Background: an optimization exercise with open tools, aiming at small area. Do not read the settings as production practice.
At most, simulation tests tie the RTL to the original design; equivalence was not proved.
Some runs may be left out. An edit can pass the tests and still lose a function that they never use.
The RTL of run 10 was laid out without a check of its function.
No activity file was given, so power comes from the tool's default toggle rates.

### flow/standard.sh
#!/bin/bash
# synth_recipe.tcl (not shown) runs the flow's synth.tcl, then flattens the netlist and writes it again
# the make line also repeats each setting of config.mk as NAME=value (left out here)
make -C /OpenROAD-flow-scripts/flow DESIGN_CONFIG=/design/flow/config.mk WORK_HOME=/design/flow/orfs CLKGATE_MAP_FILE= SYNTH_SCRIPT=/design/flow/synth_recipe.tcl "${@:-finish}"
### flow/constraint.sdc
create_clock -name core_clock -period 12.5 [get_ports {clk}]
set_input_delay 2.5000 -clock core_clock [delete_from_list [all_inputs] [get_ports {clk}]]
set_output_delay 2.5000 -clock core_clock [all_outputs]
set_load 0.01 [all_outputs]
### flow/design.v
module processor( input         clk, reset,
                  output [31:0] PC,
                  input  [31:0] instruction,
                  output        WE,
                  output [31:0] address_to_mem,
                  output [31:0] data_to_mem,
                  input  [31:0] data_from_mem
                );
	wire [5:0]  op = instruction[31:26];
	wire [4:0]  rs = instruction[25:21];
	wire [4:0]  rt = instruction[20:16];
	wire [4:0]  rd = instruction[15:11];
	wire [5:0]  fn = instruction[5:0];
	wire grp0    = ~op[5] & ~op[4] & ~op[3];           
	wire is_jump = grp0 & op[0];                       
	wire is_jr   = is_jump & op[2];
	wire is_jal  = is_jump & ~op[2];
	wire is_beq  = grp0 & ~op[0] & op[2];
	wire is_lw   = op[5] & ~op[3];
	wire reg_we  = ~((op[5] & op[3]) | (~op[5] & ~op[4] & op[2]));
	wire wa_31   = ~op[5] & ~op[4] & op[0];
	wire use_rd  = op[4] | (~op[5] & ~op[3]);
	wire alu_imm = op[5] | (op[3] & ~op[4]);
	wire subm    = grp0 & ~op[2] & fn[1];              
	wire bytem   = op[4];
	wire r_alu   = ~op[4] & ~op[3];
	wire sel_sum = ~op[5] & (~r_alu | (fn[5] & ~fn[2] & ~fn[3]));
	wire sel_slt = r_alu & fn[5] & ~fn[2] & fn[3];
	wire sel_g   = r_alu & fn[5] & fn[2];              
	wire sel_p   = r_alu & fn[5] & fn[2] & fn[0];      
	wire sel_sh  = r_alu & ~fn[5];
	wire sel_shr = sel_sh & fn[1];
	wire sel_shl = sel_sh & ~fn[1];
	wire [31:0] rv1, rv2, wd;
	wire [4:0]  wa = wa_31 ? 5'd31 : (use_rd ? rd : rt);
	wire [31:1] wen, wenb, sel1, sel2;
	wire [31:0] rf_q [1:31];
	wdecoder wdec(.a(wa), .en(reg_we), .y(wen), .yb(wenb));
	rdecoder rdec1(.a(rs), .y(sel1));
	rdecoder rdec2(.a(rt), .y(sel2));
	genvar k, b;
	generate
		for (k = 1; k < 32; k = k + 1) begin : regs
			reg  [31:0] q;
			wire [31:0] d;
			for (b = 0; b < 32; b = b + 1) begin : bits
				hold h(.en(wen[k]), .enb(wenb[k]), .d(wd[b]), .q(q[b]), .y(d[b]));
			end
			always @(posedge clk) q <= d;
			assign rf_q[k] = q;
		end
		for (b = 0; b < 32; b = b + 1) begin : rd_bits
			wire [31:1] col;
			for (k = 1; k < 32; k = k + 1) begin : c
				assign col[k] = rf_q[k][b];
			end
			rd_bit p1(.sel(sel1), .q(col), .y(rv1[b]));
			rd_bit p2(.sel(sel2), .q(col), .y(rv2[b]));
		end
	endgenerate
	wire [31:0] simm = {{16{instruction[15]}}, instruction[15:0]};
	wire [31:0] bop  = alu_imm ? simm : (rv2 ^ {32{subm}});
	wire [31:0] sum, p, g;
	wire [3:0]  cby;
	adder u_add(.a(rv1), .b(bop), .cin(subm), .bytem(bytem), .sum(sum), .p(p), .g(g), .cby(cby));
	wire [3:0] sat = cby & {4{bytem & instruction[8]}};
	wire eq = ~|p;                                     
	wire [31:0] shr;
	wire fill = fn[0] & rv2[31];
	wire big  = |rv1[31:5];
	shifter u_sh(.a(rv1[4:0]), .b(rv2), .left(~fn[1]), .fill(fill), .y(shr));
	reg  [31:0] pc;
	wire [31:0] pc4, pc_next;
	pc_logic u_pc(.pc(pc), .instruction(instruction), .rv1(rv1),
	              .is_jr(is_jr), .is_jal(is_jal), .take(is_beq & eq),
	              .pc4(pc4), .pc_next(pc_next));
	always @(posedge clk or posedge reset)
		if (reset) pc <= 32'd0;
		else       pc <= pc_next;
	wire bigfill = alu_on & sel_sh & big & fill;
	wire sw_mem = is_lw;
	wire sw_pc4 = wa_31;
	wire alu_on = ~is_lw & ~wa_31;
	generate
		for (b = 0; b < 32; b = b + 1) begin : wb
			res_bit r(.s_sum(alu_on & sel_sum), .sum(sum[b]),
			          .s_g(alu_on & sel_g), .g(g[b]), .s_p(alu_on & sel_p), .p(p[b]),
			          .s_shr(alu_on & sel_shr & ~big), .shr(shr[b]),
			          .s_shl(alu_on & sel_shl & ~big), .shl(shr[31-b]),
			          .s_mem(sw_mem), .mem(data_from_mem[b]),
			          .s_pc4(sw_pc4), .pc4(pc4[b]),
			          .x(sat[b/8] | bigfill | (b == 0 ? (alu_on & sel_slt & ~cby[3]) : 1'b0)),
			          .y(wd[b]));
		end
	endgenerate
	assign PC             = pc;
	assign WE             = op[5] & op[3];
	assign address_to_mem = sum;
	assign data_to_mem    = rv2;
endmodule
module wdecoder(input [4:0] a, input en, output [31:1] y, output [31:1] yb);
	wire [3:0] lo = {4{en}} & {a[1] & a[0], a[1] & ~a[0], ~a[1] & a[0], ~a[1] & ~a[0]};
	wire [7:0] hi;
	genvar k;
	generate
		for (k = 0; k < 8; k = k + 1) begin : h
			assign hi[k] = (a[4:2] == k);
		end
		for (k = 1; k < 32; k = k + 1) begin : d
			assign y[k]  = hi[k/4] & lo[k%4];
			assign yb[k] = ~(hi[k/4] & lo[k%4]);
		end
	endgenerate
endmodule
module rdecoder(input [4:0] a, output [31:1] y);
	wire [3:0] lo = {a[1] & a[0], a[1] & ~a[0], ~a[1] & a[0], ~a[1] & ~a[0]};
	wire [7:0] hi;
	genvar k;
	generate
		for (k = 0; k < 8; k = k + 1) begin : h
			assign hi[k] = (a[4:2] == k);
		end
		for (k = 1; k < 32; k = k + 1) begin : d
			assign y[k] = hi[k/4] & lo[k%4];
		end
	endgenerate
endmodule
module hold(input en, enb, d, q, output y);
	assign y = (en & d) | (enb & q);
endmodule
module aoi222(input a1, b1, a2, b2, a3, b3, output y);
	assign y = ~((a1 & b1) | (a2 & b2) | (a3 & b3));
endmodule
module rd_bit(input [31:1] sel, input [31:1] q, output y);
	wire [10:0] n;
	genvar k;
	generate
		for (k = 0; k < 10; k = k + 1) begin : g
			aoi222 a(.a1(sel[3*k+1]), .b1(q[3*k+1]), .a2(sel[3*k+2]), .b2(q[3*k+2]),
			         .a3(sel[3*k+3]), .b3(q[3*k+3]), .y(n[k]));
		end
	endgenerate
	assign n[10] = ~(sel[31] & q[31]);
	assign y = ~(&n);
endmodule
module res_bit(input s_sum, sum, s_g, g, s_p, p, s_shr, shr, s_shl, shl,
               s_mem, mem, s_pc4, pc4, x, output y);
	assign y = (s_sum & sum) | (s_g & g) | (s_p & p) | (s_shr & shr) |
	           (s_shl & shl) | (s_mem & mem) | (s_pc4 & pc4) | x;
endmodule
module adder(input [31:0] a, b, input cin, bytem,
             output [31:0] sum, output [31:0] p, output [31:0] g, output [3:0] cby);
	localparam N = 36;
	assign p = a ^ b;
	assign g = a & b;
	wire [N-1:0] g0, p0;
	genvar i, l;
	generate
		for (i = 0; i < N; i = i + 1) begin : pos
			if (i == 0) begin : c0
				assign g0[i] = cin; assign p0[i] = 1'b0;
			end else if (i % 9 == 0) begin : cut
				assign g0[i] = 1'b0; assign p0[i] = ~bytem;
			end else begin : nb
				assign g0[i] = g[i - 1 - (i / 9)]; assign p0[i] = p[i - 1 - (i / 9)];
			end
		end
	endgenerate
	wire [N-1:0] gl [0:11];
	wire [N-1:0] pl [0:11];
	assign gl[0] = g0; assign pl[0] = p0;
	generate
		for (l = 0; l < 6; l = l + 1) begin : up
			for (i = 0; i < N; i = i + 1) begin : n
				if ((i + 1) % (2 << l) == 0) begin : op
					assign gl[l+1][i] = gl[l][i] | (pl[l][i] & gl[l][i - (1 << l)]);
					assign pl[l+1][i] = pl[l][i] & pl[l][i - (1 << l)];
				end else begin : pass
					assign gl[l+1][i] = gl[l][i]; assign pl[l+1][i] = pl[l][i];
				end
			end
		end
		for (l = 4; l >= 0; l = l - 1) begin : dn
			for (i = 0; i < N; i = i + 1) begin : n
				if ((i + 1) % (2 << l) == (1 << l) && i >= (2 << l)) begin : op
					assign gl[11-l][i] = gl[10-l][i] | (pl[10-l][i] & gl[10-l][i - (1 << l)]);
					assign pl[11-l][i] = pl[10-l][i] & pl[10-l][i - (1 << l)];
				end else begin : pass
					assign gl[11-l][i] = gl[10-l][i]; assign pl[11-l][i] = pl[10-l][i];
				end
			end
		end
		for (i = 1; i < N; i = i + 1) begin : s
			if (i % 9 != 0) begin : nb
				assign sum[i - 1 - (i / 9)] = p0[i] ^ gl[11][i - 1];
			end
		end
	endgenerate
	assign cby = {gl[11][35], gl[11][26], gl[11][17], gl[11][8]};
endmodule
module shifter(input [4:0] a, input [31:0] b, input left, fill, output [31:0] y);
	wire [31:0] t0, t1, t2, t3, t4;
	genvar k;
	generate
		for (k = 0; k < 32; k = k + 1) begin : st
			mux2i m0(.a0(b[k]), .a1(b[31-k]), .s(left), .y(t0[k]));                    
			mux2i m1(.a0(t0[k]), .a1(k + 1 < 32 ? t0[k+1] : ~fill), .s(a[0]), .y(t1[k]));
			mux2i m2(.a0(t1[k]), .a1(k + 2 < 32 ? t1[k+2] : fill), .s(a[1]), .y(t2[k]));  
			mux2i m3(.a0(t2[k]), .a1(k + 4 < 32 ? t2[k+4] : ~fill), .s(a[2]), .y(t3[k]));
			mux2i m4(.a0(t3[k]), .a1(k + 8 < 32 ? t3[k+8] : fill), .s(a[3]), .y(t4[k]));  
			mux2i m5(.a0(t4[k]), .a1(k + 16 < 32 ? t4[k+16] : ~fill), .s(a[4]), .y(y[k]));
		end
	endgenerate
endmodule
module mux2i(input a0, a1, s, output y);
	assign y = ~(s ? a1 : a0);
endmodule
module pc_logic(input [31:0] pc, input [31:0] instruction, input [31:0] rv1,
                input is_jr, is_jal, take,
                output [31:0] pc4, output [31:0] pc_next);
	wire [32:2] ci;
	assign ci[2] = 1'b1;
	genvar i;
	generate
		for (i = 2; i < 32; i = i + 1) begin : inc
			assign pc4[i] = pc[i] ^ ci[i];
			assign ci[i+1] = pc[i] & ci[i];
		end
	endgenerate
	assign pc4[1:0] = pc[1:0];
	wire [15:0] imm = instruction[15:0];
	wire s = imm[15];
	wire [18:2] cb;
	wire [31:0] br;
	assign cb[2] = 1'b1;
	generate
		for (i = 2; i < 18; i = i + 1) begin : low
			assign br[i] = pc[i] ^ imm[i-2] ^ cb[i];
			assign cb[i+1] = (pc[i] & imm[i-2]) | (cb[i] & (pc[i] ^ imm[i-2]));
		end
	endgenerate
	wire [32:18] ch;         
	wire mv = cb[18] ^ s;    
	assign ch[18] = 1'b1;
	generate
		for (i = 18; i < 32; i = i + 1) begin : high
			br_high h(.pc(pc[i]), .s(s), .mv(mv), .ch(ch[i]), .br(br[i]), .cho(ch[i+1]));
		end
	endgenerate
	assign br[1:0] = pc[1:0];
	wire s_jr = is_jr;
	wire s_jal = ~is_jr & is_jal;
	wire s_br = ~is_jr & ~is_jal & take;
	wire s_p4 = ~is_jr & ~is_jal & ~take;
	wire [31:0] jt = {pc4[31:28], instruction[25:0], 2'b00};
	generate
		for (i = 0; i < 32; i = i + 1) begin : nx
			pc_bit m(.s_jr(s_jr), .jr(rv1[i]), .s_jal(s_jal), .jal(jt[i]),
			         .s_br(s_br), .br(br[i]), .s_p4(s_p4), .p4(pc4[i]), .y(pc_next[i]));
		end
	endgenerate
endmodule
module br_high(input pc, s, mv, ch, output br, cho);
	assign br = pc ^ (mv & ch);
	assign cho = ch & (pc ^ s);
endmodule
module pc_bit(input s_jr, jr, s_jal, jal, s_br, br, s_p4, p4, output y);
	assign y = (s_jr & jr) | (s_jal & jal) | (s_br & br) | (s_p4 & p4);
endmodule
### flow/flow/run.sh
#!/bin/bash
# Layout flow: the standard ORFS flow (standard.sh), with the port buffers that
# global placement inserts made from the smallest buffer cell instead of the default.
# ORFS keeps each step's full log under orfs/logs/; make's own output goes to make.log.
set -euo pipefail
cd "$(dirname "$0")/.."
export BUFFER_PORTS_ARGS="-buffer_cell sky130_fd_sc_hd__buf_1"
bash standard.sh > make.log 2>&1
### flow/config.mk
export PLATFORM = sky130hd
export DESIGN_NAME = processor
export DESIGN_NICKNAME = processor
export VERILOG_FILES = /design/flow/design.v
export SDC_FILE = /design/flow/constraint.sdc
export NUM_CORES = 4
export LEC_CHECK = 0
export CAP_MARGIN = 20
export CORE_MARGIN = 2
export CORE_UTILIZATION = 45
export CTS_BUF_LIST = sky130_fd_sc_hd__clkbuf_8
export CTS_CLUSTER_DIAMETER = 50
export CTS_CLUSTER_SIZE = 16
export SETUP_SLACK_MARGIN = 0.1
export SLEW_MARGIN = 20
export SYNTH_HIERARCHICAL = 1
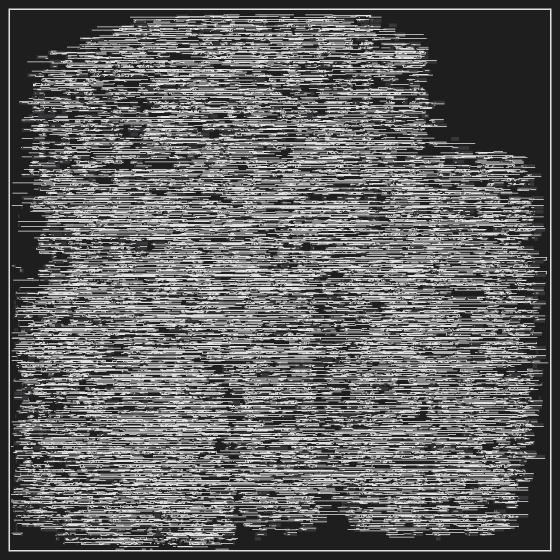
Run 1: metal 1
Cells faint in the background.
share of all routed wire: 38%
longest straight run: 154 um
main direction: horizontal

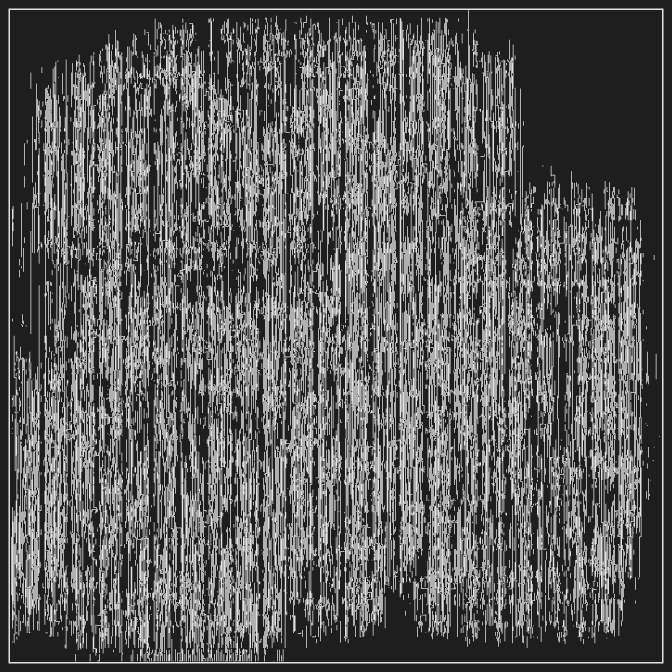
Run 1: M2 wires
wire length on this layer: 91.1 mm
share of all routed wire: 40%
nets with wire on the layer: 4,081

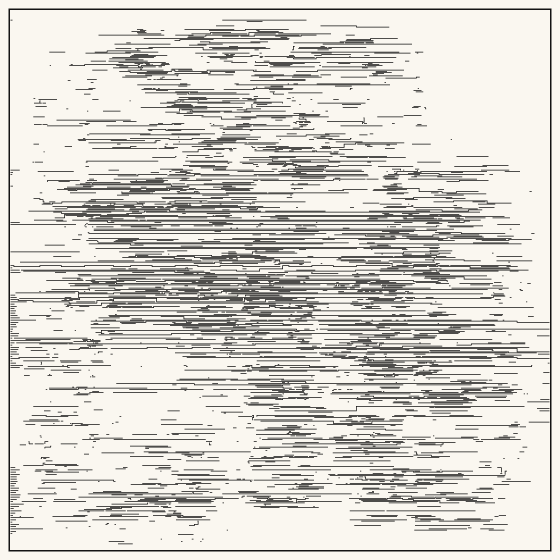
Run 1: metal 3
main direction: horizontal
share of all routed wire: 15%

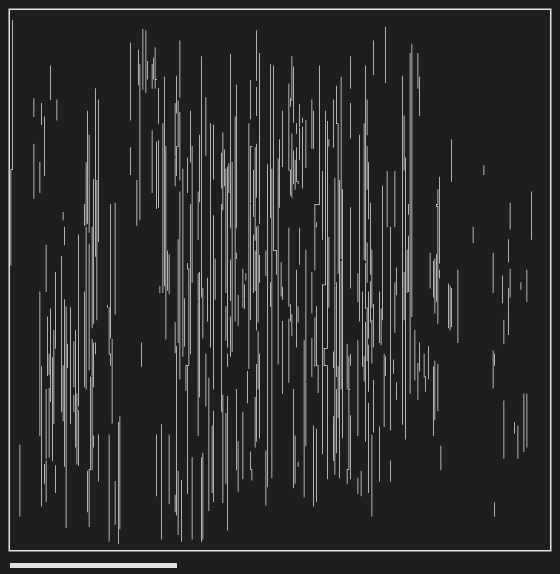
Run 1: M4 wires
Bar = 100 um.
nets with wire on the layer: 232
longest straight run: 209 um
wire length on this layer: 16,100 um
share of all routed wire: 7.0%
main direction: vertical

==> impl_metrics.yaml, run 1 <==
floorplanning:
  die_y_um: 323
  die_area_um2: 105000
  core_um2: 101000
  die_x_um: 323
  ios: 163
timing:
  finalClockSkew_ns: 0.0557
  period_share_pct: 95.4
  max_freq_ghz: 0.0839
  drv_slew: 0
  fin_crit_ns: 11.92
  slew_headroom_pct: 18.9
  worstMarginPinSlew_ns: 1.21
  rsz0062_at_grt: "false"
  fin_setup_tns_ns: 0
clocking:
  root_buffer: "clkbuf_8"
  cts_buffers: 112
  clock-sinks: 1024
  cts_tree: "done"
  post_cts_resized: 0
  clock_latency_ns: 0.86
  htree_levels: 3
  holdBufCountCts: 0
  postCtsSetupBuffers: 0
setup_path:
  path_class: "input pin to output port"
  slowest_delay_ns: 0.72
  required_ns: 10.00
  arrival_ns: 9.42
  slowest_stage: "nand2b_1"
  worstSetupStartpointType: "input pin"
routing:
  vias: 46800
  m1WireLength_um: 86600
  drt-pass1-iter-count: 13
  wl_met3_um: 35000
  post-route-drc-count: 0
  drtIter0Drc: 11600
  ant_nets: 0
  wl_met2_um: 91100
  wire_per_inst_um: 38.9
finish:
  fin_util_pct: 52.4
  area_growth_syn_to_layout_pct: 15.8
  drive_gt1_share_pct: 12.5
  stdcell_area_um2: 53100
pwr:
  p_per_area_nw_per_um2: 230
  p_total_mw: 12.2
synthesis:
  synth.avg_cell_area_um2: 11.5
  synthCells: 3987
  yosys_warnings: 8
global_route:
  grt_use_total_pct: 41.9
  grt_pass1_wl_um: 319000
  grt-ovfl-total: 0
  grt_pass1_vias: 43300
  grt_start_max_net_pins: 37
  antenna_found_initial: 10
worst_hold_path:
  hold_path.class: "register to register"
flow_run:
  max_cap_violations: 0
run_status:
  outcome: "complete, no violations"
[run 1: worst max-delay path: cells and delay by family]
family / cells / cell delay (ns)
buffers and inverters: 3 / 0.98
adder cells (fa/ha/maj): 2 / 0.73
AND/OR/NAND/NOR: 4 / 1.73
XOR/XNOR: 2 / 0.53
AO/OA/AOI/OAI: 9 / 2.91
[run 1: path summary, 6_finish.rpt]
path,start,to,slack (ns),depth (start not counted)
min in group asynchronous,reset,pc[29],1.74,3
setup / recovery,instruction[16],address_to_mem[31],0.58,20
hold reg to reg,regs[8].q[7],regs[8].q[7],0.50,1
max in group asynchronous,reset,pc[31],10.37,3
hold / removal,regs[8].q[7],regs[8].q[7],0.50,1
setup reg to reg,pc[2],pc[28],4.74,24
[run 1: cell usage in the layout (no fill, tap or decap), types with 13 or more instances in the layout]
cell	count
mux2i_1	192
ha_1	61
a22oi_1	96
nor2_2	20
clkinvlp_4	14
buf_4	179
a2111o_1	59
a21o_1	13
dfrtp_1	32
nand4_1	134
inv_1	36
and2_1	21
a221oi_2	32
a222oi_1	640
buf_1	161
xnor2_1	15
a21oi_1	79
nor2_1	29
xor2_1	60
bufinv_16	17
fa_1	32
nor2_4	66
inv_6	24
clkbuf_8	121
dfxtp_1	992
a22o_1	1024
nand2_1	142
nand3_1	41
[run 1: routing by layer]
layer	vias up	global-route usage (%)
met4	12	26.0
li1	18900	-
met1	23100	54.4
met5	-	0.833
met2	4031	57.5
met3	779	16.7
[run 1: sequential cells by signal, indices dropped and copies added (netlist names)]
signal / count
pc: 32
regs.q: 992
[run 1: area by class of cell]
class,instances,area [um^2]
Fill cell,9167,48300
Multi-Input combinational cell,2903,25600
Sequential cell,1024,20700
Timing Repair Buffer,350,2200
Tap cell,1368,1710
Clock buffer,121,1670
Clock inverter,91,1120
Inverter,32,120
Antenna cell,3,7.51
[run 1: through the flow]
| stage | setup WS [ns] | std cells |
|---|---|---|
| finish | 0.581 | 5892 |
| floorplan | 2.21 | 3989 |
| CTS | 0.990 | 5884 |
| detailed placement | 0.991 | 5672 |
| global placement | 1.02 | 5667 |
| global route | 0.599 | 5890 |
[run 1: power by group]
group	total, mW	internal (mW)	switching [mW]	leakage, nW
sequential	5.46	4.47	0.984	8.60
clock	2.76	1.32	1.45	1.40
combinational	4.02	1.55	2.47	11.0
Run 1, routing congestion map:
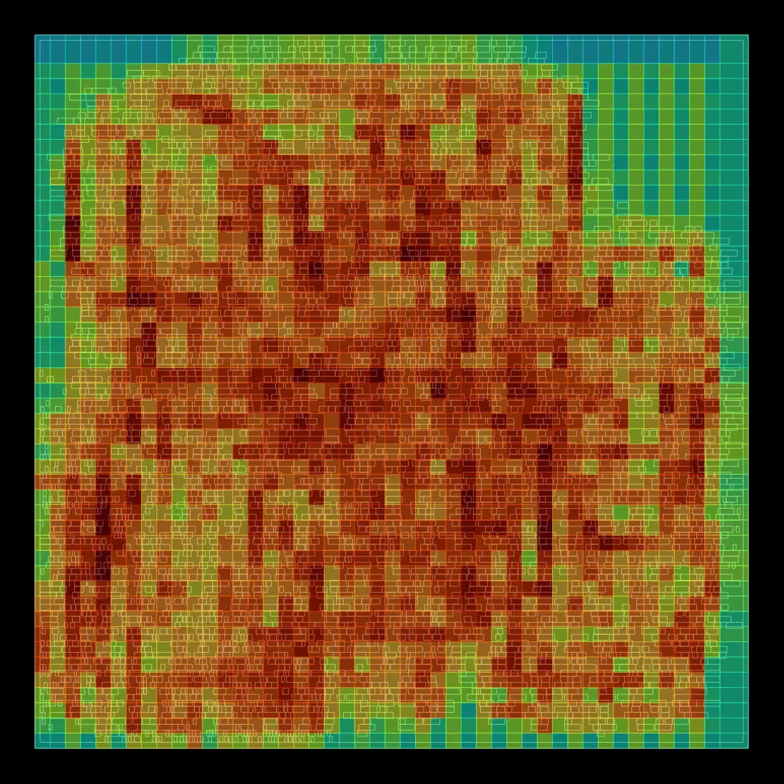

## Run 2: what changed since run 1
==> flow/run.sh (new file) <==
#!/bin/bash
# synth_recipe.tcl (not shown) runs the flow's synth.tcl, then flattens the netlist and writes it again
# the make line also repeats each setting of config.mk as NAME=value (left out here)
make -C /OpenROAD-flow-scripts/flow DESIGN_CONFIG=/design/flow/config.mk WORK_HOME=/design/flow/orfs CLKGATE_MAP_FILE= SYNTH_SCRIPT=/design/flow/synth_recipe.tcl finish
--- a/flow/config.mk
+++ b/flow/config.mk
@@ -12,5 +12,5 @@
 export CTS_CLUSTER_DIAMETER = 50
 export CTS_CLUSTER_SIZE = 16
-export SETUP_SLACK_MARGIN = 0.1
+export SETUP_SLACK_MARGIN = 0.3
 export SLEW_MARGIN = 20
 export SYNTH_HIERARCHICAL = 1
removed: flow/flow/run.sh
removed: flow/standard.sh
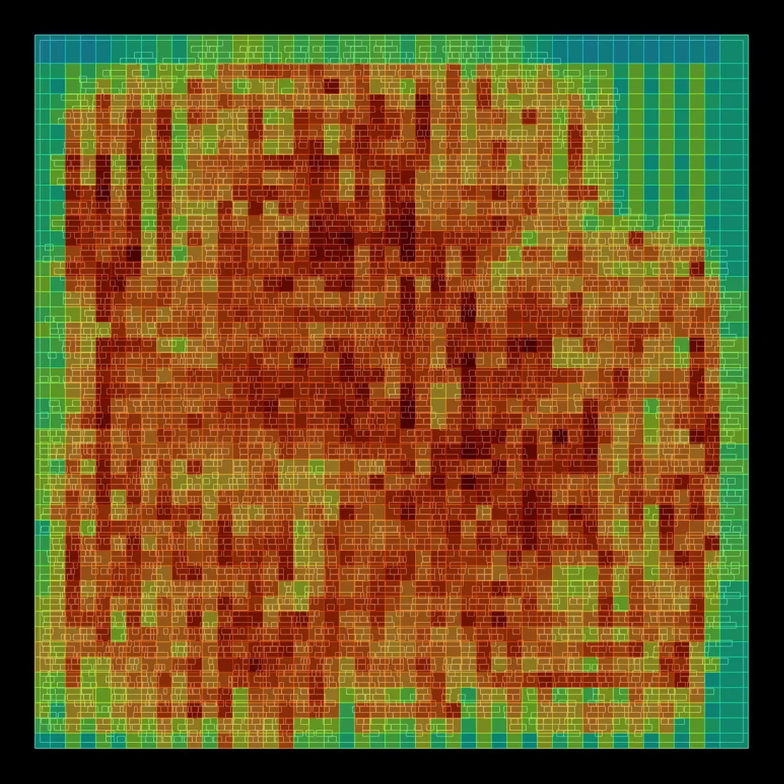
Run 2: routing congestion map
Total Routing Usage GR: 42.1%
busiest grt layer: met2
Final Core Density: 53.6%
M3 GR Usage: 15.8%
WL/cell: 38.7 um

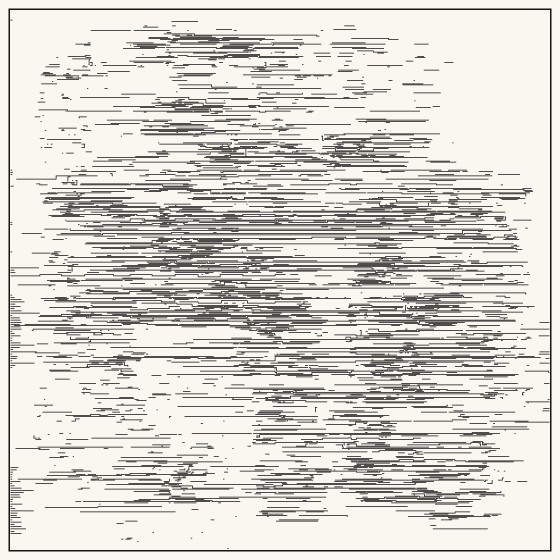
Run 2: metal 3
nets with wire on the layer: 949
wire length on this layer: 34.8 mm
main direction: horizontal
longest straight run: 209 um
share of all routed wire: 15%

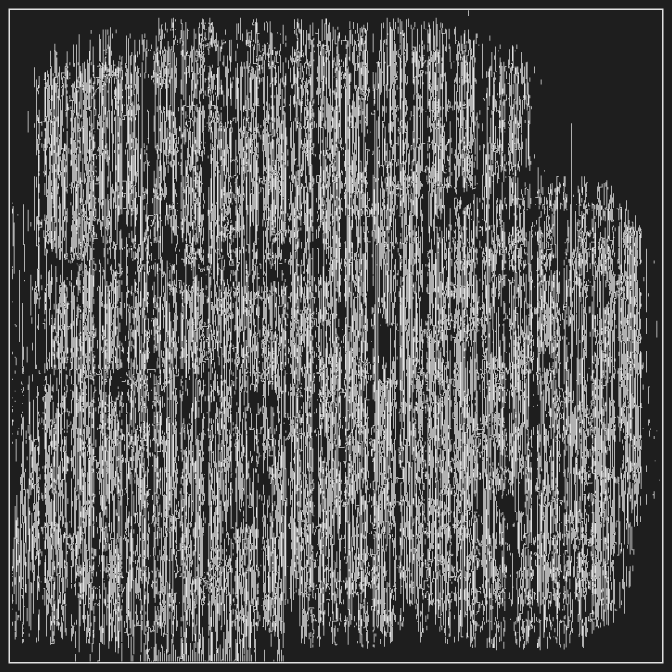
Run 2: M2 wires
longest straight run: 198 um
nets with wire on the layer: 4,087
wire length on this layer: 92.8 mm
share of all routed wire: 40%
main direction: vertical

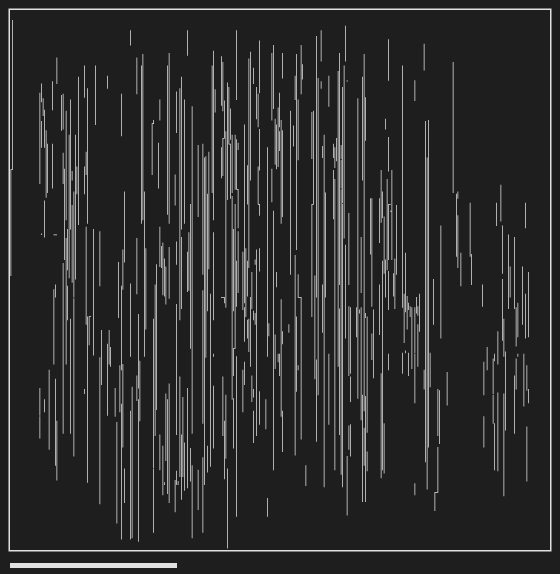
Run 2: M4 wires
Bar = 100 um.
wire length on this layer: 16,800 um
share of all routed wire: 7.3%
nets with wire on the layer: 251
longest straight run: 214 um
Total Wirelength: 230,000 um
DR vias: 47,000

==> impl_metrics.yaml, run 2 <==
finish:
  area_growth_syn_to_layout_pct: 18.6
  drive_gt1_share_pct: 13.5
  largest_register_ff_count: 992
  fin_nets: 4644
  ff_latch_area_um2: 20700
  multi_input_area_um2: 25600
  layout_common_cells: "1,024 x a22o_1, 992 x dfxtp_1, 640 x a222oi_1"
  mostFrequentLayoutCell: "a22o_1"
  fillers: 8977
placed_design:
  dp_worst_setup_slack_ns: 0.512
  io_buffers: 161
  dp_hpwl_um: 147000
  gp_congestion: 1.03
pwr:
  p_per_area_nw_per_um2: 227
  p_total_mw: 12.3
  p_leak_nw: 21.6
  irDropWorstVdd_mv: 0.118
timing:
  worstMarginPinSlew_ns: 1.24
  period_share_pct: 97.8
  finalWorstSetupSlack_ns: 0.280
  finalClockSkew_ns: 0.0681
  max_freq_ghz: 0.0818
  fin_setup_tns_ns: 0
  setup_violations: 0
  rsz0062_at_grt: "false"
  drv_slew: 0
  slew_headroom_pct: 17.2
  fin_crit_ns: 12.22
clocking:
  root_buffer: "clkbuf_8"
  holdBufCountCts: 0
  cts_tree: "done"
  clock-sinks: 1024
  clock_latency_ns: 0.86
  cts.clk_slew.worst_paths_ns: 0.08
  cts_buffer_depth: 3
  htree_levels: 3
  cts_buffers: 108
setup_path:
  reg2reg_slack_ns: 4.89
  rr_startpoint: "pc[2]"
  arrival_ns: 9.72
  required_ns: 10.00
  reg2reg_to: "pc[25]"
  slowest_delay_ns: 0.84
  cp-endpoint: "address_to_mem[31]"
  cp.depth: 19
  path_buf_inv: 2
  worstSetupStartpointType: "input pin"
  slowest_stage: "clkdlybuf4s50_1"
  end_kind: "output port"
  crit_path_start: "instruction[20]"
  path_class: "input pin to output port"
  ff2ff_path_depth: 25
  critPathTopFamily: "compound AO/OA/AOI/OAI gates"
routing:
  drt-pass1-iter-count: 12
  drtIter0Drc: 11700
  m1WireLength_um: 86100
  ant_nets: 0
  wl_met3_um: 34800
  post-route-drc-count: 0
  via_per_inst: 7.90
  wl_met2_um: 92800
  top_layer: "met5"
global_route:
  grt-ovfl-total: 0
  grt_pass1_wl_um: 320000
  grt_pass1_vias: 43800
  antenna_found_initial: 11
  grt_start_max_net_pins: 48
synthesis:
  synthCells: 3987
  yosys_warnings: 8
  synth.avg_cell_area_um2: 11.5
floorplanning:
  ios: 163
  start_util_pct: 45.2
  die_x_um: 323
  die_area_um2: 105000
  die_y_um: 323
  core_um2: 101000
  num_rows: 117
run_status:
  outcome: "complete, no violations"
flow_run:
  max_cap_violations: 0
worst_hold_path:
  hold_path.class: "register to register"
[run 2: cell count changes in the layout (fill, tap and decap cells not counted), sizes merged]
cell	delta
inv	-11
dlymetal6s2s	+2
clkbuf	-1
bufinv	-7
buf	-95
clkinv	+8
clkinvlp	+2
clkdlybuf4s50	+159
[run 2: worst reg2reg max path, stage by stage (launching register included)]
cell and delay (ns):
dfrtp_1 0.41, inv_1 0.18, ha_1 0.18, inv_1 0.04, fa_1 0.37, fa_1 0.38, fa_1 0.39, fa_1 0.40
fa_1 0.39, fa_1 0.39, fa_1 0.40, fa_1 0.40, fa_1 0.40, fa_1 0.43, fa_1 0.40, fa_1 0.39
fa_1 0.42, fa_1 0.38, inv_1 0.08, fa_1 0.18, xnor2_1 0.12, buf_4 0.23, nand2_1 0.10, xnor2_1 0.13
a22oi_1 0.18, nand2_1 0.07
[run 2: per-layer routing]
metal,global-route usage (%),vias to the layer above
met3,15.8,853
met4,26.5,10
met5,0,-
li1,-,19000
met1,54.0,23100
met2,59.4,4086
[run 2: how the worst min path moves through the flow]
stage / start / end / slack [ns] / cells past startpoint
finish: regs[4].q[28] / regs[4].q[28] / 0.50 / 1
global route: regs[8].q[20] / regs[8].q[20] / 0.52 / 1
CTS: regs[22].q[5] / regs[22].q[5] / 0.50 / 1
detailed placement: regs[26].q[21] / regs[26].q[21] / 0.48 / 1
global placement: regs[7].q[4] / regs[7].q[4] / 0.47 / 1
floorplan: regs[10].q[0] / regs[10].q[0] / 0.46 / 1
[run 2: metrics by stage]
step	utilization, %	cells	instance area [um^2]	hold slack [ns]
after floorplan	-	3989	45900	0.460
after global placement	50.9	5733	51700	0.472
after detailed placement	51.0	5736	51700	0.476
after CTS	53.5	5939	54300	0.502
after global routing	53.6	5948	54400	0.516
final	53.6	5949	54400	0.504
[run 2: power by group]
part | internal, mW | switching, mW | leakage, nW
clock | 1.16 | 1.41 | 1.28
sequential | 4.47 | 0.990 | 8.60
combinational | 1.80 | 2.49 | 11.7
total | 7.43 | 4.89 | 21.6
[run 2: repair_timing]
action | CTS | global route
setup buffers | 0 | 6
resized for setup | 0 | 5
endpoints found under the setup margin | 0 | 4
[run 2: layout make-up]
type                    count  area share, %
well taps                1368           3.15
clock buffers             120           3.04
repair buffers            416           6.81
clock inverters            83           1.68
inverters                  32          0.221
flip-flops and latches   1024           38.0
multi-input cells        2903           47.1
diodes                      3         0.0138
## Run 3: what changed since run 2
--- a/flow/design.v
+++ b/flow/design.v
@@ -100,16 +100,27 @@
 endmodule
 module wdecoder(input [4:0] a, input en, output [31:1] y, output [31:1] yb);
-	wire [3:0] lo = {4{en}} & {a[1] & a[0], a[1] & ~a[0], ~a[1] & a[0], ~a[1] & ~a[0]};
-	wire [7:0] hi;
-	genvar k;
-	generate
+	wire [3:0] lo, lon;
+	wire [7:0] hi, hin;
+	genvar k;
+	generate
+		for (k = 0; k < 4; k = k + 1) begin : l
+			assign lo[k]  = en & (a[1:0] == k);
+			assign lon[k] = ~(en & (a[1:0] == k));
+		end
 		for (k = 0; k < 8; k = k + 1) begin : h
-			assign hi[k] = (a[4:2] == k);
+			assign hi[k]  = (a[4:2] == k);
+			assign hin[k] = ~(a[4:2] == k);
 		end
 		for (k = 1; k < 32; k = k + 1) begin : d
-			assign y[k]  = hi[k/4] & lo[k%4];
-			assign yb[k] = ~(hi[k/4] & lo[k%4]);
-		end
-	endgenerate
+			nor2  n(.a(hin[k/4]), .b(lon[k%4]), .y(y[k]));
+			nand2 m(.a(hi[k/4]), .b(lo[k%4]), .y(yb[k]));
+		end
+	endgenerate
+endmodule
+module nor2(input a, b, output y);
+	assign y = ~(a | b);
+endmodule
+module nand2(input a, b, output y);
+	assign y = ~(a & b);
 endmodule
 module rdecoder(input [4:0] a, output [31:1] y);
@@ -146,6 +157,15 @@
 module res_bit(input s_sum, sum, s_g, g, s_p, p, s_shr, shr, s_shl, shl,
                s_mem, mem, s_pc4, pc4, x, output y);
-	assign y = (s_sum & sum) | (s_g & g) | (s_p & p) | (s_shr & shr) |
-	           (s_shl & shl) | (s_mem & mem) | (s_pc4 & pc4) | x;
+	wire n1, n2, n3;
+	aoi222 a1(.a1(s_sum), .b1(sum), .a2(s_g), .b2(g), .a3(s_p), .b3(p), .y(n1));
+	aoi222 a2(.a1(s_shr), .b1(shr), .a2(s_shl), .b2(shl), .a3(s_mem), .b3(mem), .y(n2));
+	aoi21 a3(.a1(s_pc4), .a2(pc4), .b1(x), .y(n3));
+	nand3 o(.a(n1), .b(n2), .c(n3), .y(y));
+endmodule
+module aoi21(input a1, a2, b1, output y);
+	assign y = ~((a1 & a2) | b1);
+endmodule
+module nand3(input a, b, c, output y);
+	assign y = ~(a & b & c);
 endmodule
 module adder(input [31:0] a, b, input cin, bytem,
==> flow/flow/run.sh (new file) <==
#!/bin/bash
# Layout flow: the standard ORFS flow (standard.sh), with the port buffers that
# global placement inserts made from the smallest buffer cell instead of the default.
# ORFS keeps each step's full log under orfs/logs/; make's own output goes to make.log.
set -euo pipefail
cd "$(dirname "$0")/.."
export BUFFER_PORTS_ARGS="-buffer_cell sky130_fd_sc_hd__buf_1"
bash standard.sh > make.log 2>&1
==> flow/standard.sh (new file) <==
#!/bin/bash
# synth_recipe.tcl (not shown) runs the flow's synth.tcl, then flattens the netlist and writes it again
# the make line also repeats each setting of config.mk as NAME=value (left out here)
make -C /OpenROAD-flow-scripts/flow DESIGN_CONFIG=/design/flow/config.mk WORK_HOME=/design/flow/orfs CLKGATE_MAP_FILE= SYNTH_SCRIPT=/design/flow/synth_recipe.tcl "${@:-finish}"
--- a/flow/config.mk
+++ b/flow/config.mk
@@ -9,8 +9,8 @@
 export CORE_MARGIN = 2
 export CORE_UTILIZATION = 45
-export CTS_BUF_LIST = sky130_fd_sc_hd__clkbuf_8
-export CTS_CLUSTER_DIAMETER = 50
-export CTS_CLUSTER_SIZE = 16
-export SETUP_SLACK_MARGIN = 0.3
+export CTS_BUF_LIST = sky130_fd_sc_hd__clkbuf_4
+export CTS_CLUSTER_DIAMETER = 35
+export CTS_CLUSTER_SIZE = 8
+export SETUP_SLACK_MARGIN = 0.1
 export SLEW_MARGIN = 20
 export SYNTH_HIERARCHICAL = 1
removed: flow/run.sh
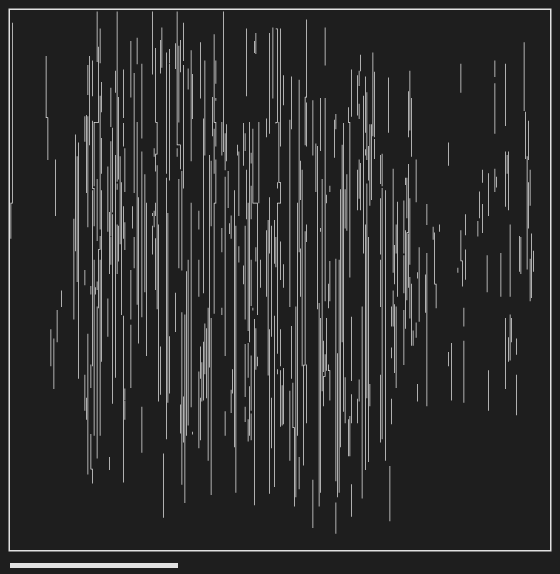
Run 3: M4 wires
Bar = 100 um.
share of all routed wire: 7.2%
longest straight run: 172 um
main direction: vertical
nets with wire on the layer: 266
wire length on this layer: 16,400 um
Total Wirelength: 226,000 um
DR vias: 47,000

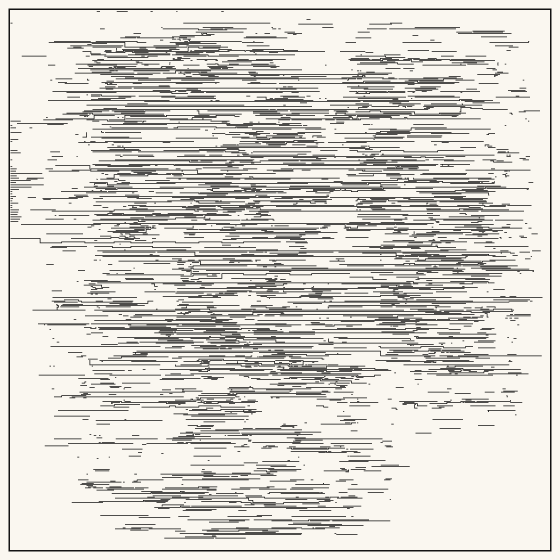
Run 3: metal 3
nets with wire on the layer: 933
wire length on this layer: 35.1 mm
share of all routed wire: 16%
main direction: horizontal
longest straight run: 187 um
M3 GR Usage: 15.8%

==> impl_metrics.yaml, run 3 <==
run_status:
  outcome: "complete, no violations"
pwr:
  pwr-share-seq_pct: 44.8
  switching_share_pct: 39.2
  p_total_mw: 12.1
  irDropWorstVdd_mv: 0.163
  share_comb_of_total_power_pct: 32.9
setup_path:
  path_class: "input pin to output port"
  ff2ff_path_depth: 25
  slowest_delay_ns: 0.85
  reg2reg_to: "pc[20]"
  crit_path_start: "instruction[19]"
  cp.depth: 20
  worstSetupStartpointType: "input pin"
  end_kind: "output port"
global_route:
  grt_pass1_vias: 43100
  grt_pass1_wl_um: 316000
  grt_use_total_pct: 41.6
finish:
  drive_gt1_share_pct: 14.2
  fin_nets: 4629
  area_growth_syn_to_layout_pct: 16.0
  layout_common_cells: "992 x a22o_1, 992 x dfxtp_1, 704 x a222oi_1"
clocking:
  postCtsSetupBuffers: 0
  cts_buffers: 182
  clock_latency_ns: 1.16
routing:
  post-route-drc-count: 0
  ant_nets: 0
  drt-pass1-iter-count: 11
  drtIter0Drc: 12200
timing:
  finalClockSkew_ns: 0.0862
  worstMarginPinSlew_ns: 1.26
  setup_violations: 0
  drv_slew: 0
placed_design:
  gp_congestion: 1.01
  dp_hpwl_um: 142000
floorplanning:
  die_x_um: 322
  ios: 163
  num_rows: 116
  start_util_pct: 45.5
flow_run:
  max_cap_violations: 0
synthesis:
  synth.avg_cell_area_um2: 11.5
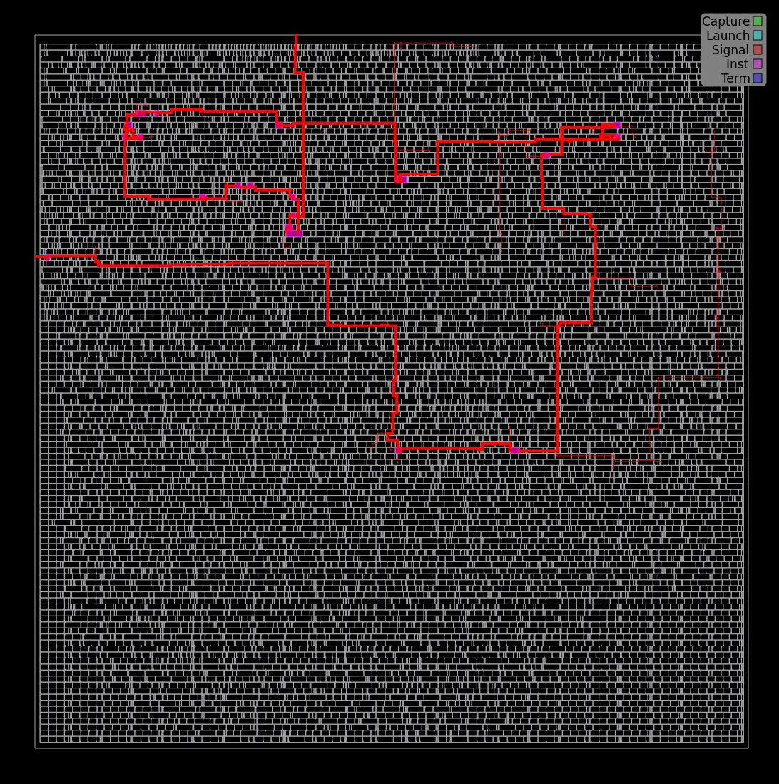
Run 3: the worst timing path
Final Critical Period: 11.95 ns
final std cells w/o fill: 5,949
Final Core Density: 52.7%
setup TNS: 0 ns

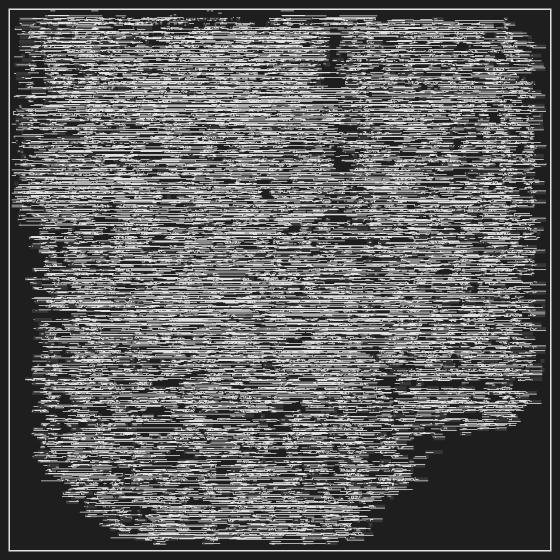
Run 3: metal 1
Cells faint in the background.
main direction: horizontal
wire length on this layer: 85.2 mm
share of all routed wire: 38%
met1 Resource Use GR: 54.7%

-- run 3: cell type report --
| class | count | area, um^2 | share of cell area (%) |
|---|---|---|---|
| diodes | 4 | 10.0 | 0.0189 |
| clock buffers | 221 | 1660 | 3.14 |
| clock inverters | 81 | 1040 | 1.97 |
| inverters | 33 | 124 | 0.234 |
| multi-input cells | 2870 | 25400 | 48.0 |
| flip-flops and latches | 1024 | 20700 | 39.1 |
| well taps | 1357 | 1700 | 3.21 |
| repair buffers | 359 | 2320 | 4.38 |
-- run 3: metrics by stage --
step	instance area [um^2]	setup WS, ns	cells	hold WS, ns
6_report	52900	0.551	5949	0.505
5_1_grt	52900	0.591	5947	0.514
4_1_cts	52700	1.02	5937	0.501
3_5_place_dp	50000	1.04	5635	0.477
3_3_place_gp	49900	1.09	5630	0.473
2_1_floorplan	45600	2.22	3950	0.460
-- run 3: worst register-to-register path, stage by stage (launching register included) --
cell and delay [ns]:
dfrtp_1 0.41, inv_1 0.14, ha_1 0.16, inv_1 0.05, fa_1 0.38, fa_1 0.39
fa_1 0.38, fa_1 0.40, fa_1 0.39, fa_1 0.39, fa_1 0.39, fa_1 0.39
fa_1 0.40, fa_1 0.39, fa_1 0.39, fa_1 0.40, fa_1 0.39, fa_1 0.37
inv_1 0.07, fa_1 0.17, xnor2_1 0.11, buf_4 0.23, nand2_1 0.09, xnor2_1 0.12
a22oi_1 0.19, nand2_1 0.09
-- run 3: worst min-delay path by stage --
| stage | end | slack, ns | start | depth (start not counted) |
|---|---|---|---|---|
| finish | regs[29].q[20] | 0.50 | regs[29].q[20] | 1 |
| detailed placement | regs[14].q[18] | 0.48 | regs[14].q[18] | 1 |
| global route | regs[31].q[8] | 0.51 | regs[31].q[8] | 1 |
| CTS | regs[11].q[28] | 0.50 | regs[11].q[28] | 1 |
| floorplan | regs[10].q[0] | 0.46 | regs[10].q[0] | 1 |
| global placement | regs[13].q[6] | 0.47 | regs[13].q[6] | 1 |
-- run 3: power by group through the flow --
stage | clock, mW | sequential (mW) | combinational [mW]
2_1_floorplan | 0 | 5.22 | 2.44
3_3_place_gp | 0 | 5.41 | 3.72
3_5_place_dp | 0 | 5.42 | 3.78
4_1_cts | 2.73 | 5.38 | 3.79
5_1_grt | 2.87 | 5.57 | 4.11
6_report | 2.71 | 5.45 | 3.99
-- run 3: metal layers --
metal | track usage, % | vias to the layer above
met5 | 0 | -
li1 | - | 19100
met3 | 15.8 | 844
met1 | 54.7 | 22900
met4 | 27.3 | 8
met2 | 56.4 | 4172
## Run 4: what changed since run 3
--- a/flow/config.mk
+++ b/flow/config.mk
@@ -8,5 +8,5 @@
 export CAP_MARGIN = 20
 export CORE_MARGIN = 2
-export CORE_UTILIZATION = 45
+export CORE_UTILIZATION = 55
 export CTS_BUF_LIST = sky130_fd_sc_hd__clkbuf_4
 export CTS_CLUSTER_DIAMETER = 35
==> impl_metrics.yaml, run 4 <==
setup_path:
  worstSetupStartpointType: "input pin"
  arrival_ns: 9.69
global_route:
  antenna_found_initial: 23
  grt-ovfl-total: 0
  grt_start_max_net_pins: 36
  grt_pass1_wl_um: 327000
  grt_pass1_vias: 43900
routing:
  post-route-drc-count: 0
  drt-pass1-iter-count: 17
  wire_per_inst_um: 42.1
  ant_nets: 0
clocking:
  clock-sinks: 1024
  post_cts_resized: 0
  cts_tree: "done"
  root_buffer: "clkbuf_4"
timing:
  max_freq_ghz: 0.0821
  slew_headroom_pct: 10.9
  rsz0062_at_grt: "false"
  worstMarginPinSlew_ns: 1.33
  drv_slew: 0
  finalClockSkew_ns: 0.116
  setup_violations: 0
finish:
  layout_common_cells: "992 x a22o_1, 992 x dfxtp_1, 704 x a222oi_1"
  area_growth_syn_to_layout_pct: 14.1
  ff_latch_area_um2: 20700
  drive_gt1_share_pct: 13.6
  fin_nets: 4613
floorplanning:
  die_x_um: 292
  start_util_pct: 55.5
  core_um2: 82100
pwr:
  pwr-share-seq_pct: 45.4
  irDropWorstVdd_mv: 0.122
  switchingPower_mw: 4.94
  p_per_area_nw_per_um2: 231
worst_hold_path:
  hold_path.class: "register to register"
  hold_start: "regs[26].q[24]"
synthesis:
  synth.avg_cell_area_um2: 11.5
  yosys_warnings: 8
placed_design:
  io_buffers: 161
  dp_hpwl_um: 145000
flow_run:
  max_cap_violations: 0
run_status:
  outcome: "complete, no violations"
run 4: layer usage:
metal	wire length (um)	track usage [%]	part of all wire (%)
met1	81700	65.9	35
met5	314	1.82	0.13
met4	21300	39.3	9.0
met2	90300	69.9	38
met3	43300	25.6	18
run 4: worst max-delay path, delay by kind of cell:
kind | cells | cell delay, ns
compound gates | 7 | 2.45
xor+xnor | 2 | 0.89
fa+ha+maj | 2 | 0.77
buf+inv | 3 | 1.03
simple gates | 5 | 2.02
run 4: final timing paths:
kind,end,cells past startpoint,slack [ns]
worst max-delay path,address_to_mem[31],19,0.31
max in group asynchronous,pc[29],3,10.82
worst min register to register,regs[26].q[24],1,0.50
min in group asynchronous,pc[27],3,1.36
worst min-delay path,regs[26].q[24],1,0.50
worst max register to register,regs[24].q[31],33,4.93
run 4: cell type report:
| cell class | instances | area share, % |
|---|---|---|
| multi-input cells | 2870 | 48.8 |
| flip-flops and latches | 1024 | 39.7 |
| repair buffers | 356 | 4.35 |
| clock buffers | 201 | 2.90 |
| well taps | 1070 | 2.57 |
| clock inverters | 67 | 1.34 |
| inverters | 33 | 0.238 |
| diodes | 12 | 0.0577 |
run 4: power by group through the flow:
stage          clock [mW]  combinational (mW)  sequential [mW]
2_1_floorplan           0                2.44             5.22
3_3_place_gp            0                3.82             5.41
3_5_place_dp            0                3.89             5.43
4_1_cts              2.35                3.89             5.39
5_1_grt              2.50                4.25             5.57
6_report             2.37                4.20             5.46
run 4: stage by stage:
step                util [%]  cells
CTS                     63.1   5615
floorplan                  -   3950
global placement        60.2   5341
detailed placement      60.4   5347
finish                  63.4   5633
global route            63.3   5628
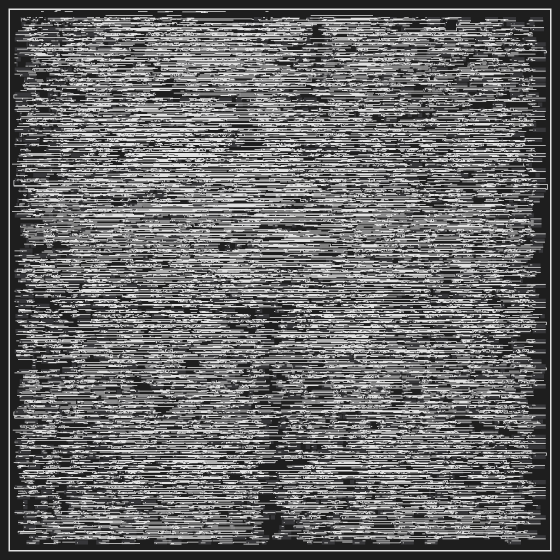
Run 4: metal 1
Cells faint in the background.
nets with wire on the layer: 4,452
main direction: horizontal
longest straight run: 140 um
Total Wirelength: 237,000 um
DR vias: 48,300
met1 Resource Use GR: 65.9%

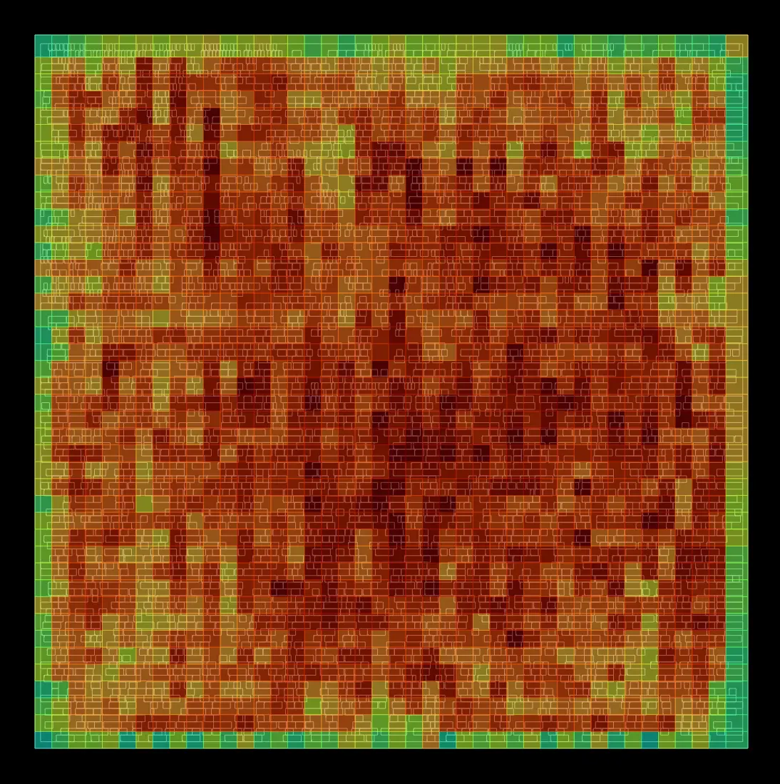
Run 4: routing congestion map
Total Routing Usage GR: 53.0%
M2 GR Usage: 69.9%
Final Core Density: 63.4%

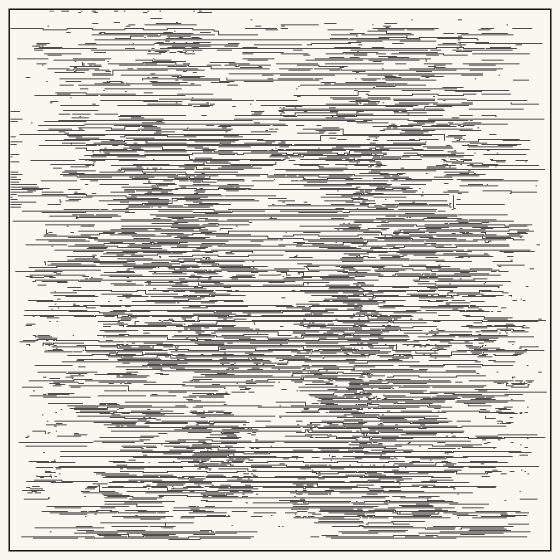
Run 4: metal 3
longest straight run: 176 um
main direction: horizontal

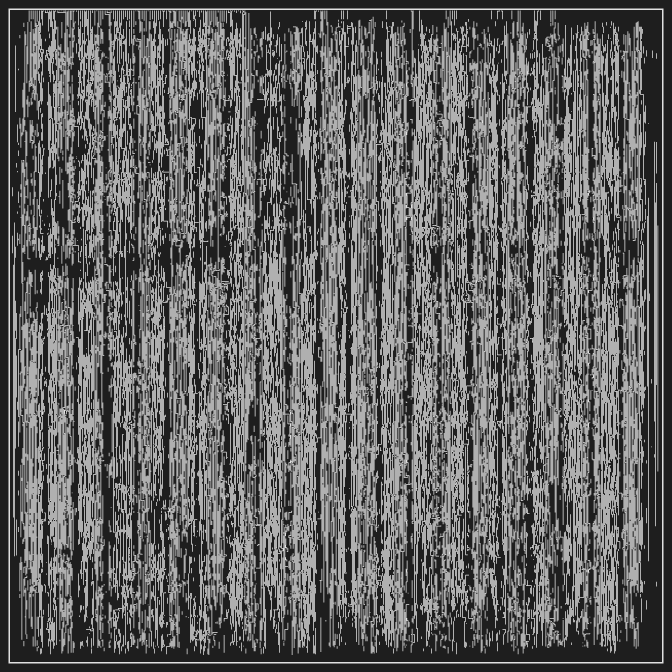
Run 4: M2 wires
longest straight run: 163 um
wire length on this layer: 90.3 mm
share of all routed wire: 38%
main direction: vertical

Run 4, M4 wires:
Bar = 100 um.
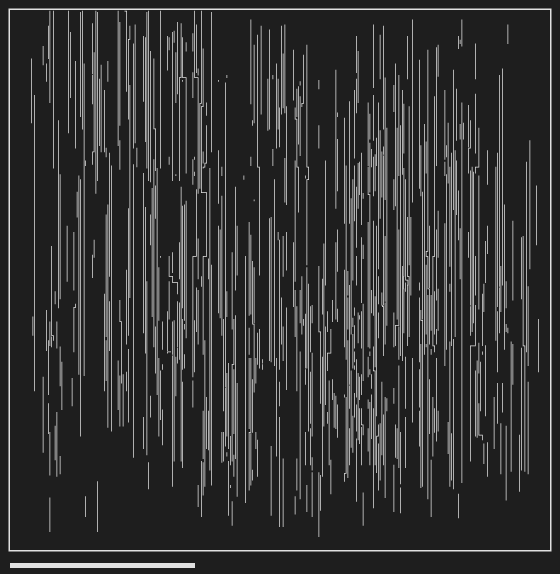

## Run 5: what changed since run 4
==> flow/flow/run.sh (replaced) <==
#!/bin/bash
# Layout flow: the standard ORFS flow (standard.sh) with two changes:
#  - the port buffers that global placement inserts use the smallest buffer cell;
#  - clock tree synthesis clusters flip-flops in small groups driven by clkbuf_4 and
#    adds no dummy load cells at the tree's leaves.
# ORFS keeps each step's full log under orfs/logs/; make's own output goes to make.log.
set -euo pipefail
cd "$(dirname "$0")/.."
export BUFFER_PORTS_ARGS="-buffer_cell sky130_fd_sc_hd__buf_1"
export CTS_ARGS="-sink_clustering_enable -repair_clock_nets -sink_clustering_size 8 -sink_clustering_max_diameter 35 -buf_list sky130_fd_sc_hd__clkbuf_4 -dont_use_dummy_load"
bash standard.sh > make.log 2>&1
--- a/flow/config.mk
+++ b/flow/config.mk
@@ -8,8 +8,6 @@
 export CAP_MARGIN = 20
 export CORE_MARGIN = 2
-export CORE_UTILIZATION = 55
-export CTS_BUF_LIST = sky130_fd_sc_hd__clkbuf_4
-export CTS_CLUSTER_DIAMETER = 35
-export CTS_CLUSTER_SIZE = 8
+export CORE_UTILIZATION = 45
+export PLACE_DENSITY = 0.8
 export SETUP_SLACK_MARGIN = 0.1
 export SLEW_MARGIN = 20
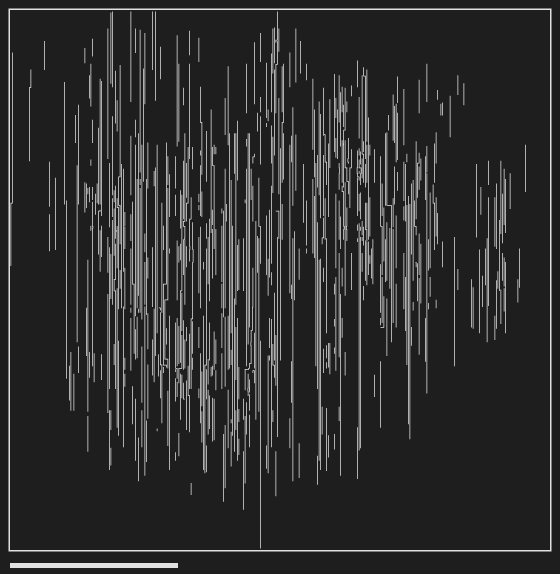
Run 5: M4 wires
Bar = 100 um.
nets with wire on the layer: 331
wire length on this layer: 18,400 um
share of all routed wire: 8.6%

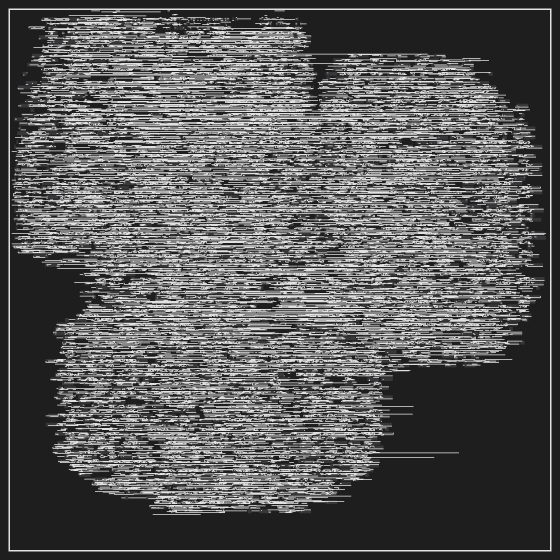
Run 5: metal 1
Cells faint in the background.
longest straight run: 126 um
wire length on this layer: 73.8 mm
share of all routed wire: 34%
main direction: horizontal
Total Wirelength: 216,000 um
met1 Resource Use GR: 48.4%
DR vias: 47,800

==> impl_metrics.yaml, run 5 <==
global_route:
  grt_use_total_pct: 39.3
  grt-ovfl-total: 0
  antenna_found_initial: 9
synthesis:
  synth.avg_cell_area_um2: 11.5
  synthCells: 3948
timing:
  worstMarginPinSlew_ns: 1.38
  max_freq_ghz: 0.0821
  drv_slew: 0
  holdWs_ns: 0.501
  setup_violations: 0
  finalClockSkew_ns: 0.161
  period_share_pct: 97.5
  fin_setup_tns_ns: 0
  slew_headroom_pct: 8.02
finish:
  fin_nets: 4600
  area_growth_syn_to_layout_pct: 12.4
  largest_register_ff_count: 992
  drive_gt1_share_pct: 11.6
  layout_common_cells: "992 x a22o_1, 992 x dfxtp_1, 704 x a222oi_1"
setup_path:
  reg2reg_to: "pc[25]"
  worstSetupStartpointType: "input pin"
  path_class: "input pin to output port"
  end_kind: "output port"
  ff2ff_path_depth: 24
  rr_startpoint: "pc[2]"
  arrival_ns: 9.68
  required_ns: 10.00
pwr:
  p_int_mw: 6.62
  clkPwrFrac_pct: 15.6
  pwr-share-seq_pct: 48.7
  p_leak_nw: 20.2
  irDropWorstVdd_mv: 0.112
  p_total_mw: 11.2
  p_per_area_nw_per_um2: 219
  switching_share_pct: 41.0
  share_comb_of_total_power_pct: 35.6
clocking:
  htree_levels: 4
  root_buffer: "clkbuf_4"
  clock-sinks: 1024
  cts_tree: "done"
  clock_latency_ns: 1.21
  cts.clk_slew.worst_paths_ns: 0.05
  post_cts_resized: 0
  cts_buffers: 163
  postCtsSetupBuffers: 0
  holdBufCountCts: 0
  cts_buffer_depth: 3
flow_run:
  max_cap_violations: 0
worst_hold_path:
  min_path_cells: 1
  hold_start: "regs[21].q[9]"
routing:
  via_per_inst: 8.24
  wire_per_inst_um: 37.2
  drtIter0Drc: 14700
  post-route-drc-count: 0
  drt-pass1-iter-count: 17
floorplanning:
  ios: 163
  num_rows: 116
  start_util_pct: 45.5
  die_y_um: 322
  die_x_um: 322
  core_um2: 100000
  die_area_um2: 104000
run_status:
  outcome: "complete, no violations"
placed_design:
  io_buffers: 161
  gp_congestion: 1.03
  dp_hpwl_um: 132000
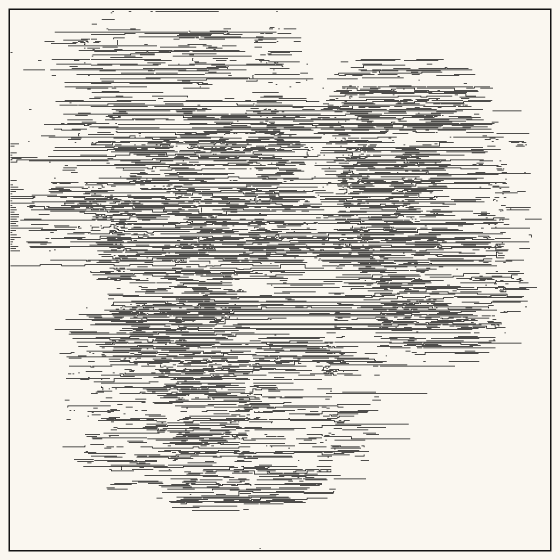
Run 5: metal 3
nets with wire on the layer: 1,038
share of all routed wire: 19%
wire length on this layer: 40.4 mm
main direction: horizontal
M3 GR Usage: 20.0%

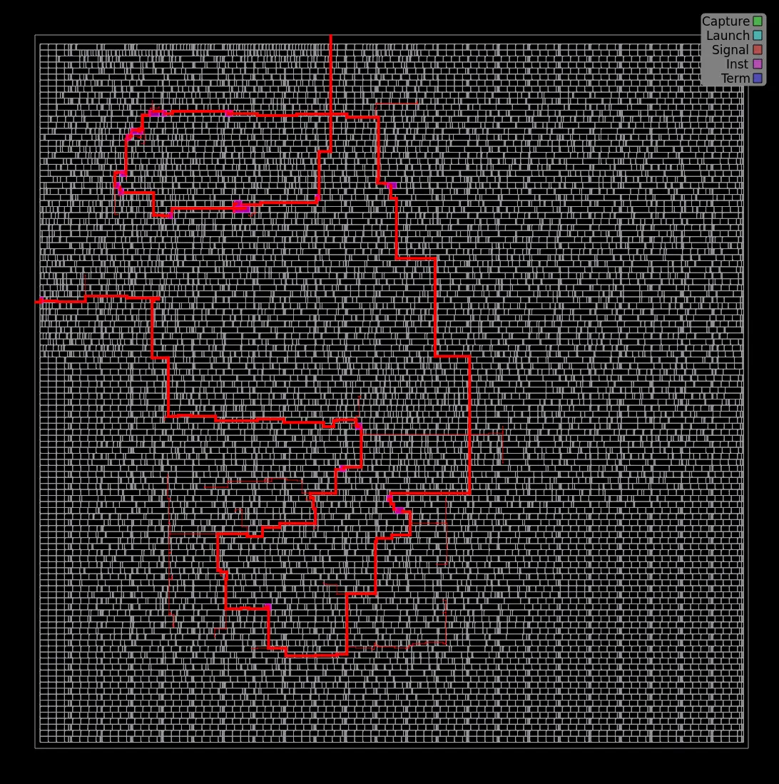
Run 5: the worst timing path
Final Core Density: 51.1%
setup ws final: 0.316 ns
Final Critical Period: 12.18 ns
final std cells w/o fill: 5,803

-- run 5: layer usage --
metal / track usage (%) / up-vias / share of wire (%) / wire, um
li1: - / 18900 / - / -
met1: 48.4 / 22600 / 34 / 73800
met2: 52.4 / 5076 / 38 / 82700
met3: 20.0 / 1235 / 19 / 40400
met4: 27.3 / 16 / 8.6 / 18400
met5: 2.22 / - / 0.17 / 358
-- run 5: power by group through the flow --
stage	Sequential [mW]	Combinational [mW]	Clock, mW
floorplan	5.22	2.44	0
global placement	5.38	3.65	0
detailed placement	5.43	3.74	0
CTS	5.39	3.74	1.73
global route	5.57	4.09	1.86
finish	5.47	4.00	1.75
-- run 5: metrics by stage --
stage	area [um^2]	worst slack (ns)	cells	utilization, %
finish	51200	0.316	5803	51.1
global placement	49700	1.09	5618	49.5
detailed placement	49700	1.01	5621	49.6
CTS	50900	1.03	5784	50.8
floorplan	45600	2.22	3950	-
global route	51200	0.516	5800	51.1
-- run 5: worst max-delay path by stage --
stage | cells after the start | slack (ns) | startpoint | end
5_1_grt | 20 | 0.52 | instruction[18] | address_to_mem[20]
3_5_place_dp | 20 | 1.01 | instruction[18] | address_to_mem[20]
3_3_place_gp | 20 | 1.09 | instruction[18] | address_to_mem[20]
4_1_cts | 20 | 1.03 | instruction[18] | address_to_mem[20]
2_1_floorplan | 16 | 2.22 | instruction[25] | address_to_mem[31]
6_report | 20 | 0.32 | instruction[18] | address_to_mem[20]
-- run 5: layout make-up --
cell class              count  area (um^2)
diodes                      7         17.5
clock buffers             163         1220
fillers                  8890        49000
inverters                  33          124
multi-input cells        2870        25300
flip-flops and latches   1024        20700
well taps                1357         1700
repair buffers            349         2220
-- run 5: critical path, cell delays in order --
cell and delay, ns:
buf_1 0.61, nand3b_1 0.57, nor2_2 1.06, buf_4 0.44, a222oi_1 0.16, nand4_1 0.44, a2111o_1 0.36, xor2_1 0.26
a21oi_1 0.16, ha_1 0.36, nor2b_1 0.17, a31o_2 0.26, a21oi_1 0.20, a21boi_0 0.18, or3_1 0.35, a31oi_1 0.29
o21ai_0 0.24, fa_1 0.43, xor2_1 0.31, buf_1 0.29
## Run 6: what changed since run 5
--- a/flow/config.mk
+++ b/flow/config.mk
@@ -8,5 +8,5 @@
 export CAP_MARGIN = 20
 export CORE_MARGIN = 2
-export CORE_UTILIZATION = 45
+export CORE_UTILIZATION = 55
 export PLACE_DENSITY = 0.8
 export SETUP_SLACK_MARGIN = 0.1
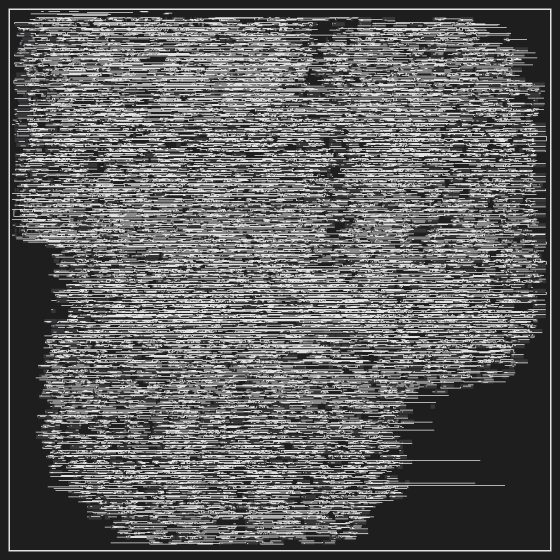
Run 6: metal 1
Cells faint in the background.
share of all routed wire: 34%
longest straight run: 137 um
wire length on this layer: 71.8 mm

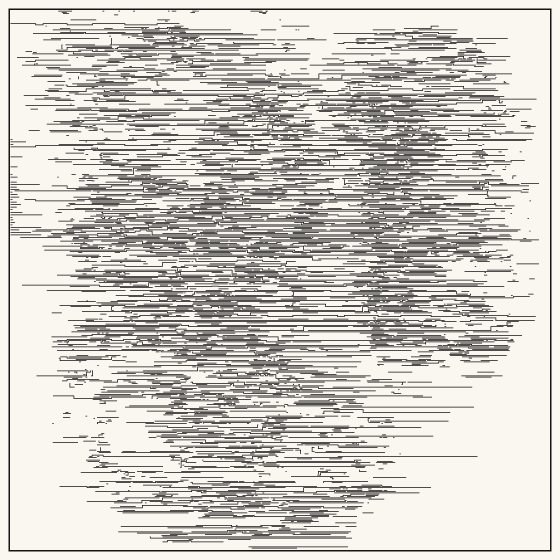
Run 6: metal 3
main direction: horizontal
nets with wire on the layer: 1,079
share of all routed wire: 19%
longest straight run: 172 um
wire length on this layer: 41.0 mm
M3 GR Usage: 23.6%
DR vias: 47,900
Total Wirelength: 213,000 um

==> impl_metrics.yaml, run 6 <==
run_status:
  outcome: "complete, no violations"
finish:
  fin_nets: 4578
  area_growth_syn_to_layout_pct: 11.4
  layout_common_cells: "992 x a22o_1, 992 x dfxtp_1, 704 x a222oi_1"
  fin_util_pct: 61.8
  drive_gt1_share_pct: 11.2
  largest_register_ff_count: 992
timing:
  rsz0062_at_grt: "false"
  drv_slew: 0
  slew_headroom_pct: 11.4
  finalClockSkew_ns: 0.188
  setup_violations: 0
  period_share_pct: 96.0
  fin_setup_tns_ns: 0
  worstMarginPinSlew_ns: 1.33
pwr:
  p_total_mw: 11.2
  p_int_mw: 6.62
  p_leak_nw: 20.1
  switching_share_pct: 41.1
  p_per_area_nw_per_um2: 221
  pwr-share-seq_pct: 48.7
  switchingPower_mw: 4.62
  irDropWorstVdd_mv: 0.120
  share_comb_of_total_power_pct: 35.7
clocking:
  cts_buffers: 164
  clock-sinks: 1024
  post_cts_resized: 0
  cts_tree: "done"
  cts_buffer_depth: 3
  clock_latency_ns: 1.21
  cts.clk_slew.worst_paths_ns: 0.05
  root_buffer: "clkbuf_4"
  postCtsSetupBuffers: 0
global_route:
  grt_pass1_vias: 43900
  grt-ovfl-total: 0
  grt_use_total_pct: 47.0
  grt_start_max_net_pins: 48
placed_design:
  dp_worst_setup_slack_ns: 1.12
  gp_congestion: 1.13
  dp_hpwl_um: 127000
  io_buffers: 161
routing:
  drtIter0Drc: 14400
  post-route-drc-count: 0
  drt-pass1-iter-count: 15
  wire_per_inst_um: 38.8
  ant_nets: 0
setup_path:
  end_kind: "output port"
  arrival_ns: 9.50
floorplanning:
  ios: 163
  die_area_um2: 85200
  die_x_um: 292
  die_y_um: 292
synthesis:
  synth.avg_cell_area_um2: 11.5
  synthCells: 3948
  yosys_warnings: 8
worst_hold_path:
  hold_path.class: "register to register"
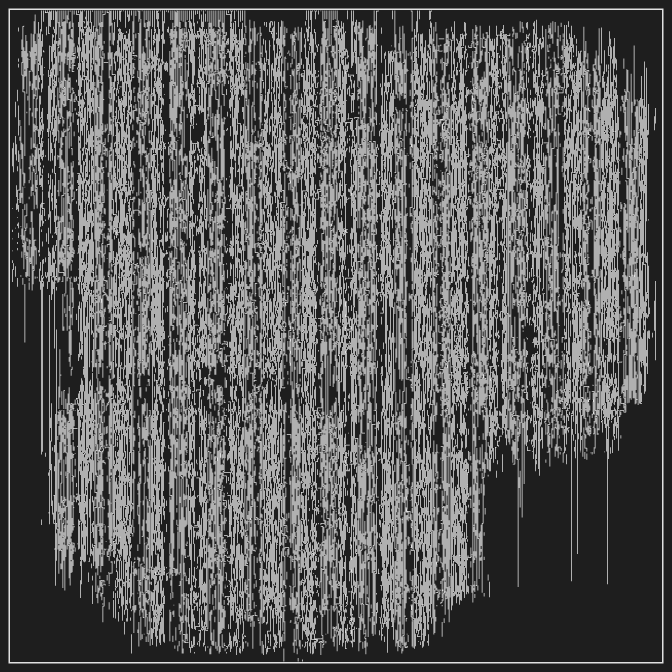
Run 6: M2 wires
nets with wire on the layer: 4,144
longest straight run: 170 um

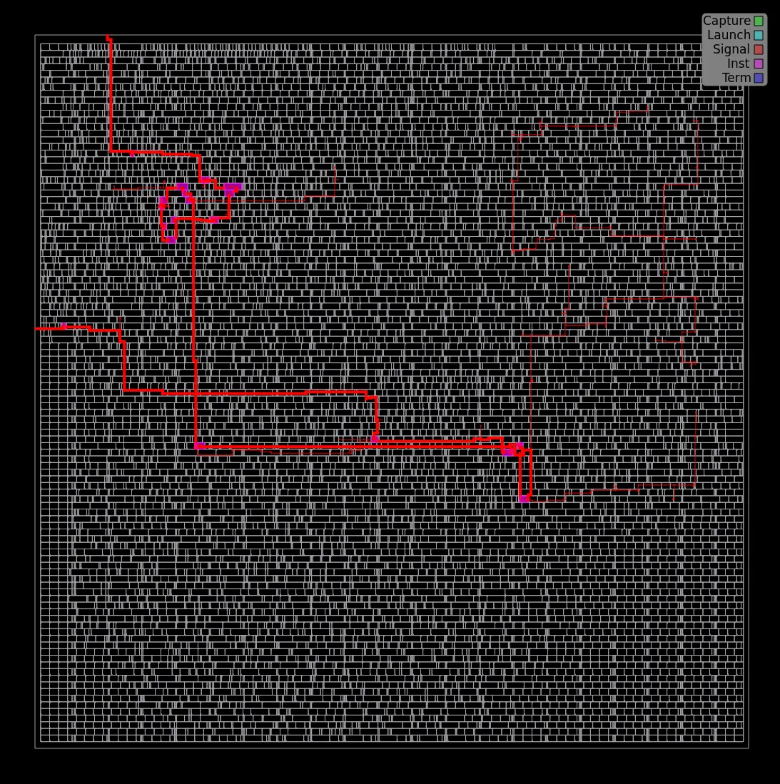
Run 6: the worst timing path
Final Critical Period: 12.00 ns
setup ws final: 0.498 ns

[run 6: cell count changes in the layout (fill, tap and decap cells not counted)]
cell,delta
buf_4,-23
buf_16,-1
nand2_1,+2
buf_2,-2
nor2_4,+4
nor2_2,-4
nor3b_1,-1
buf_8,-2
buf_12,+5
clkbuf_4,+1
nand2_2,-2
nor3b_2,+1
[run 6: worst max-delay path, cell delays in order]
cell and delay, ns:
buf_1 0.59, nand3b_1 0.57, nor2_4 1.17, a222oi_1 0.34, nand4_1 0.42, a2111o_1 0.53
xor2_1 0.20, a21oi_1 0.09, ha_1 0.41, a21o_2 0.25, a21oi_1 0.15, o21ai_1 0.09
a221o_1 0.32, or2_1 0.26, a211o_1 0.30, a221o_1 0.31, fa_1 0.39, xor2_1 0.32
buf_1 0.26
[run 6: path summary, 6_finish.rpt]
kind,from,to,slack [ns],cells after the start
setup reg to reg,pc[2],pc[24],5.08,24
setup / recovery,instruction[18],address_to_mem[31],0.50,19
min in group asynchronous,reset,pc[24],1.47,3
hold reg to reg,regs[17].q[22],regs[17].q[22],0.50,1
hold / removal,regs[17].q[22],regs[17].q[22],0.50,1
max in group asynchronous,reset,pc[2],10.67,3
[run 6: per-layer routing]
metal	up-vias	wire length [um]	GRT usage, %
met5	-	407	2.33
met3	1243	41000	23.6
met1	22700	71800	57.9
met4	34	18600	34.2
li1	18800	-	-
met2	5131	81300	62.1
[run 6: layout make-up]
cell class	instances	area, um^2
Timing Repair Buffer	326	2080
Inverter	33	124
Sequential cell	1024	20700
Antenna cell	7	17.5
Fill cell	6608	31300
Clock buffer	164	1230
Multi-Input combinational cell	2870	25300
Tap cell	1070	1340
[run 6: per-stage QoR]
| stage | hold WS, ns | std cells | cell area, um^2 |
|---|---|---|---|
| final | 0.496 | 5494 | 50800 |
| after global routing | 0.510 | 5492 | 50800 |
| after CTS | 0.497 | 5473 | 50400 |
| after detailed placement | 0.477 | 5309 | 49200 |
| after global placement | 0.473 | 5309 | 49200 |
| after floorplan | 0.460 | 3950 | 45600 |
[run 6: power groups by stage]
stage / Combinational (mW) / Clock [mW] / Sequential [mW]
global placement: 3.61 / 0 / 5.38
finish: 4.01 / 1.75 / 5.47
global route: 4.08 / 1.86 / 5.57
floorplan: 2.44 / 0 / 5.22
detailed placement: 3.70 / 0 / 5.43
CTS: 3.71 / 1.72 / 5.39
Run 6, M4 wires:
Bar = 100 um.
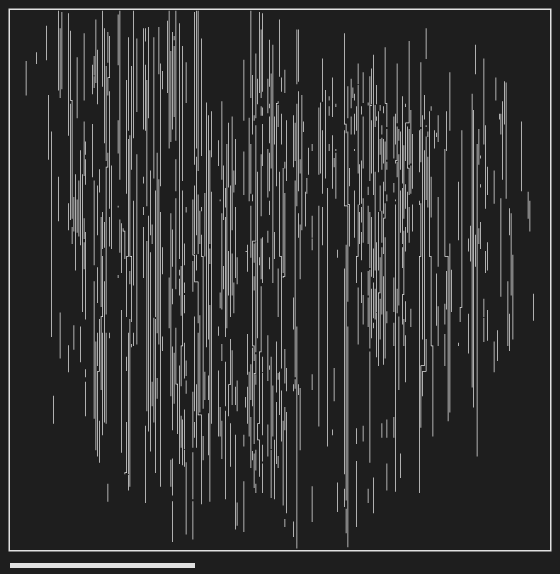

## Run 7: what changed since run 6
--- a/flow/config.mk
+++ b/flow/config.mk
@@ -9,5 +9,5 @@
 export CORE_MARGIN = 2
 export CORE_UTILIZATION = 55
-export PLACE_DENSITY = 0.8
+export PLACE_DENSITY = 0.7
 export SETUP_SLACK_MARGIN = 0.1
 export SLEW_MARGIN = 20
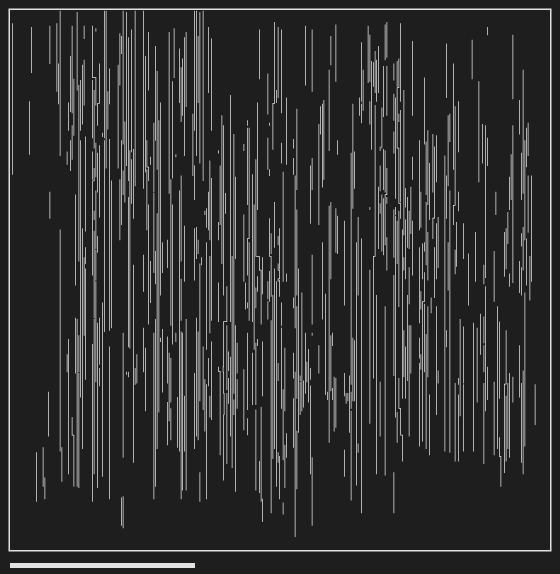
Run 7: M4 wires
Bar = 100 um.
nets with wire on the layer: 322
wire length on this layer: 19,300 um
share of all routed wire: 8.7%
main direction: vertical
longest straight run: 160 um
Total Wirelength: 222,000 um
DR vias: 47,500

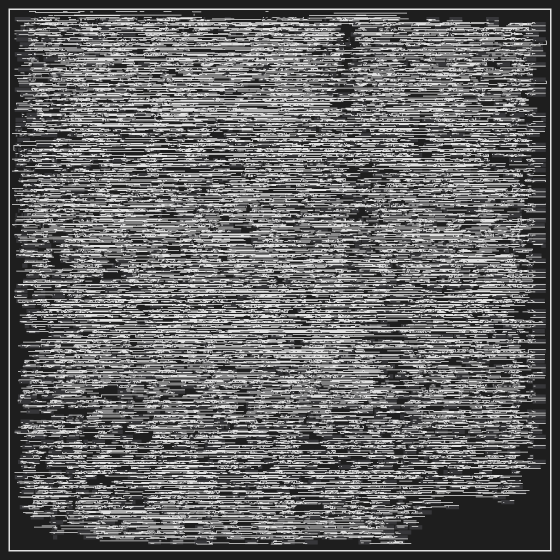
Run 7: metal 1
Cells faint in the background.
nets with wire on the layer: 4,424
wire length on this layer: 77.9 mm
longest straight run: 186 um
share of all routed wire: 35%
met1 Resource Use GR: 62.1%

==> impl_metrics.yaml, run 7 <==
worst_hold_path:
  hold_path.class: "register to register"
timing:
  fin_setup_tns_ns: 0
  holdWs_ns: 0.499
  setup_violations: 0
  finalClockSkew_ns: 0.138
  max_freq_ghz: 0.0831
  drv_slew: 0
  period_share_pct: 96.2
  slew_headroom_pct: 13.4
  fin_crit_ns: 12.03
  worstMarginPinSlew_ns: 1.30
placed_design:
  dp_hpwl_um: 137000
  io_buffers: 161
  gp_congestion: 1.07
  dpl.cell_count: 5331
routing:
  post-route-drc-count: 0
  drt-pass1-iter-count: 14
  ant_nets: 0
  drtIter0Drc: 12800
  via_per_inst: 8.61
pwr:
  p_leak_nw: 20.1
  p_per_area_nw_per_um2: 221
  p_total_mw: 11.2
  irDropWorstVdd_mv: 0.116
flow_run:
  max_cap_violations: 0
floorplanning:
  core_um2: 82100
  start_util_pct: 55.5
  die_y_um: 292
  ios: 163
  num_rows: 105
setup_path:
  end_kind: "output port"
  arrival_ns: 9.53
  worstSetupStartpointType: "input pin"
  slowest_stage: "nor2_4"
  reg2reg_slack_ns: 4.99
  path_buf_inv: 2
  path_class: "input pin to output port"
  slowest_delay_ns: 1.12
  required_ns: 10.00
  critPathTopFamily: "simple AND/OR/NAND/NOR gates"
clocking:
  root_buffer: "clkbuf_4"
  cts.clk_slew.worst_paths_ns: 0.06
  htree_levels: 4
  clock-sinks: 1024
  holdBufCountCts: 0
  cts_buffer_depth: 3
  postCtsSetupBuffers: 0
  cts_buffers: 167
  cts_tree: "done"
  clock_latency_ns: 1.18
finish:
  fin_nets: 4594
  stdcell_count: 5514
  drive_gt1_share_pct: 11.5
  largest_register_ff_count: 992
  fin_util_pct: 61.9
global_route:
  grt_use_total_pct: 49.3
  grt_pass1_vias: 43600
  grt-ovfl-total: 0
  grt_pass1_wl_um: 309000
  antenna_found_initial: 17
  grt_start_max_net_pins: 35
run_status:
  outcome: "complete, no violations"
synthesis:
  yosys_warnings: 8
  synthCells: 3948
  synth.avg_cell_area_um2: 11.5
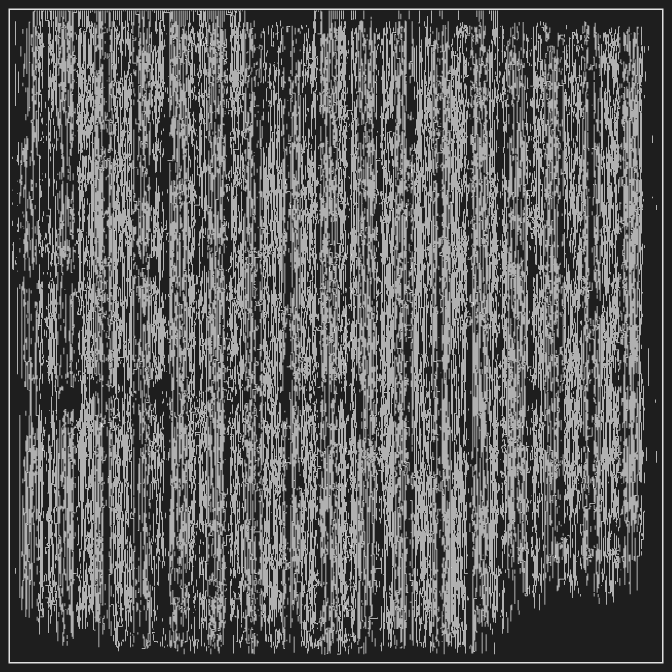
Run 7: M2 wires
main direction: vertical
share of all routed wire: 38%
wire length on this layer: 84.7 mm
nets with wire on the layer: 4,066

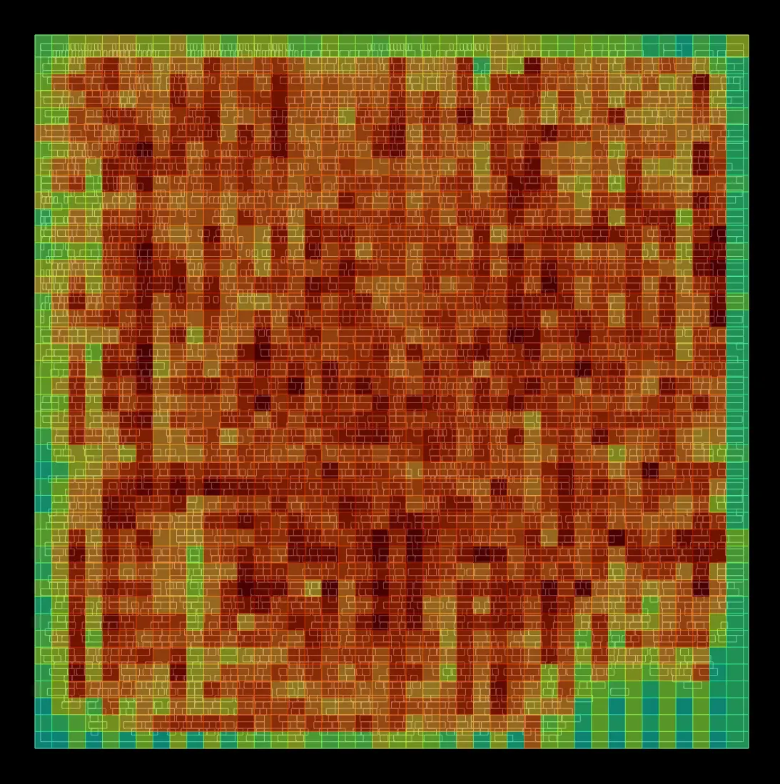
Run 7: routing congestion map
M3 GR Usage: 23.3%
WL/cell: 40.2 um

run 7: path summary, 6_finish.rpt:
kind / end / startpoint / cells after the start
max: address_to_mem[31] / instruction[19] / 19
min in group asynchronous: pc[24] / reset / 3
max reg2reg: pc[22] / pc[2] / 24
max in group asynchronous: pc[28] / reset / 3
min: regs[2].q[31] / regs[2].q[31] / 1
min reg2reg: regs[2].q[31] / regs[2].q[31] / 1
run 7: final cells by class:
type,instances,area (um^2)
fill,6940,31300
multi-input combinational,2870,25300
sequential,1024,20700
timing repair buffer,339,2120
tap,1070,1340
clock buffer,167,1250
inverter,33,124
antenna,11,27.5
run 7: power breakdown:
part           total, mW  switching (mW)  internal [mW]
sequential          5.46           0.983           4.47
clock               1.77            1.16          0.610
combinational       4.01            2.46           1.55
run 7: through the flow:
stage | worst slack [ns] | area (um^2)
floorplan | 2.22 | 45600
global placement | 1.11 | 49300
detailed placement | 1.10 | 49400
CTS | 1.08 | 50700
global route | 0.675 | 50800
finish | 0.470 | 50900
run 7: routing by layer:
layer,GRT usage [%],up-vias,wire [um]
met5,1.93,-,328
met2,65.1,4666,84700
met3,23.3,1111,39600
met1,62.1,22800,77900
li1,-,18900,-
met4,35.6,24,19300
Run 7, metal 3:
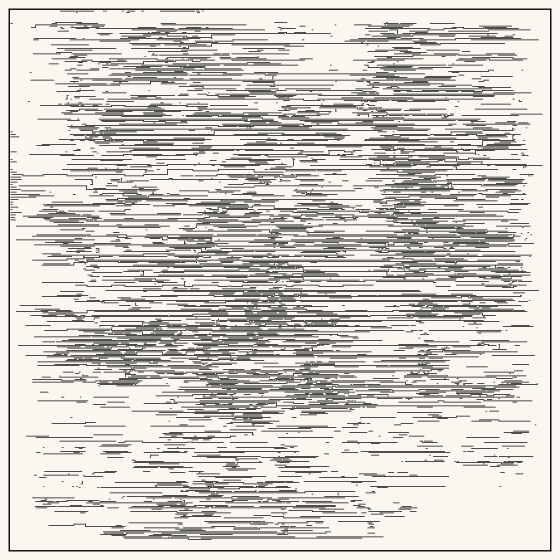

## Run 8: what changed since run 7
--- a/flow/design.v
+++ b/flow/design.v
@@ -78,8 +78,8 @@
 		if (reset) pc <= 32'd0;
 		else       pc <= pc_next;
+	wire alu_on = ~is_lw & ~wa_31;
 	wire bigfill = alu_on & sel_sh & big & fill;
 	wire sw_mem = is_lw;
 	wire sw_pc4 = wa_31;
-	wire alu_on = ~is_lw & ~wa_31;
 	generate
 		for (b = 0; b < 32; b = b + 1) begin : wb
@@ -133,7 +133,10 @@
 		end
 		for (k = 1; k < 32; k = k + 1) begin : d
-			assign y[k] = hi[k/4] & lo[k%4];
-		end
-	endgenerate
+			and2 g(.a(hi[k/4]), .b(lo[k%4]), .y(y[k]));
+		end
+	endgenerate
+endmodule
+module and2(input a, b, output y);
+	assign y = a & b;
 endmodule
 module hold(input en, enb, d, q, output y);
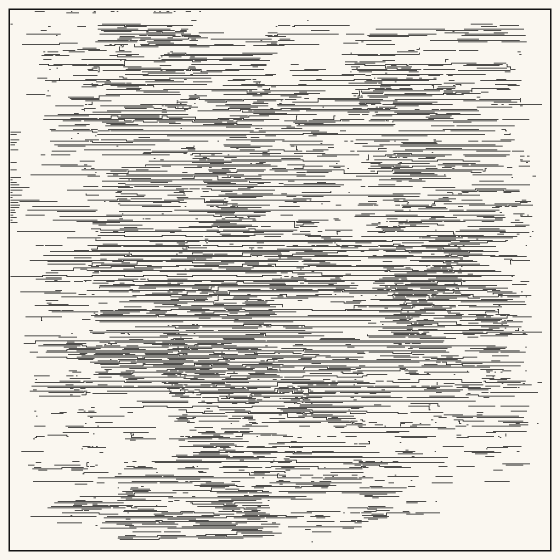
Run 8: metal 3
longest straight run: 197 um
main direction: horizontal
share of all routed wire: 17%
nets with wire on the layer: 1,006
wire length on this layer: 36.8 mm

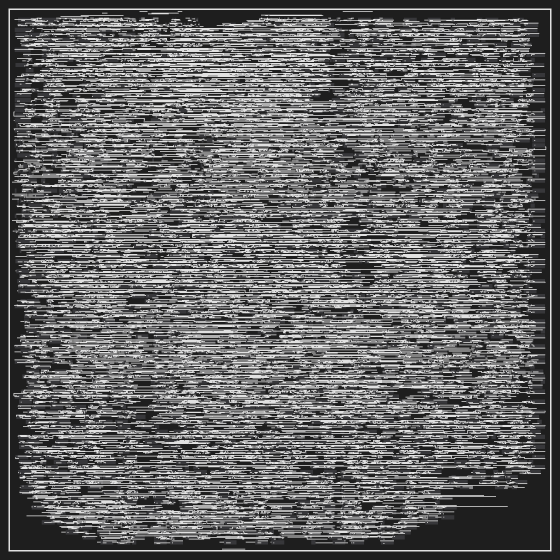
Run 8: metal 1
Cells faint in the background.
wire length on this layer: 78.1 mm
longest straight run: 174 um
met1 Resource Use GR: 62.3%
Total Wirelength: 217,000 um
DR vias: 46,800

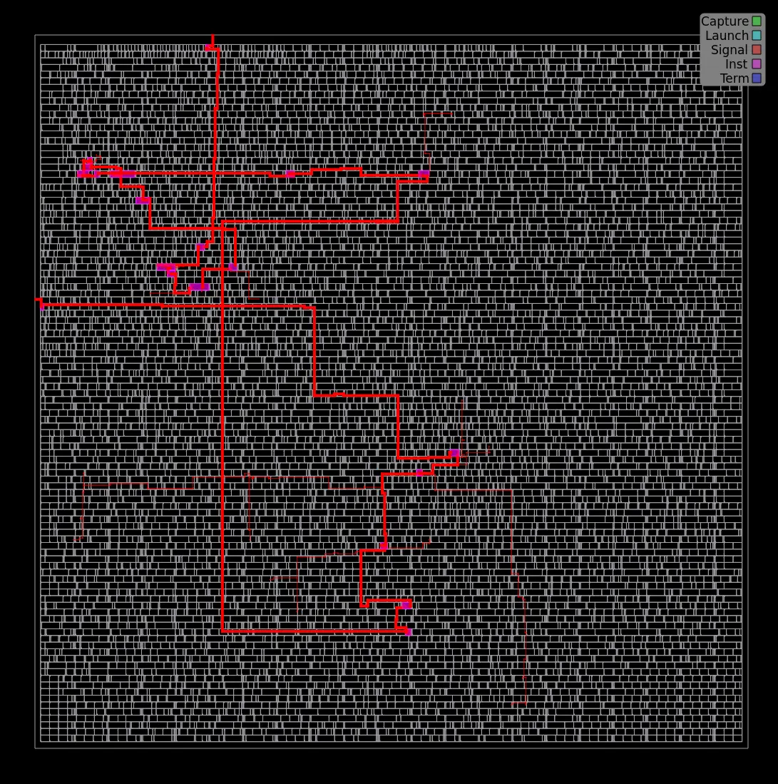
Run 8: the worst timing path
setup ws final: 0.196 ns
final std cells w/o fill: 5,508
Final Critical Period: 12.30 ns
Final Core Density: 61.6%

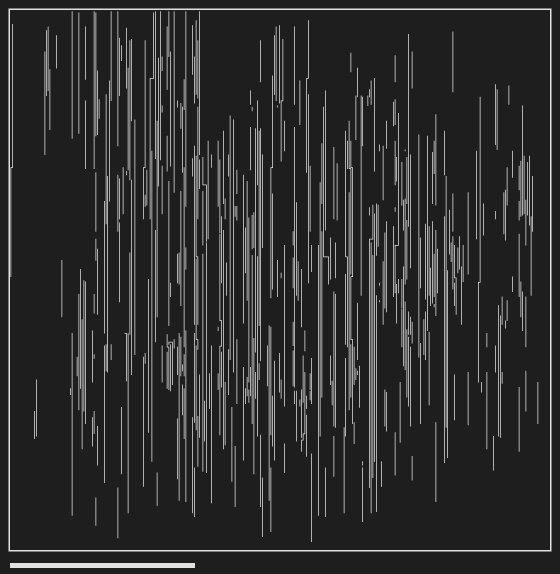
Run 8: M4 wires
Bar = 100 um.
share of all routed wire: 7.6%
longest straight run: 168 um
main direction: vertical
wire length on this layer: 16,500 um

==> impl_metrics.yaml, run 8 <==
finish:
  fin_nets: 4590
  area_growth_syn_to_layout_pct: 10.7
  fillers: 6929
  drive_gt1_share_pct: 10.8
  largest_register_ff_count: 992
  multi_input_area_um2: 25100
  ff_latch_area_um2: 20700
  layout_common_cells: "992 x a22o_1, 992 x dfxtp_1, 704 x a222oi_1"
  stdcell_area_um2: 50600
global_route:
  antenna_found_initial: 15
  grt-ovfl-total: 0
  grt_use_total_pct: 48.4
  grt_start_max_net_pins: 35
  grt_pass1_vias: 43200
  grt_pass1_wl_um: 306000
routing:
  ant_nets: 0
  via_per_inst: 8.50
  wire_per_inst_um: 39.4
  drt-pass1-iter-count: 15
  drtIter0Drc: 12700
  post-route-drc-count: 0
timing:
  max_freq_ghz: 0.0813
  holdWs_ns: 0.499
  fin_setup_tns_ns: 0
  finalClockSkew_ns: 0.150
  rsz0062_at_grt: "false"
  worstMarginPinSlew_ns: 1.31
  slew_headroom_pct: 12.6
  drv_slew: 0
  period_share_pct: 98.4
  setup_violations: 0
  hold_viol_final: 0
synthesis:
  synth.avg_cell_area_um2: 11.6
  synth_area_um2: 45700
  synthCells: 3931
  yosys_warnings: 8
placed_design:
  gp_congestion: 1.06
  dp_hpwl_um: 138000
  io_buffers: 161
  dpl.cell_count: 5324
  placed_cell_area_um2: 49200
clocking:
  postCtsSetupBuffers: 0
  cts.clk_slew.worst_paths_ns: 0.06
  cts_tree: "done"
  post_cts_resized: 0
  htree_levels: 4
  clock-sinks: 1024
  root_buffer: "clkbuf_4"
  holdBufCountCts: 0
  cts_buffers: 171
  cts_buffer_depth: 3
  clock_latency_ns: 1.18
setup_path:
  rr_startpoint: "pc[2]"
  end_kind: "output port"
  slowest_delay_ns: 0.72
  ff2ff_path_depth: 24
  reg2reg_to: "pc[23]"
  critPathTopFamily: "compound AO/OA/AOI/OAI gates"
  path_class: "input pin to output port"
  arrival_ns: 9.80
  crit_path_cell_trace: "buf_1 -> and3b_2 -> and2_1 -> buf_4 -> a222oi_1 -> nand4_1 -> a2111o_1 -> xor2_1 -> a21oi_1 -> ha_1 -> a21oi_1 -> o21ai_2 -> a2111oi_4 -> a2111oi_2 -> a21o_2 -> a41o_4 -> a211o_1 -> fa_1 -> xor2_1 -> buf_1"
  reg2reg_slack_ns: 4.95
  slowest_stage: "nand4_1"
  path_buf_inv: 3
  worstSetupStartpointType: "input pin"
  critPathMaxFanout: 16
  required_ns: 10.00
pwr:
  p_per_area_nw_per_um2: 221
  p_total_mw: 11.2
  p_leak_nw: 20.3
  irDropWorstVdd_mv: 0.125
worst_hold_path:
  hold_path.class: "register to register"
  min_path_cells: 1
  hold_path_end: "regs[11].q[2]"
  hold_start: "regs[11].q[2]"
floorplanning:
  die_area_um2: 85400
  num_rows: 105
  start_util_pct: 55.7
  core_um2: 82100
  ios: 163
  die_y_um: 292
  die_x_um: 292
flow_run:
  max_cap_violations: 0
run_status:
  outcome: "complete, no violations"
==> run 8: cell type report <==
cell class / instances / share of cell area, %
diodes: 9 / 0.0445
repair buffers: 342 / 4.05
inverters: 32 / 0.238
flip-flops and latches: 1024 / 40.9
well taps: 1070 / 2.65
multi-input cells: 2860 / 49.6
clock buffers: 171 / 2.54
==> run 8: report_power, final <==
group	switching, mW	internal [mW]	total, mW
clock	1.16	0.623	1.78
sequential	0.976	4.47	5.44
combinational	2.42	1.53	3.95
total	4.55	6.62	11.2
==> run 8: worst reg2reg max path, stage by stage, from the launching register on <==
cell	delay (ns)
dfrtp_1	0.42
inv_1	0.14
ha_1	0.17
inv_1	0.05
fa_1	0.39
fa_1	0.40
fa_1	0.39
fa_1	0.38
fa_1	0.39
fa_1	0.39
fa_1	0.38
fa_1	0.40
fa_1	0.40
fa_1	0.41
fa_1	0.39
fa_1	0.39
fa_1	0.41
fa_1	0.38
inv_1	0.08
fa_1	0.22
xnor2_2	0.30
nand2_1	0.16
xnor2_1	0.15
a22oi_1	0.19
nand2_1	0.08
==> run 8: per-stage QoR <==
step / setup slack [ns] / utilization, %
2_1_floorplan: 2.65 / -
3_3_place_gp: 0.962 / 59.8
3_5_place_dp: 0.963 / 59.9
4_1_cts: 0.940 / 61.4
5_1_grt: 0.169 / 61.6
6_report: 0.196 / 61.6
==> run 8: worst max path at each step <==
stage	start	endpoint	slack, ns	depth (start not counted)
after global placement	instruction[20]	address_to_mem[29]	0.96	20
after detailed placement	instruction[20]	address_to_mem[31]	0.96	22
after CTS	instruction[17]	address_to_mem[31]	0.94	21
final	instruction[19]	address_to_mem[29]	0.20	20
after floorplan	instruction[25]	address_to_mem[31]	2.65	16
after global routing	instruction[19]	address_to_mem[29]	0.17	20
==> run 8: layer usage <==
metal | share of wire (%) | up-vias | track usage (%)
met2 | 39 | 4504 | 65.9
li1 | - | 18800 | -
met3 | 17 | 910 | 20.0
met1 | 36 | 22600 | 62.3
met5 | 0.043 | - | 0.113
met4 | 7.6 | 16 | 32.2
Run 8, M2 wires:
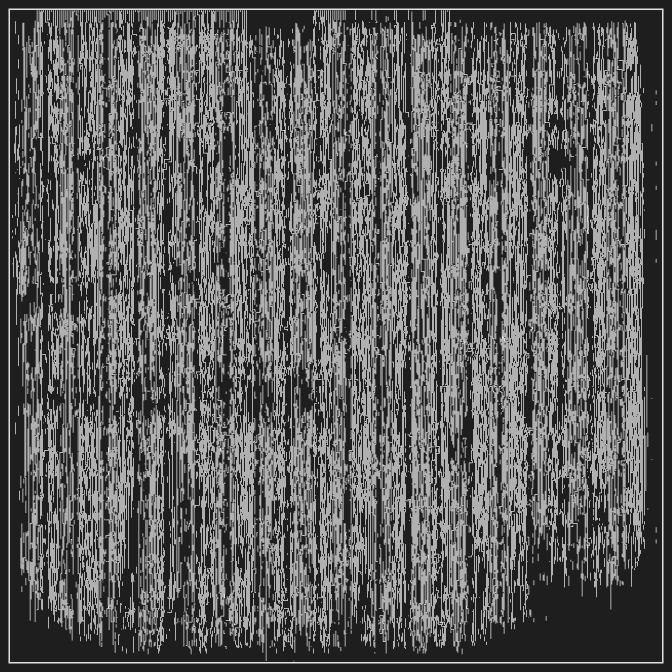

## Run 9: what changed since run 8
--- a/flow/config.mk
+++ b/flow/config.mk
@@ -9,5 +9,5 @@
 export CORE_MARGIN = 2
 export CORE_UTILIZATION = 55
-export PLACE_DENSITY = 0.7
+export PLACE_DENSITY = 0.8
 export SETUP_SLACK_MARGIN = 0.1
 export SLEW_MARGIN = 20
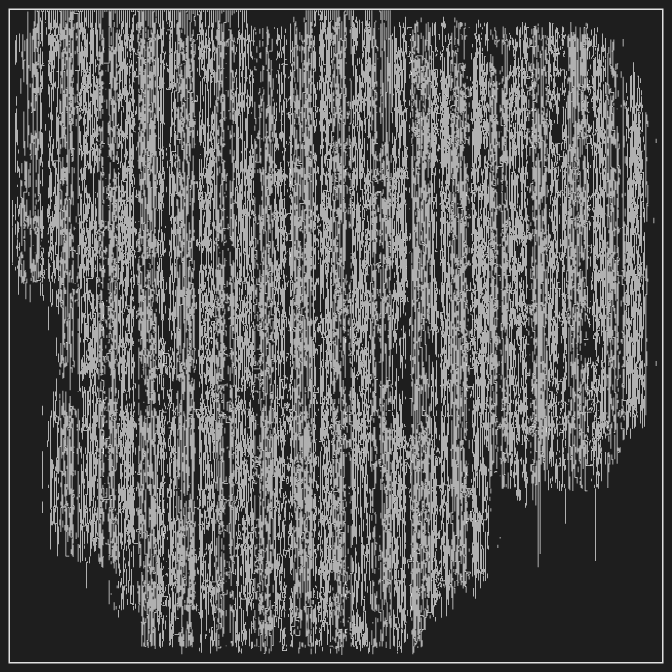
Run 9: M2 wires
main direction: vertical
longest straight run: 152 um
share of all routed wire: 38%
wire length on this layer: 80.5 mm
nets with wire on the layer: 4,114

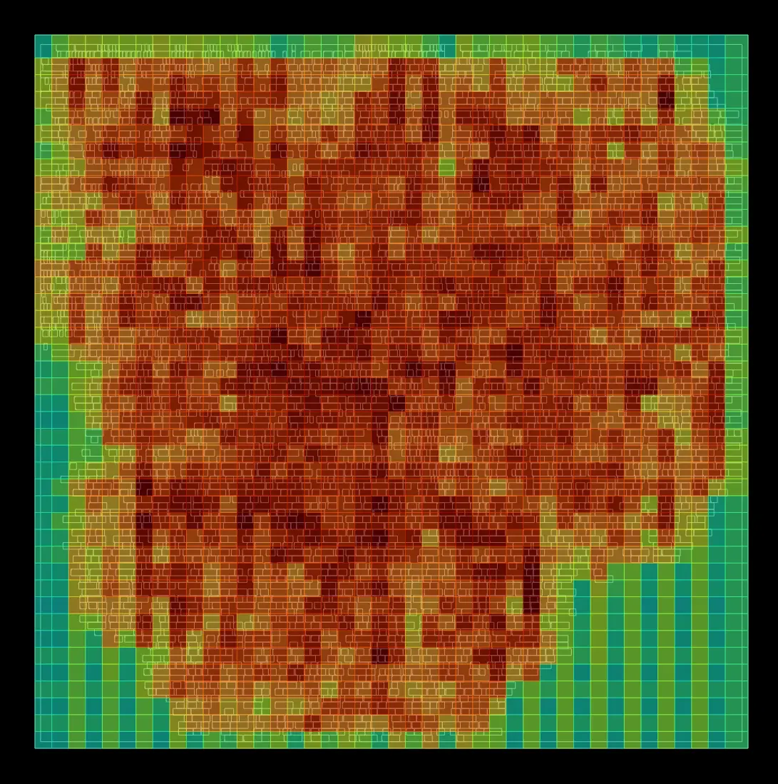
Run 9: routing congestion map
Final Core Density: 61.6%
WL/cell: 38.1 um
met1 Resource Use GR: 58.1%
M3 GR Usage: 22.5%
M2 GR Usage: 61.8%

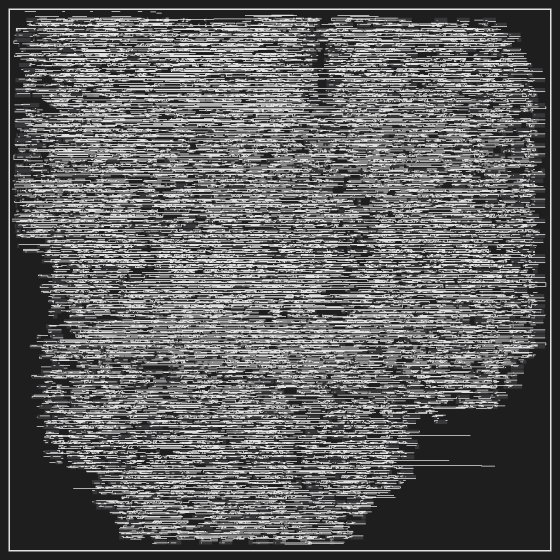
Run 9: metal 1
Cells faint in the background.
share of all routed wire: 34%
main direction: horizontal
longest straight run: 103 um
wire length on this layer: 71.6 mm
nets with wire on the layer: 4,396
DR vias: 47,500
Total Wirelength: 210,000 um

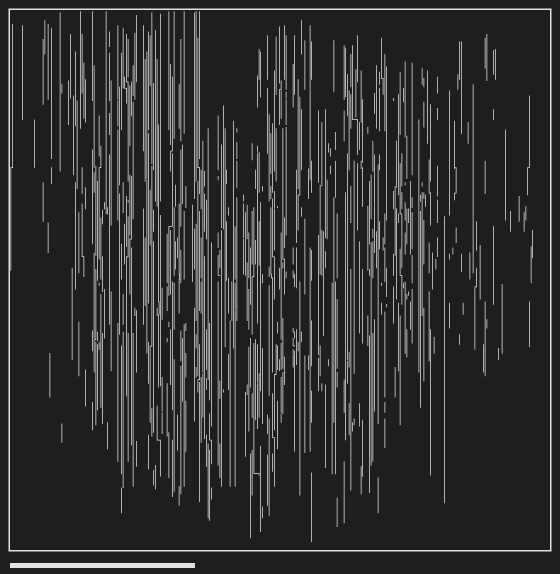
Run 9: M4 wires
Bar = 100 um.
wire length on this layer: 18,800 um
nets with wire on the layer: 366
main direction: vertical
share of all routed wire: 9.0%
longest straight run: 155 um

==> impl_metrics.yaml, run 9 <==
timing:
  fin_crit_ns: 12.21
  finalClockSkew_ns: 0.154
  finalWorstSetupSlack_ns: 0.294
  hold_viol_final: 0
  period_share_pct: 97.7
  drv_slew: 0
  slew_headroom_pct: 12.2
  max_freq_ghz: 0.0819
  rsz0062_at_grt: "false"
  fin_setup_tns_ns: 0
global_route:
  grt_start_max_net_pins: 35
  grt_pass1_wl_um: 299000
  grt_use_total_pct: 46.7
  grt-ovfl-total: 0
  antenna_found_initial: 13
synthesis:
  synth.avg_cell_area_um2: 11.6
  synthCells: 3931
  yosys_warnings: 8
routing:
  top_layer: "met5"
  post-route-drc-count: 0
  m1WireLength_um: 71600
  drt-pass1-iter-count: 17
  wl_met3_um: 38600
clocking:
  root_buffer: "clkbuf_4"
  clock-sinks: 1024
  htree_levels: 4
  clock_latency_ns: 1.18
  cts_tree: "done"
  cts.clk_slew.worst_paths_ns: 0.05
  holdBufCountCts: 0
  cts_buffer_depth: 3
  post_cts_resized: 0
  postCtsSetupBuffers: 0
placed_design:
  gp_congestion: 1.07
  dp_hpwl_um: 133000
setup_path:
  critPathTopFamily: "compound AO/OA/AOI/OAI gates"
  arrival_ns: 9.71
  slowest_delay_ns: 0.67
  path_class: "input pin to output port"
  reg2reg_slack_ns: 4.94
  slowest_stage: "nand4_1"
  end_kind: "output port"
  required_ns: 10.00
  worstSetupStartpointType: "input pin"
  critPathMaxFanout: 20
floorplanning:
  die_area_um2: 85400
  core_um2: 82100
  num_rows: 105
  ios: 163
  start_util_pct: 55.7
finish:
  drive_gt1_share_pct: 10.5
  fin_nets: 4589
  layout_common_cells: "992 x a22o_1, 992 x dfxtp_1, 704 x a222oi_1"
  area_growth_syn_to_layout_pct: 10.6
pwr:
  switching_share_pct: 40.9
  p_total_mw: 11.2
  irDropWorstVdd_mv: 0.108
  p_int_mw: 6.60
  switchingPower_mw: 4.56
worst_hold_path:
  hold_path.class: "register to register"
flow_run:
  max_cap_violations: 0
run_status:
  outcome: "complete, no violations"
-- run 9: changes by cell type in the layout (fill, tap and decap cells not counted), sizes merged --
cell / delta
buf: +5
clkbuf: -6
diode: +1
-- run 9: layer usage --
| metal | vias to the layer above | track usage (%) |
|---|---|---|
| li1 | 18800 | - |
| met1 | 22500 | 58.1 |
| met2 | 4892 | 61.8 |
| met3 | 1190 | 22.5 |
| met4 | 20 | 34.6 |
| met5 | - | 2.61 |
-- run 9: area by class of cell --
class	count	area [um^2]	share of cell area (%)
clock buffer	165	1240	2.45
multi-input combinational	2860	25100	49.6
antenna	10	25.0	0.0495
timing repair buffer	347	2090	4.14
sequential	1024	20700	40.9
inverter	32	120	0.238
tap	1070	1340	2.65
-- run 9: power groups by stage --
stage          sequential [mW]  clock, mW  combinational [mW]
2_1_floorplan             5.21          0                2.42
3_3_place_gp              5.38          0                3.60
3_5_place_dp              5.42          0                3.69
4_1_cts                   5.38       1.73                3.69
5_1_grt                   5.56       1.87                4.05
6_report                  5.45       1.75                3.96
-- run 9: path summary, 6_finish.rpt --
check / start / to / cells after the start
hold reg to reg: regs[23].q[16] / regs[23].q[16] / 1
max in group asynchronous: reset / pc[22] / 3
setup reg to reg: pc[2] / pc[21] / 24
hold / removal: regs[23].q[16] / regs[23].q[16] / 1
min in group asynchronous: reset / pc[25] / 3
setup / recovery: instruction[20] / address_to_mem[31] / 20
-- run 9: through the flow --
step / instance area (um^2) / cells
after floorplan: 45700 / 3933
after global placement: 49200 / 5329
after detailed placement: 49200 / 5329
after CTS: 50400 / 5494
after global routing: 50500 / 5504
final: 50600 / 5508
## Run 10: large edit since run 9, in outline
flow/design.v: 292 -> 307 lines; modules unchanged: 0
  processor: edited, 100 -> 65 lines
  Multx5b_2in: new, 3 lines
  Multx32b_2in: new, 3 lines
  Comparator: new, 3 lines
  Extend16_32: new, 3 lines
  Register32: new, 5 lines
  Register32_reset: new, 8 lines
  Register32_Array: new, 12 lines
  PCMutex: new, 10 lines
  ALU2: new, 35 lines
  complementAdd32B: new, 18 lines
  FourTimesUnsignedAdd8B: new, 10 lines
  SaturatedUnsignedAdd8B: new, 12 lines
  FourTimesSaturatedUnsignedAdd8B: new, 9 lines
  complementSub32B: new, 10 lines
  srlv32B: new, 6 lines
  sllv32B: new, 6 lines
  srav32B: new, 6 lines
  logicAND32B: new, 6 lines
  logicOR32B: new, 6 lines
  logicXOR32B: new, 6 lines
  slt32B: new, 6 lines
  MainDecoder: new, 19 lines
  ALUDecoder: new, 29 lines
  ControlUnit: new, 11 lines
  removed: wdecoder, nor2, nand2, rdecoder, and2, hold, aoi222, rd_bit, res_bit, aoi21, nand3, adder, shifter, mux2i, pc_logic, br_high, pc_bit
==> module srav32B as of run 10 <==
module srav32B(
	input [31:0] a,
	input signed [31:0] b,  
	output [31:0] result);
	assign result = b >>> a;
endmodule
==> module Comparator as of run 10 <==
module Comparator(input [31:0] ina, inb, output out);
	assign out = ina==inb;
endmodule
==> module slt32B as of run 10 <==
module slt32B(
	input [31:0] a,
	input [31:0] b,
	output [31:0] result);
	assign result = (a < b) ? 1 : 0;
endmodule
==> module ALU2 as of run 10 <==
module ALU2 (
input[31:0] SrcA, SrcB, 
input[3:0]  ALUControl, 
output reg  Zero,
output reg[31:0] ALUResult
);
wire [33:0] w1, w2, w3, w4, w5, w6, w7, w8, w9, w10, w11;
complementAdd32B                myCircuit1(SrcA, SrcB, w1[31:0], w1[32], w1[33]);    
complementSub32B                myCircuit2(SrcA, SrcB, w2[31:0], w2[32], w2[33]);    
logicAND32B                     myCircuit3(SrcA, SrcB, w3[31:0]);                    
logicOR32B                      myCircuit4(SrcA, SrcB, w4[31:0]);                    
logicXOR32B                     myCircuit5(SrcA, SrcB, w5[31:0]);                    
slt32B                          myCircuit6(SrcA, SrcB, w6[31:0]);                    
FourTimesUnsignedAdd8B          myCircuit7(SrcA, SrcB, w7[31:0]);                    
FourTimesSaturatedUnsignedAdd8B myCircuit8(SrcA, SrcB, w8[31:0]);                    
srlv32B                         myCircuit9(SrcA, SrcB, w9[31:0]);                    
sllv32B                        myCircuit10(SrcA, SrcB, w10[31:0]);                   
srav32B                        myCircuit11(SrcA, SrcB, w11[31:0]);                   
always @ (*) begin
	case (ALUControl)
	  4'b0010 : begin ALUResult = w1[31:0]; Zero = (ALUResult == 0) ? 1 : 0; end  
	  4'b0110 : begin ALUResult = w2[31:0]; Zero = (ALUResult == 0) ? 1 : 0; end  
	  4'b0000 : begin ALUResult = w3[31:0]; Zero = (ALUResult == 0) ? 1 : 0; end  
	  4'b0001 : begin ALUResult = w4[31:0]; Zero = (ALUResult == 0) ? 1 : 0; end  
	  4'b0011 : begin ALUResult = w5[31:0]; Zero = (ALUResult == 0) ? 1 : 0; end  
	  4'b0111 : begin ALUResult = w6[31:0]; Zero = (ALUResult == 0) ? 1 : 0; end  
	  4'b1000 : begin ALUResult = w7[31:0]; Zero = (ALUResult == 0) ? 1 : 0; end  
	  4'b1001 : begin ALUResult = w8[31:0]; Zero = (ALUResult == 0) ? 1 : 0; end  
	  4'b0101 : begin ALUResult = w9[31:0]; Zero = (ALUResult == 0) ? 1 : 0; end  
	  4'b1010 : begin ALUResult = w10[31:0]; Zero = (ALUResult == 0) ? 1 : 0; end  
	  4'b1111 : begin ALUResult = w11[31:0]; Zero = (ALUResult == 0) ? 1 : 0; end  
	  default : begin ALUResult = w1[31:0]; Zero = (ALUResult == 0) ? 1 : 0; end
	endcase
end
endmodule
==> module Register32 as of run 10 <==
module Register32(input[31:0] in,  input clk, output reg [31:0] out);
	always @(posedge clk) begin 
	    out <= in;
	end
endmodule
==> module FourTimesSaturatedUnsignedAdd8B as of run 10 <==
module FourTimesSaturatedUnsignedAdd8B(
	input [31:0] a,
	input [31:0] b,
	output [31:0] sum);
	SaturatedUnsignedAdd8B myCircuit1(a[7:0],   b[7:0],   sum[7:0]);
	SaturatedUnsignedAdd8B myCircuit2(a[15:8],  b[15:8],  sum[15:8]);
	SaturatedUnsignedAdd8B myCircuit3(a[23:16], b[23:16], sum[23:16]);
	SaturatedUnsignedAdd8B myCircuit4(a[31:24], b[31:24], sum[31:24]);
endmodule
==> module ControlUnit as of run 10 <==
module ControlUnit(
input [5:0] Opcode,
input [5:0] Funct,
input [4:0] Shamt,
output[3:0] ALUControl,
output RegWrite, RegDst, ALUSrc, Branch, MemWrite, MemToReg, Jal, Jr
);
wire [1:0] WIREALUOp;
MainDecoder myDecoder1(Opcode, RegWrite, RegDst, ALUSrc, WIREALUOp, Branch, MemWrite, MemToReg, Jal, Jr);
ALUDecoder  myDecoder2(WIREALUOp, Shamt, Funct, ALUControl);
endmodule
==> flow/run.sh (new file) <==
#!/bin/bash
# synth_recipe.tcl (not shown) runs the flow's synth.tcl, then flattens the netlist and writes it again
# the make line also repeats each setting of config.mk as NAME=value (left out here)
make -C /OpenROAD-flow-scripts/flow DESIGN_CONFIG=/design/flow/config.mk WORK_HOME=/design/flow/orfs CLKGATE_MAP_FILE= SYNTH_SCRIPT=/design/flow/synth_recipe.tcl finish
--- a/flow/config.mk
+++ b/flow/config.mk
@@ -8,7 +8,4 @@
 export CAP_MARGIN = 20
 export CORE_MARGIN = 2
-export CORE_UTILIZATION = 55
-export PLACE_DENSITY = 0.8
-export SETUP_SLACK_MARGIN = 0.1
+export CORE_UTILIZATION = 45
 export SLEW_MARGIN = 20
-export SYNTH_HIERARCHICAL = 1
removed: flow/flow/run.sh
removed: flow/standard.sh
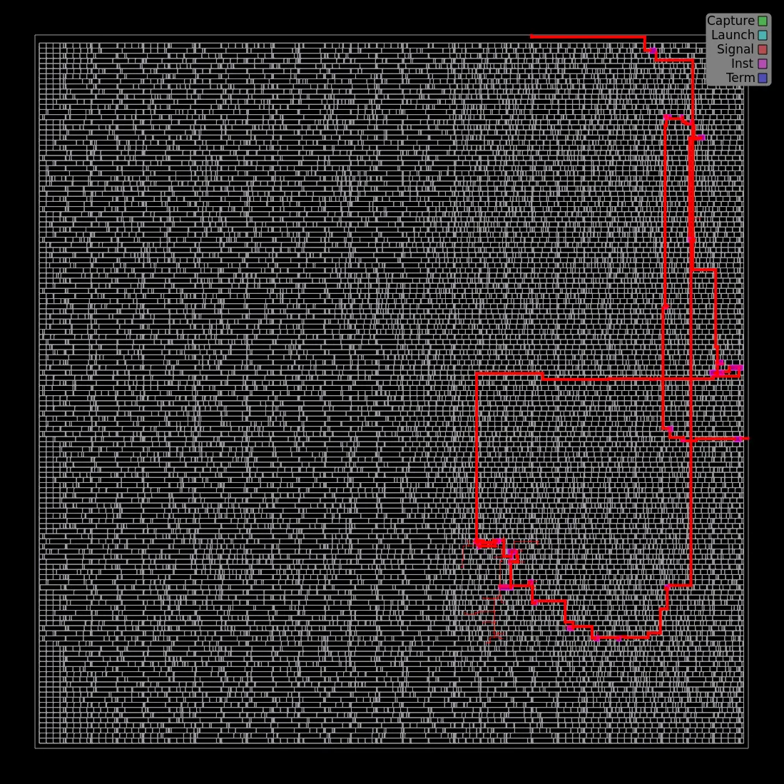
Run 10: the worst timing path
final std cells w/o fill: 7,100
Final Core Density: 52.2%
Final Critical Period: 12.33 ns

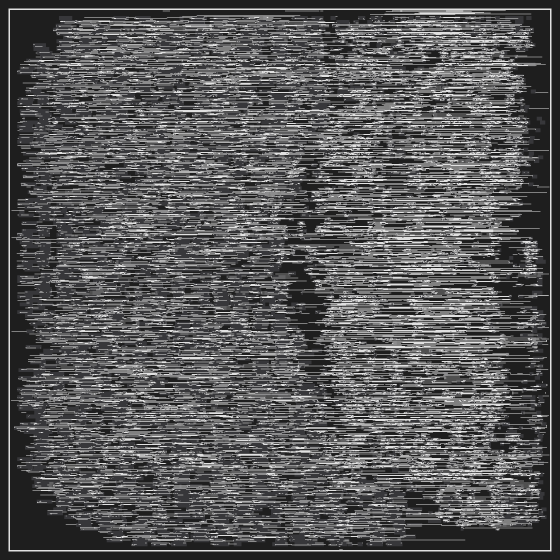
Run 10: metal 1
Cells faint in the background.
nets with wire on the layer: 5,056
longest straight run: 128 um
share of all routed wire: 36%
main direction: horizontal
met1 Resource Use GR: 52.7%
DR vias: 50,600
Total Wirelength: 298,000 um

==> impl_metrics.yaml, run 10 <==
finish:
  layout_common_cells: "1,024 x edfxtp_1, 451 x mux4_2, 374 x buf_4"
  fillers: 11900
  area_growth_syn_to_layout_pct: 14.7
  drive_gt1_share_pct: 23.6
  multi_input_area_um2: 30300
  fin_nets: 5321
  largest_register_ff_count: 1024
  mostFrequentLayoutCell: "edfxtp_1"
placed_design:
  placed_cell_area_um2: 69400
  dpl.cell_count: 6888
  io_buffers: 162
  dp_worst_setup_slack_ns: 0.196
  dp_hpwl_um: 212000
pwr:
  p_total_mw: 11.8
  p_leak_nw: 24.6
  p_int_mw: 7.48
  irDropWorstVdd_mv: 0.141
  share_comb_of_total_power_pct: 35.4
  switchingPower_mw: 4.35
  clkPwrFrac_pct: 26.3
  pwr-share-seq_pct: 38.3
synthesis:
  yosys_warnings: 6
  synth_area_um2: 63500
  synth.avg_cell_area_um2: 13.2
global_route:
  grt_pass1_wl_um: 405000
  grt-ovfl-total: 0
  busiest_layer: "met2"
  grt_use_total_pct: 40.7
  grt_pass1_vias: 48500
  grtUsageMet2_pct: 61.9
timing:
  finalWorstSetupSlack_ns: 0.173
  slew_headroom_pct: 11.1
  period_share_pct: 98.6
  fin_setup_tns_ns: 0
  finalClockSkew_ns: 0.0658
  holdWs_ns: 0.524
  rsz0062_at_grt: "false"
  worstMarginPinSlew_ns: 1.32
  drv_slew: 0
  setup_violations: 0
  hold_viol_final: 0
clocking:
  cts.clk_slew.worst_paths_ns: 0.07
  cts_buffers: 108
  clock-sinks: 1056
  cts_buffer_depth: 3
  cts_tree: "done"
floorplanning:
  num_rows: 137
  die_area_um2: 144000
  core_um2: 140000
  ios: 163
  die_x_um: 380
setup_path:
  path_class: "input pin to output port"
  critPathMaxFanout: 18
  required_ns: 10.00
routing:
  drt-pass1-iter-count: 7
  post-route-drc-count: 0
  ant_nets: 0
flow_run:
  max_cap_violations: 0
run_status:
  outcome: "complete, no violations"
worst_hold_path:
  hold_path.class: "register to register"
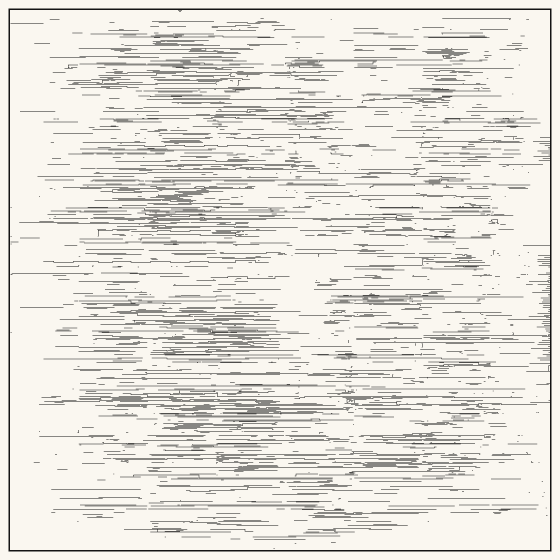
Run 10: metal 3
wire length on this layer: 33.7 mm
share of all routed wire: 11%
nets with wire on the layer: 892
longest straight run: 189 um
main direction: horizontal
M3 GR Usage: 8.76%

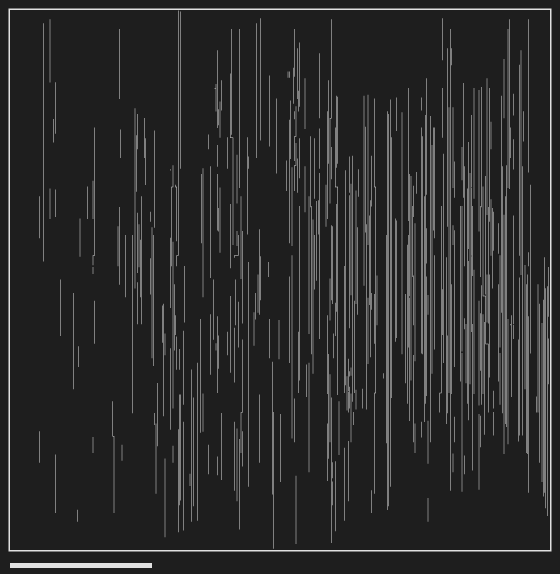
Run 10: M4 wires
Bar = 100 um.
main direction: vertical
wire length on this layer: 24.2 mm
longest straight run: 324 um

[run 10: final timing paths]
check / from / to / slack [ns] / cells past startpoint
min: myPC.out[1] / myPC.out[1] / 0.52 / 2
min reg2reg: myPC.out[1] / myPC.out[1] / 0.52 / 2
max reg2reg: myRegArray.reg_array[30][20] / myPC.out[23] / 4.49 / 25
max in group asynchronous: reset / myPC.out[2] / 9.79 / 3
max: instruction[29] / address_to_mem[0] / 0.17 / 27
min in group asynchronous: reset / myPC.out[22] / 2.20 / 3
[run 10: logic make-up after synthesis]
logic type                 share of synthesized area, %
muxes                                              22.0
and+or+nand+nor                                    8.10
AOI/OAI and AO/OA                                  12.4
DFF                                                49.7
adders and majority gates                          2.67
buffers and inverters                              3.58
xor gates and xnor gates                           1.57
[run 10: layer usage]
metal	up-vias	routed length (um)	part of all wire, %
met2	3664	133000	44
met5	-	64	0.021
met3	845	33700	11
met4	10	24200	8.1
li1	20100	-	-
met1	25900	108000	36
[run 10: what timing repair did]
| action | 4_1_cts | 5_1_grt |
|---|---|---|
| resized for setup | 0 | 5 |
| hold buffers | 0 | 0 |
| endpoints found under the setup margin | 0 | 4 |
| setup buffers | 0 | 1 |
[run 10: layout make-up]
class,instances,area share (%)
multi-input cells,3282,41.6
flip-flops and latches,1056,43.3
well taps,1876,3.22
repair buffers,557,6.68
clock inverters,67,0.749
inverters,118,0.608
clock buffers,135,3.85
diodes,9,0.0309
[run 10: power by group through the flow]
stage          sequential [mW]  combinational (mW)  clock (mW)
2_1_floorplan             4.63                2.03           0
3_3_place_gp              4.60                4.01           0
3_5_place_dp              4.60                4.02           0
4_1_cts                   4.53                4.03        3.14
5_1_grt                   4.53                4.32        3.27
6_report                  4.53                4.19        3.12
[run 10: worst register-to-register path: stages, from the launching register on]
cell and delay (ns):
edfxtp_1 0.38, mux4_2 0.47, a22o_1 0.29, a211oi_1 0.91, nor3_1 0.14, buf_4 0.21
nor2_1 0.24, ha_1 0.77, inv_1 0.27, a311oi_2 0.33, buf_4 0.25, nand4bb_1 0.12
a2111oi_0 0.53, nand4_1 0.25, nor4_2 0.23, buf_4 0.22, and4_1 0.22, and4b_1 0.28
nand4b_1 0.13, nor4b_1 0.35, nand4_1 0.15, buf_4 0.22, a21oi_4 0.22, buf_12 0.20
mux2i_1 0.37, a21oi_1 0.10

==> notes/layouts.md <==
Pictures saved along the way, in no particular order.

Routing congestion map.
panel A
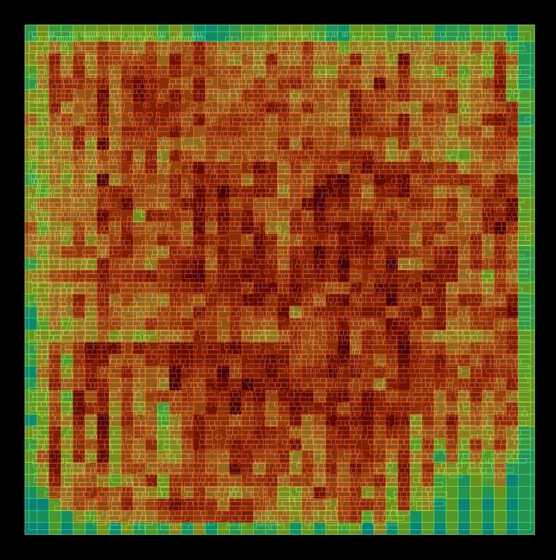
panel B
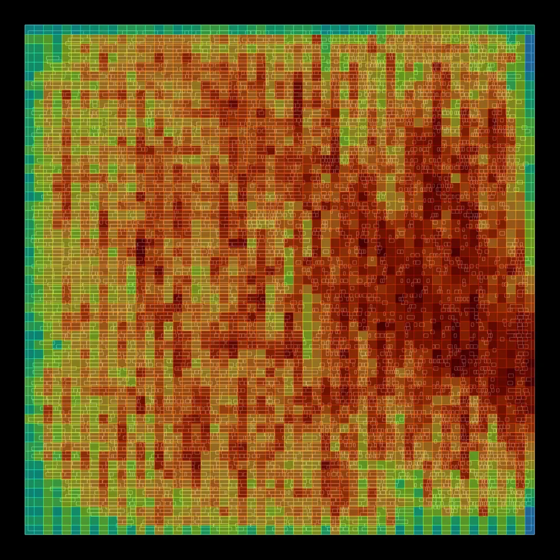
panel C
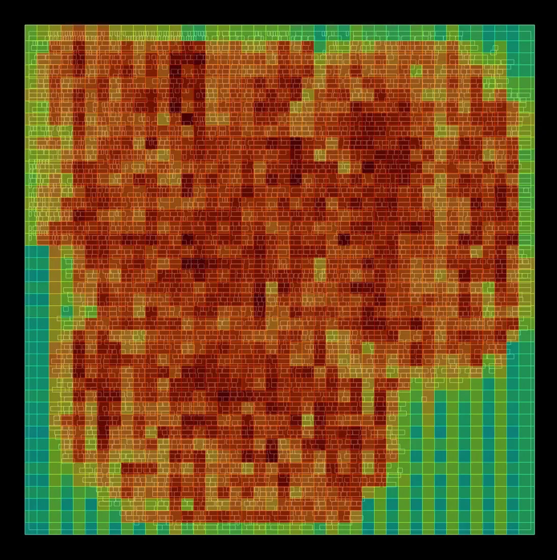
panel D
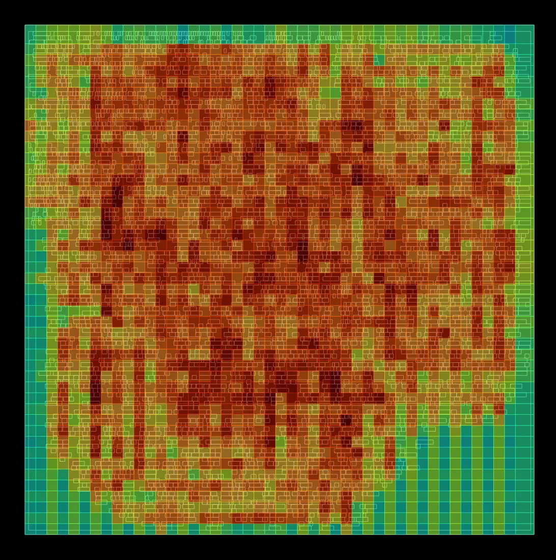
Panel D is run 3.
Panel B is run 10.
Panel C is run 6.
Panel A is run 8.

[separate check: timing with driven ports]
In the flow no input, the clock included, has a driving cell. The finished layouts below were timed again as built, in two steps.
Step 1: set_driving_cell puts a clkbuf_16 on clk and a buf_2 on each other input, an assumption about the parent block.
Step 2 adds t to the input delays and takes it off the output delays; t is the mean of the earliest and latest rising clock arrival at the registers after step 1. Input paths then give back, and output paths get back, about the clock's delay inside the block.
Slacks: no drivers / after step 1 / after step 2; pairs: no drivers / after step 1.
run | shift t [ns] | setup slack, ns | hold slack, ns | latest minus earliest clock arrival (ns) | pins driven straight from the clock port
run 1 | 0.902 | 0.581 / 0.551 / 0.551 | 0.502 / 0.502 / 0.502 | 0.055 / 0.056 | 1
run 2 | 0.897 | 0.280 / 0.255 / 0.255 | 0.504 / 0.504 / 0.504 | 0.068 / 0.068 | 1
run 3 | 1.191 | 0.551 / 0.523 / 0.523 | 0.505 / 0.505 / 0.505 | 0.087 / 0.086 | 1
run 4 | 1.240 | 0.313 / 0.287 / 0.287 | 0.504 / 0.504 / 0.504 | 0.116 / 0.116 | 1
run 5 | 1.196 | 0.316 / 0.290 / 0.290 | 0.501 / 0.501 / 0.501 | 0.161 / 0.161 | 1
run 6 | 1.193 | 0.498 / 0.465 / 0.465 | 0.496 / 0.496 / 0.496 | 0.189 / 0.188 | 1
run 7 | 1.179 | 0.470 / 0.440 / 0.440 | 0.499 / 0.499 / 0.499 | 0.137 / 0.138 | 1
run 8 | 1.167 | 0.196 / 0.137 / 0.137 | 0.499 / 0.499 / 0.499 | 0.150 / 0.149 | 1
run 9 | 1.165 | 0.294 / 0.265 / 0.265 | 0.500 / 0.500 / 0.500 | 0.153 / 0.153 | 1
run 10 | 0.812 | 0.173 / 0.050 / 0.050 | 0.524 / 0.524 / 0.524 | 0.066 / 0.065 | 1
After both steps setup and hold are still met in every run listed. For run 10, which loses most, drivers alone change the setup slack by -0.123 ns; drivers and shift together by -0.123 ns.
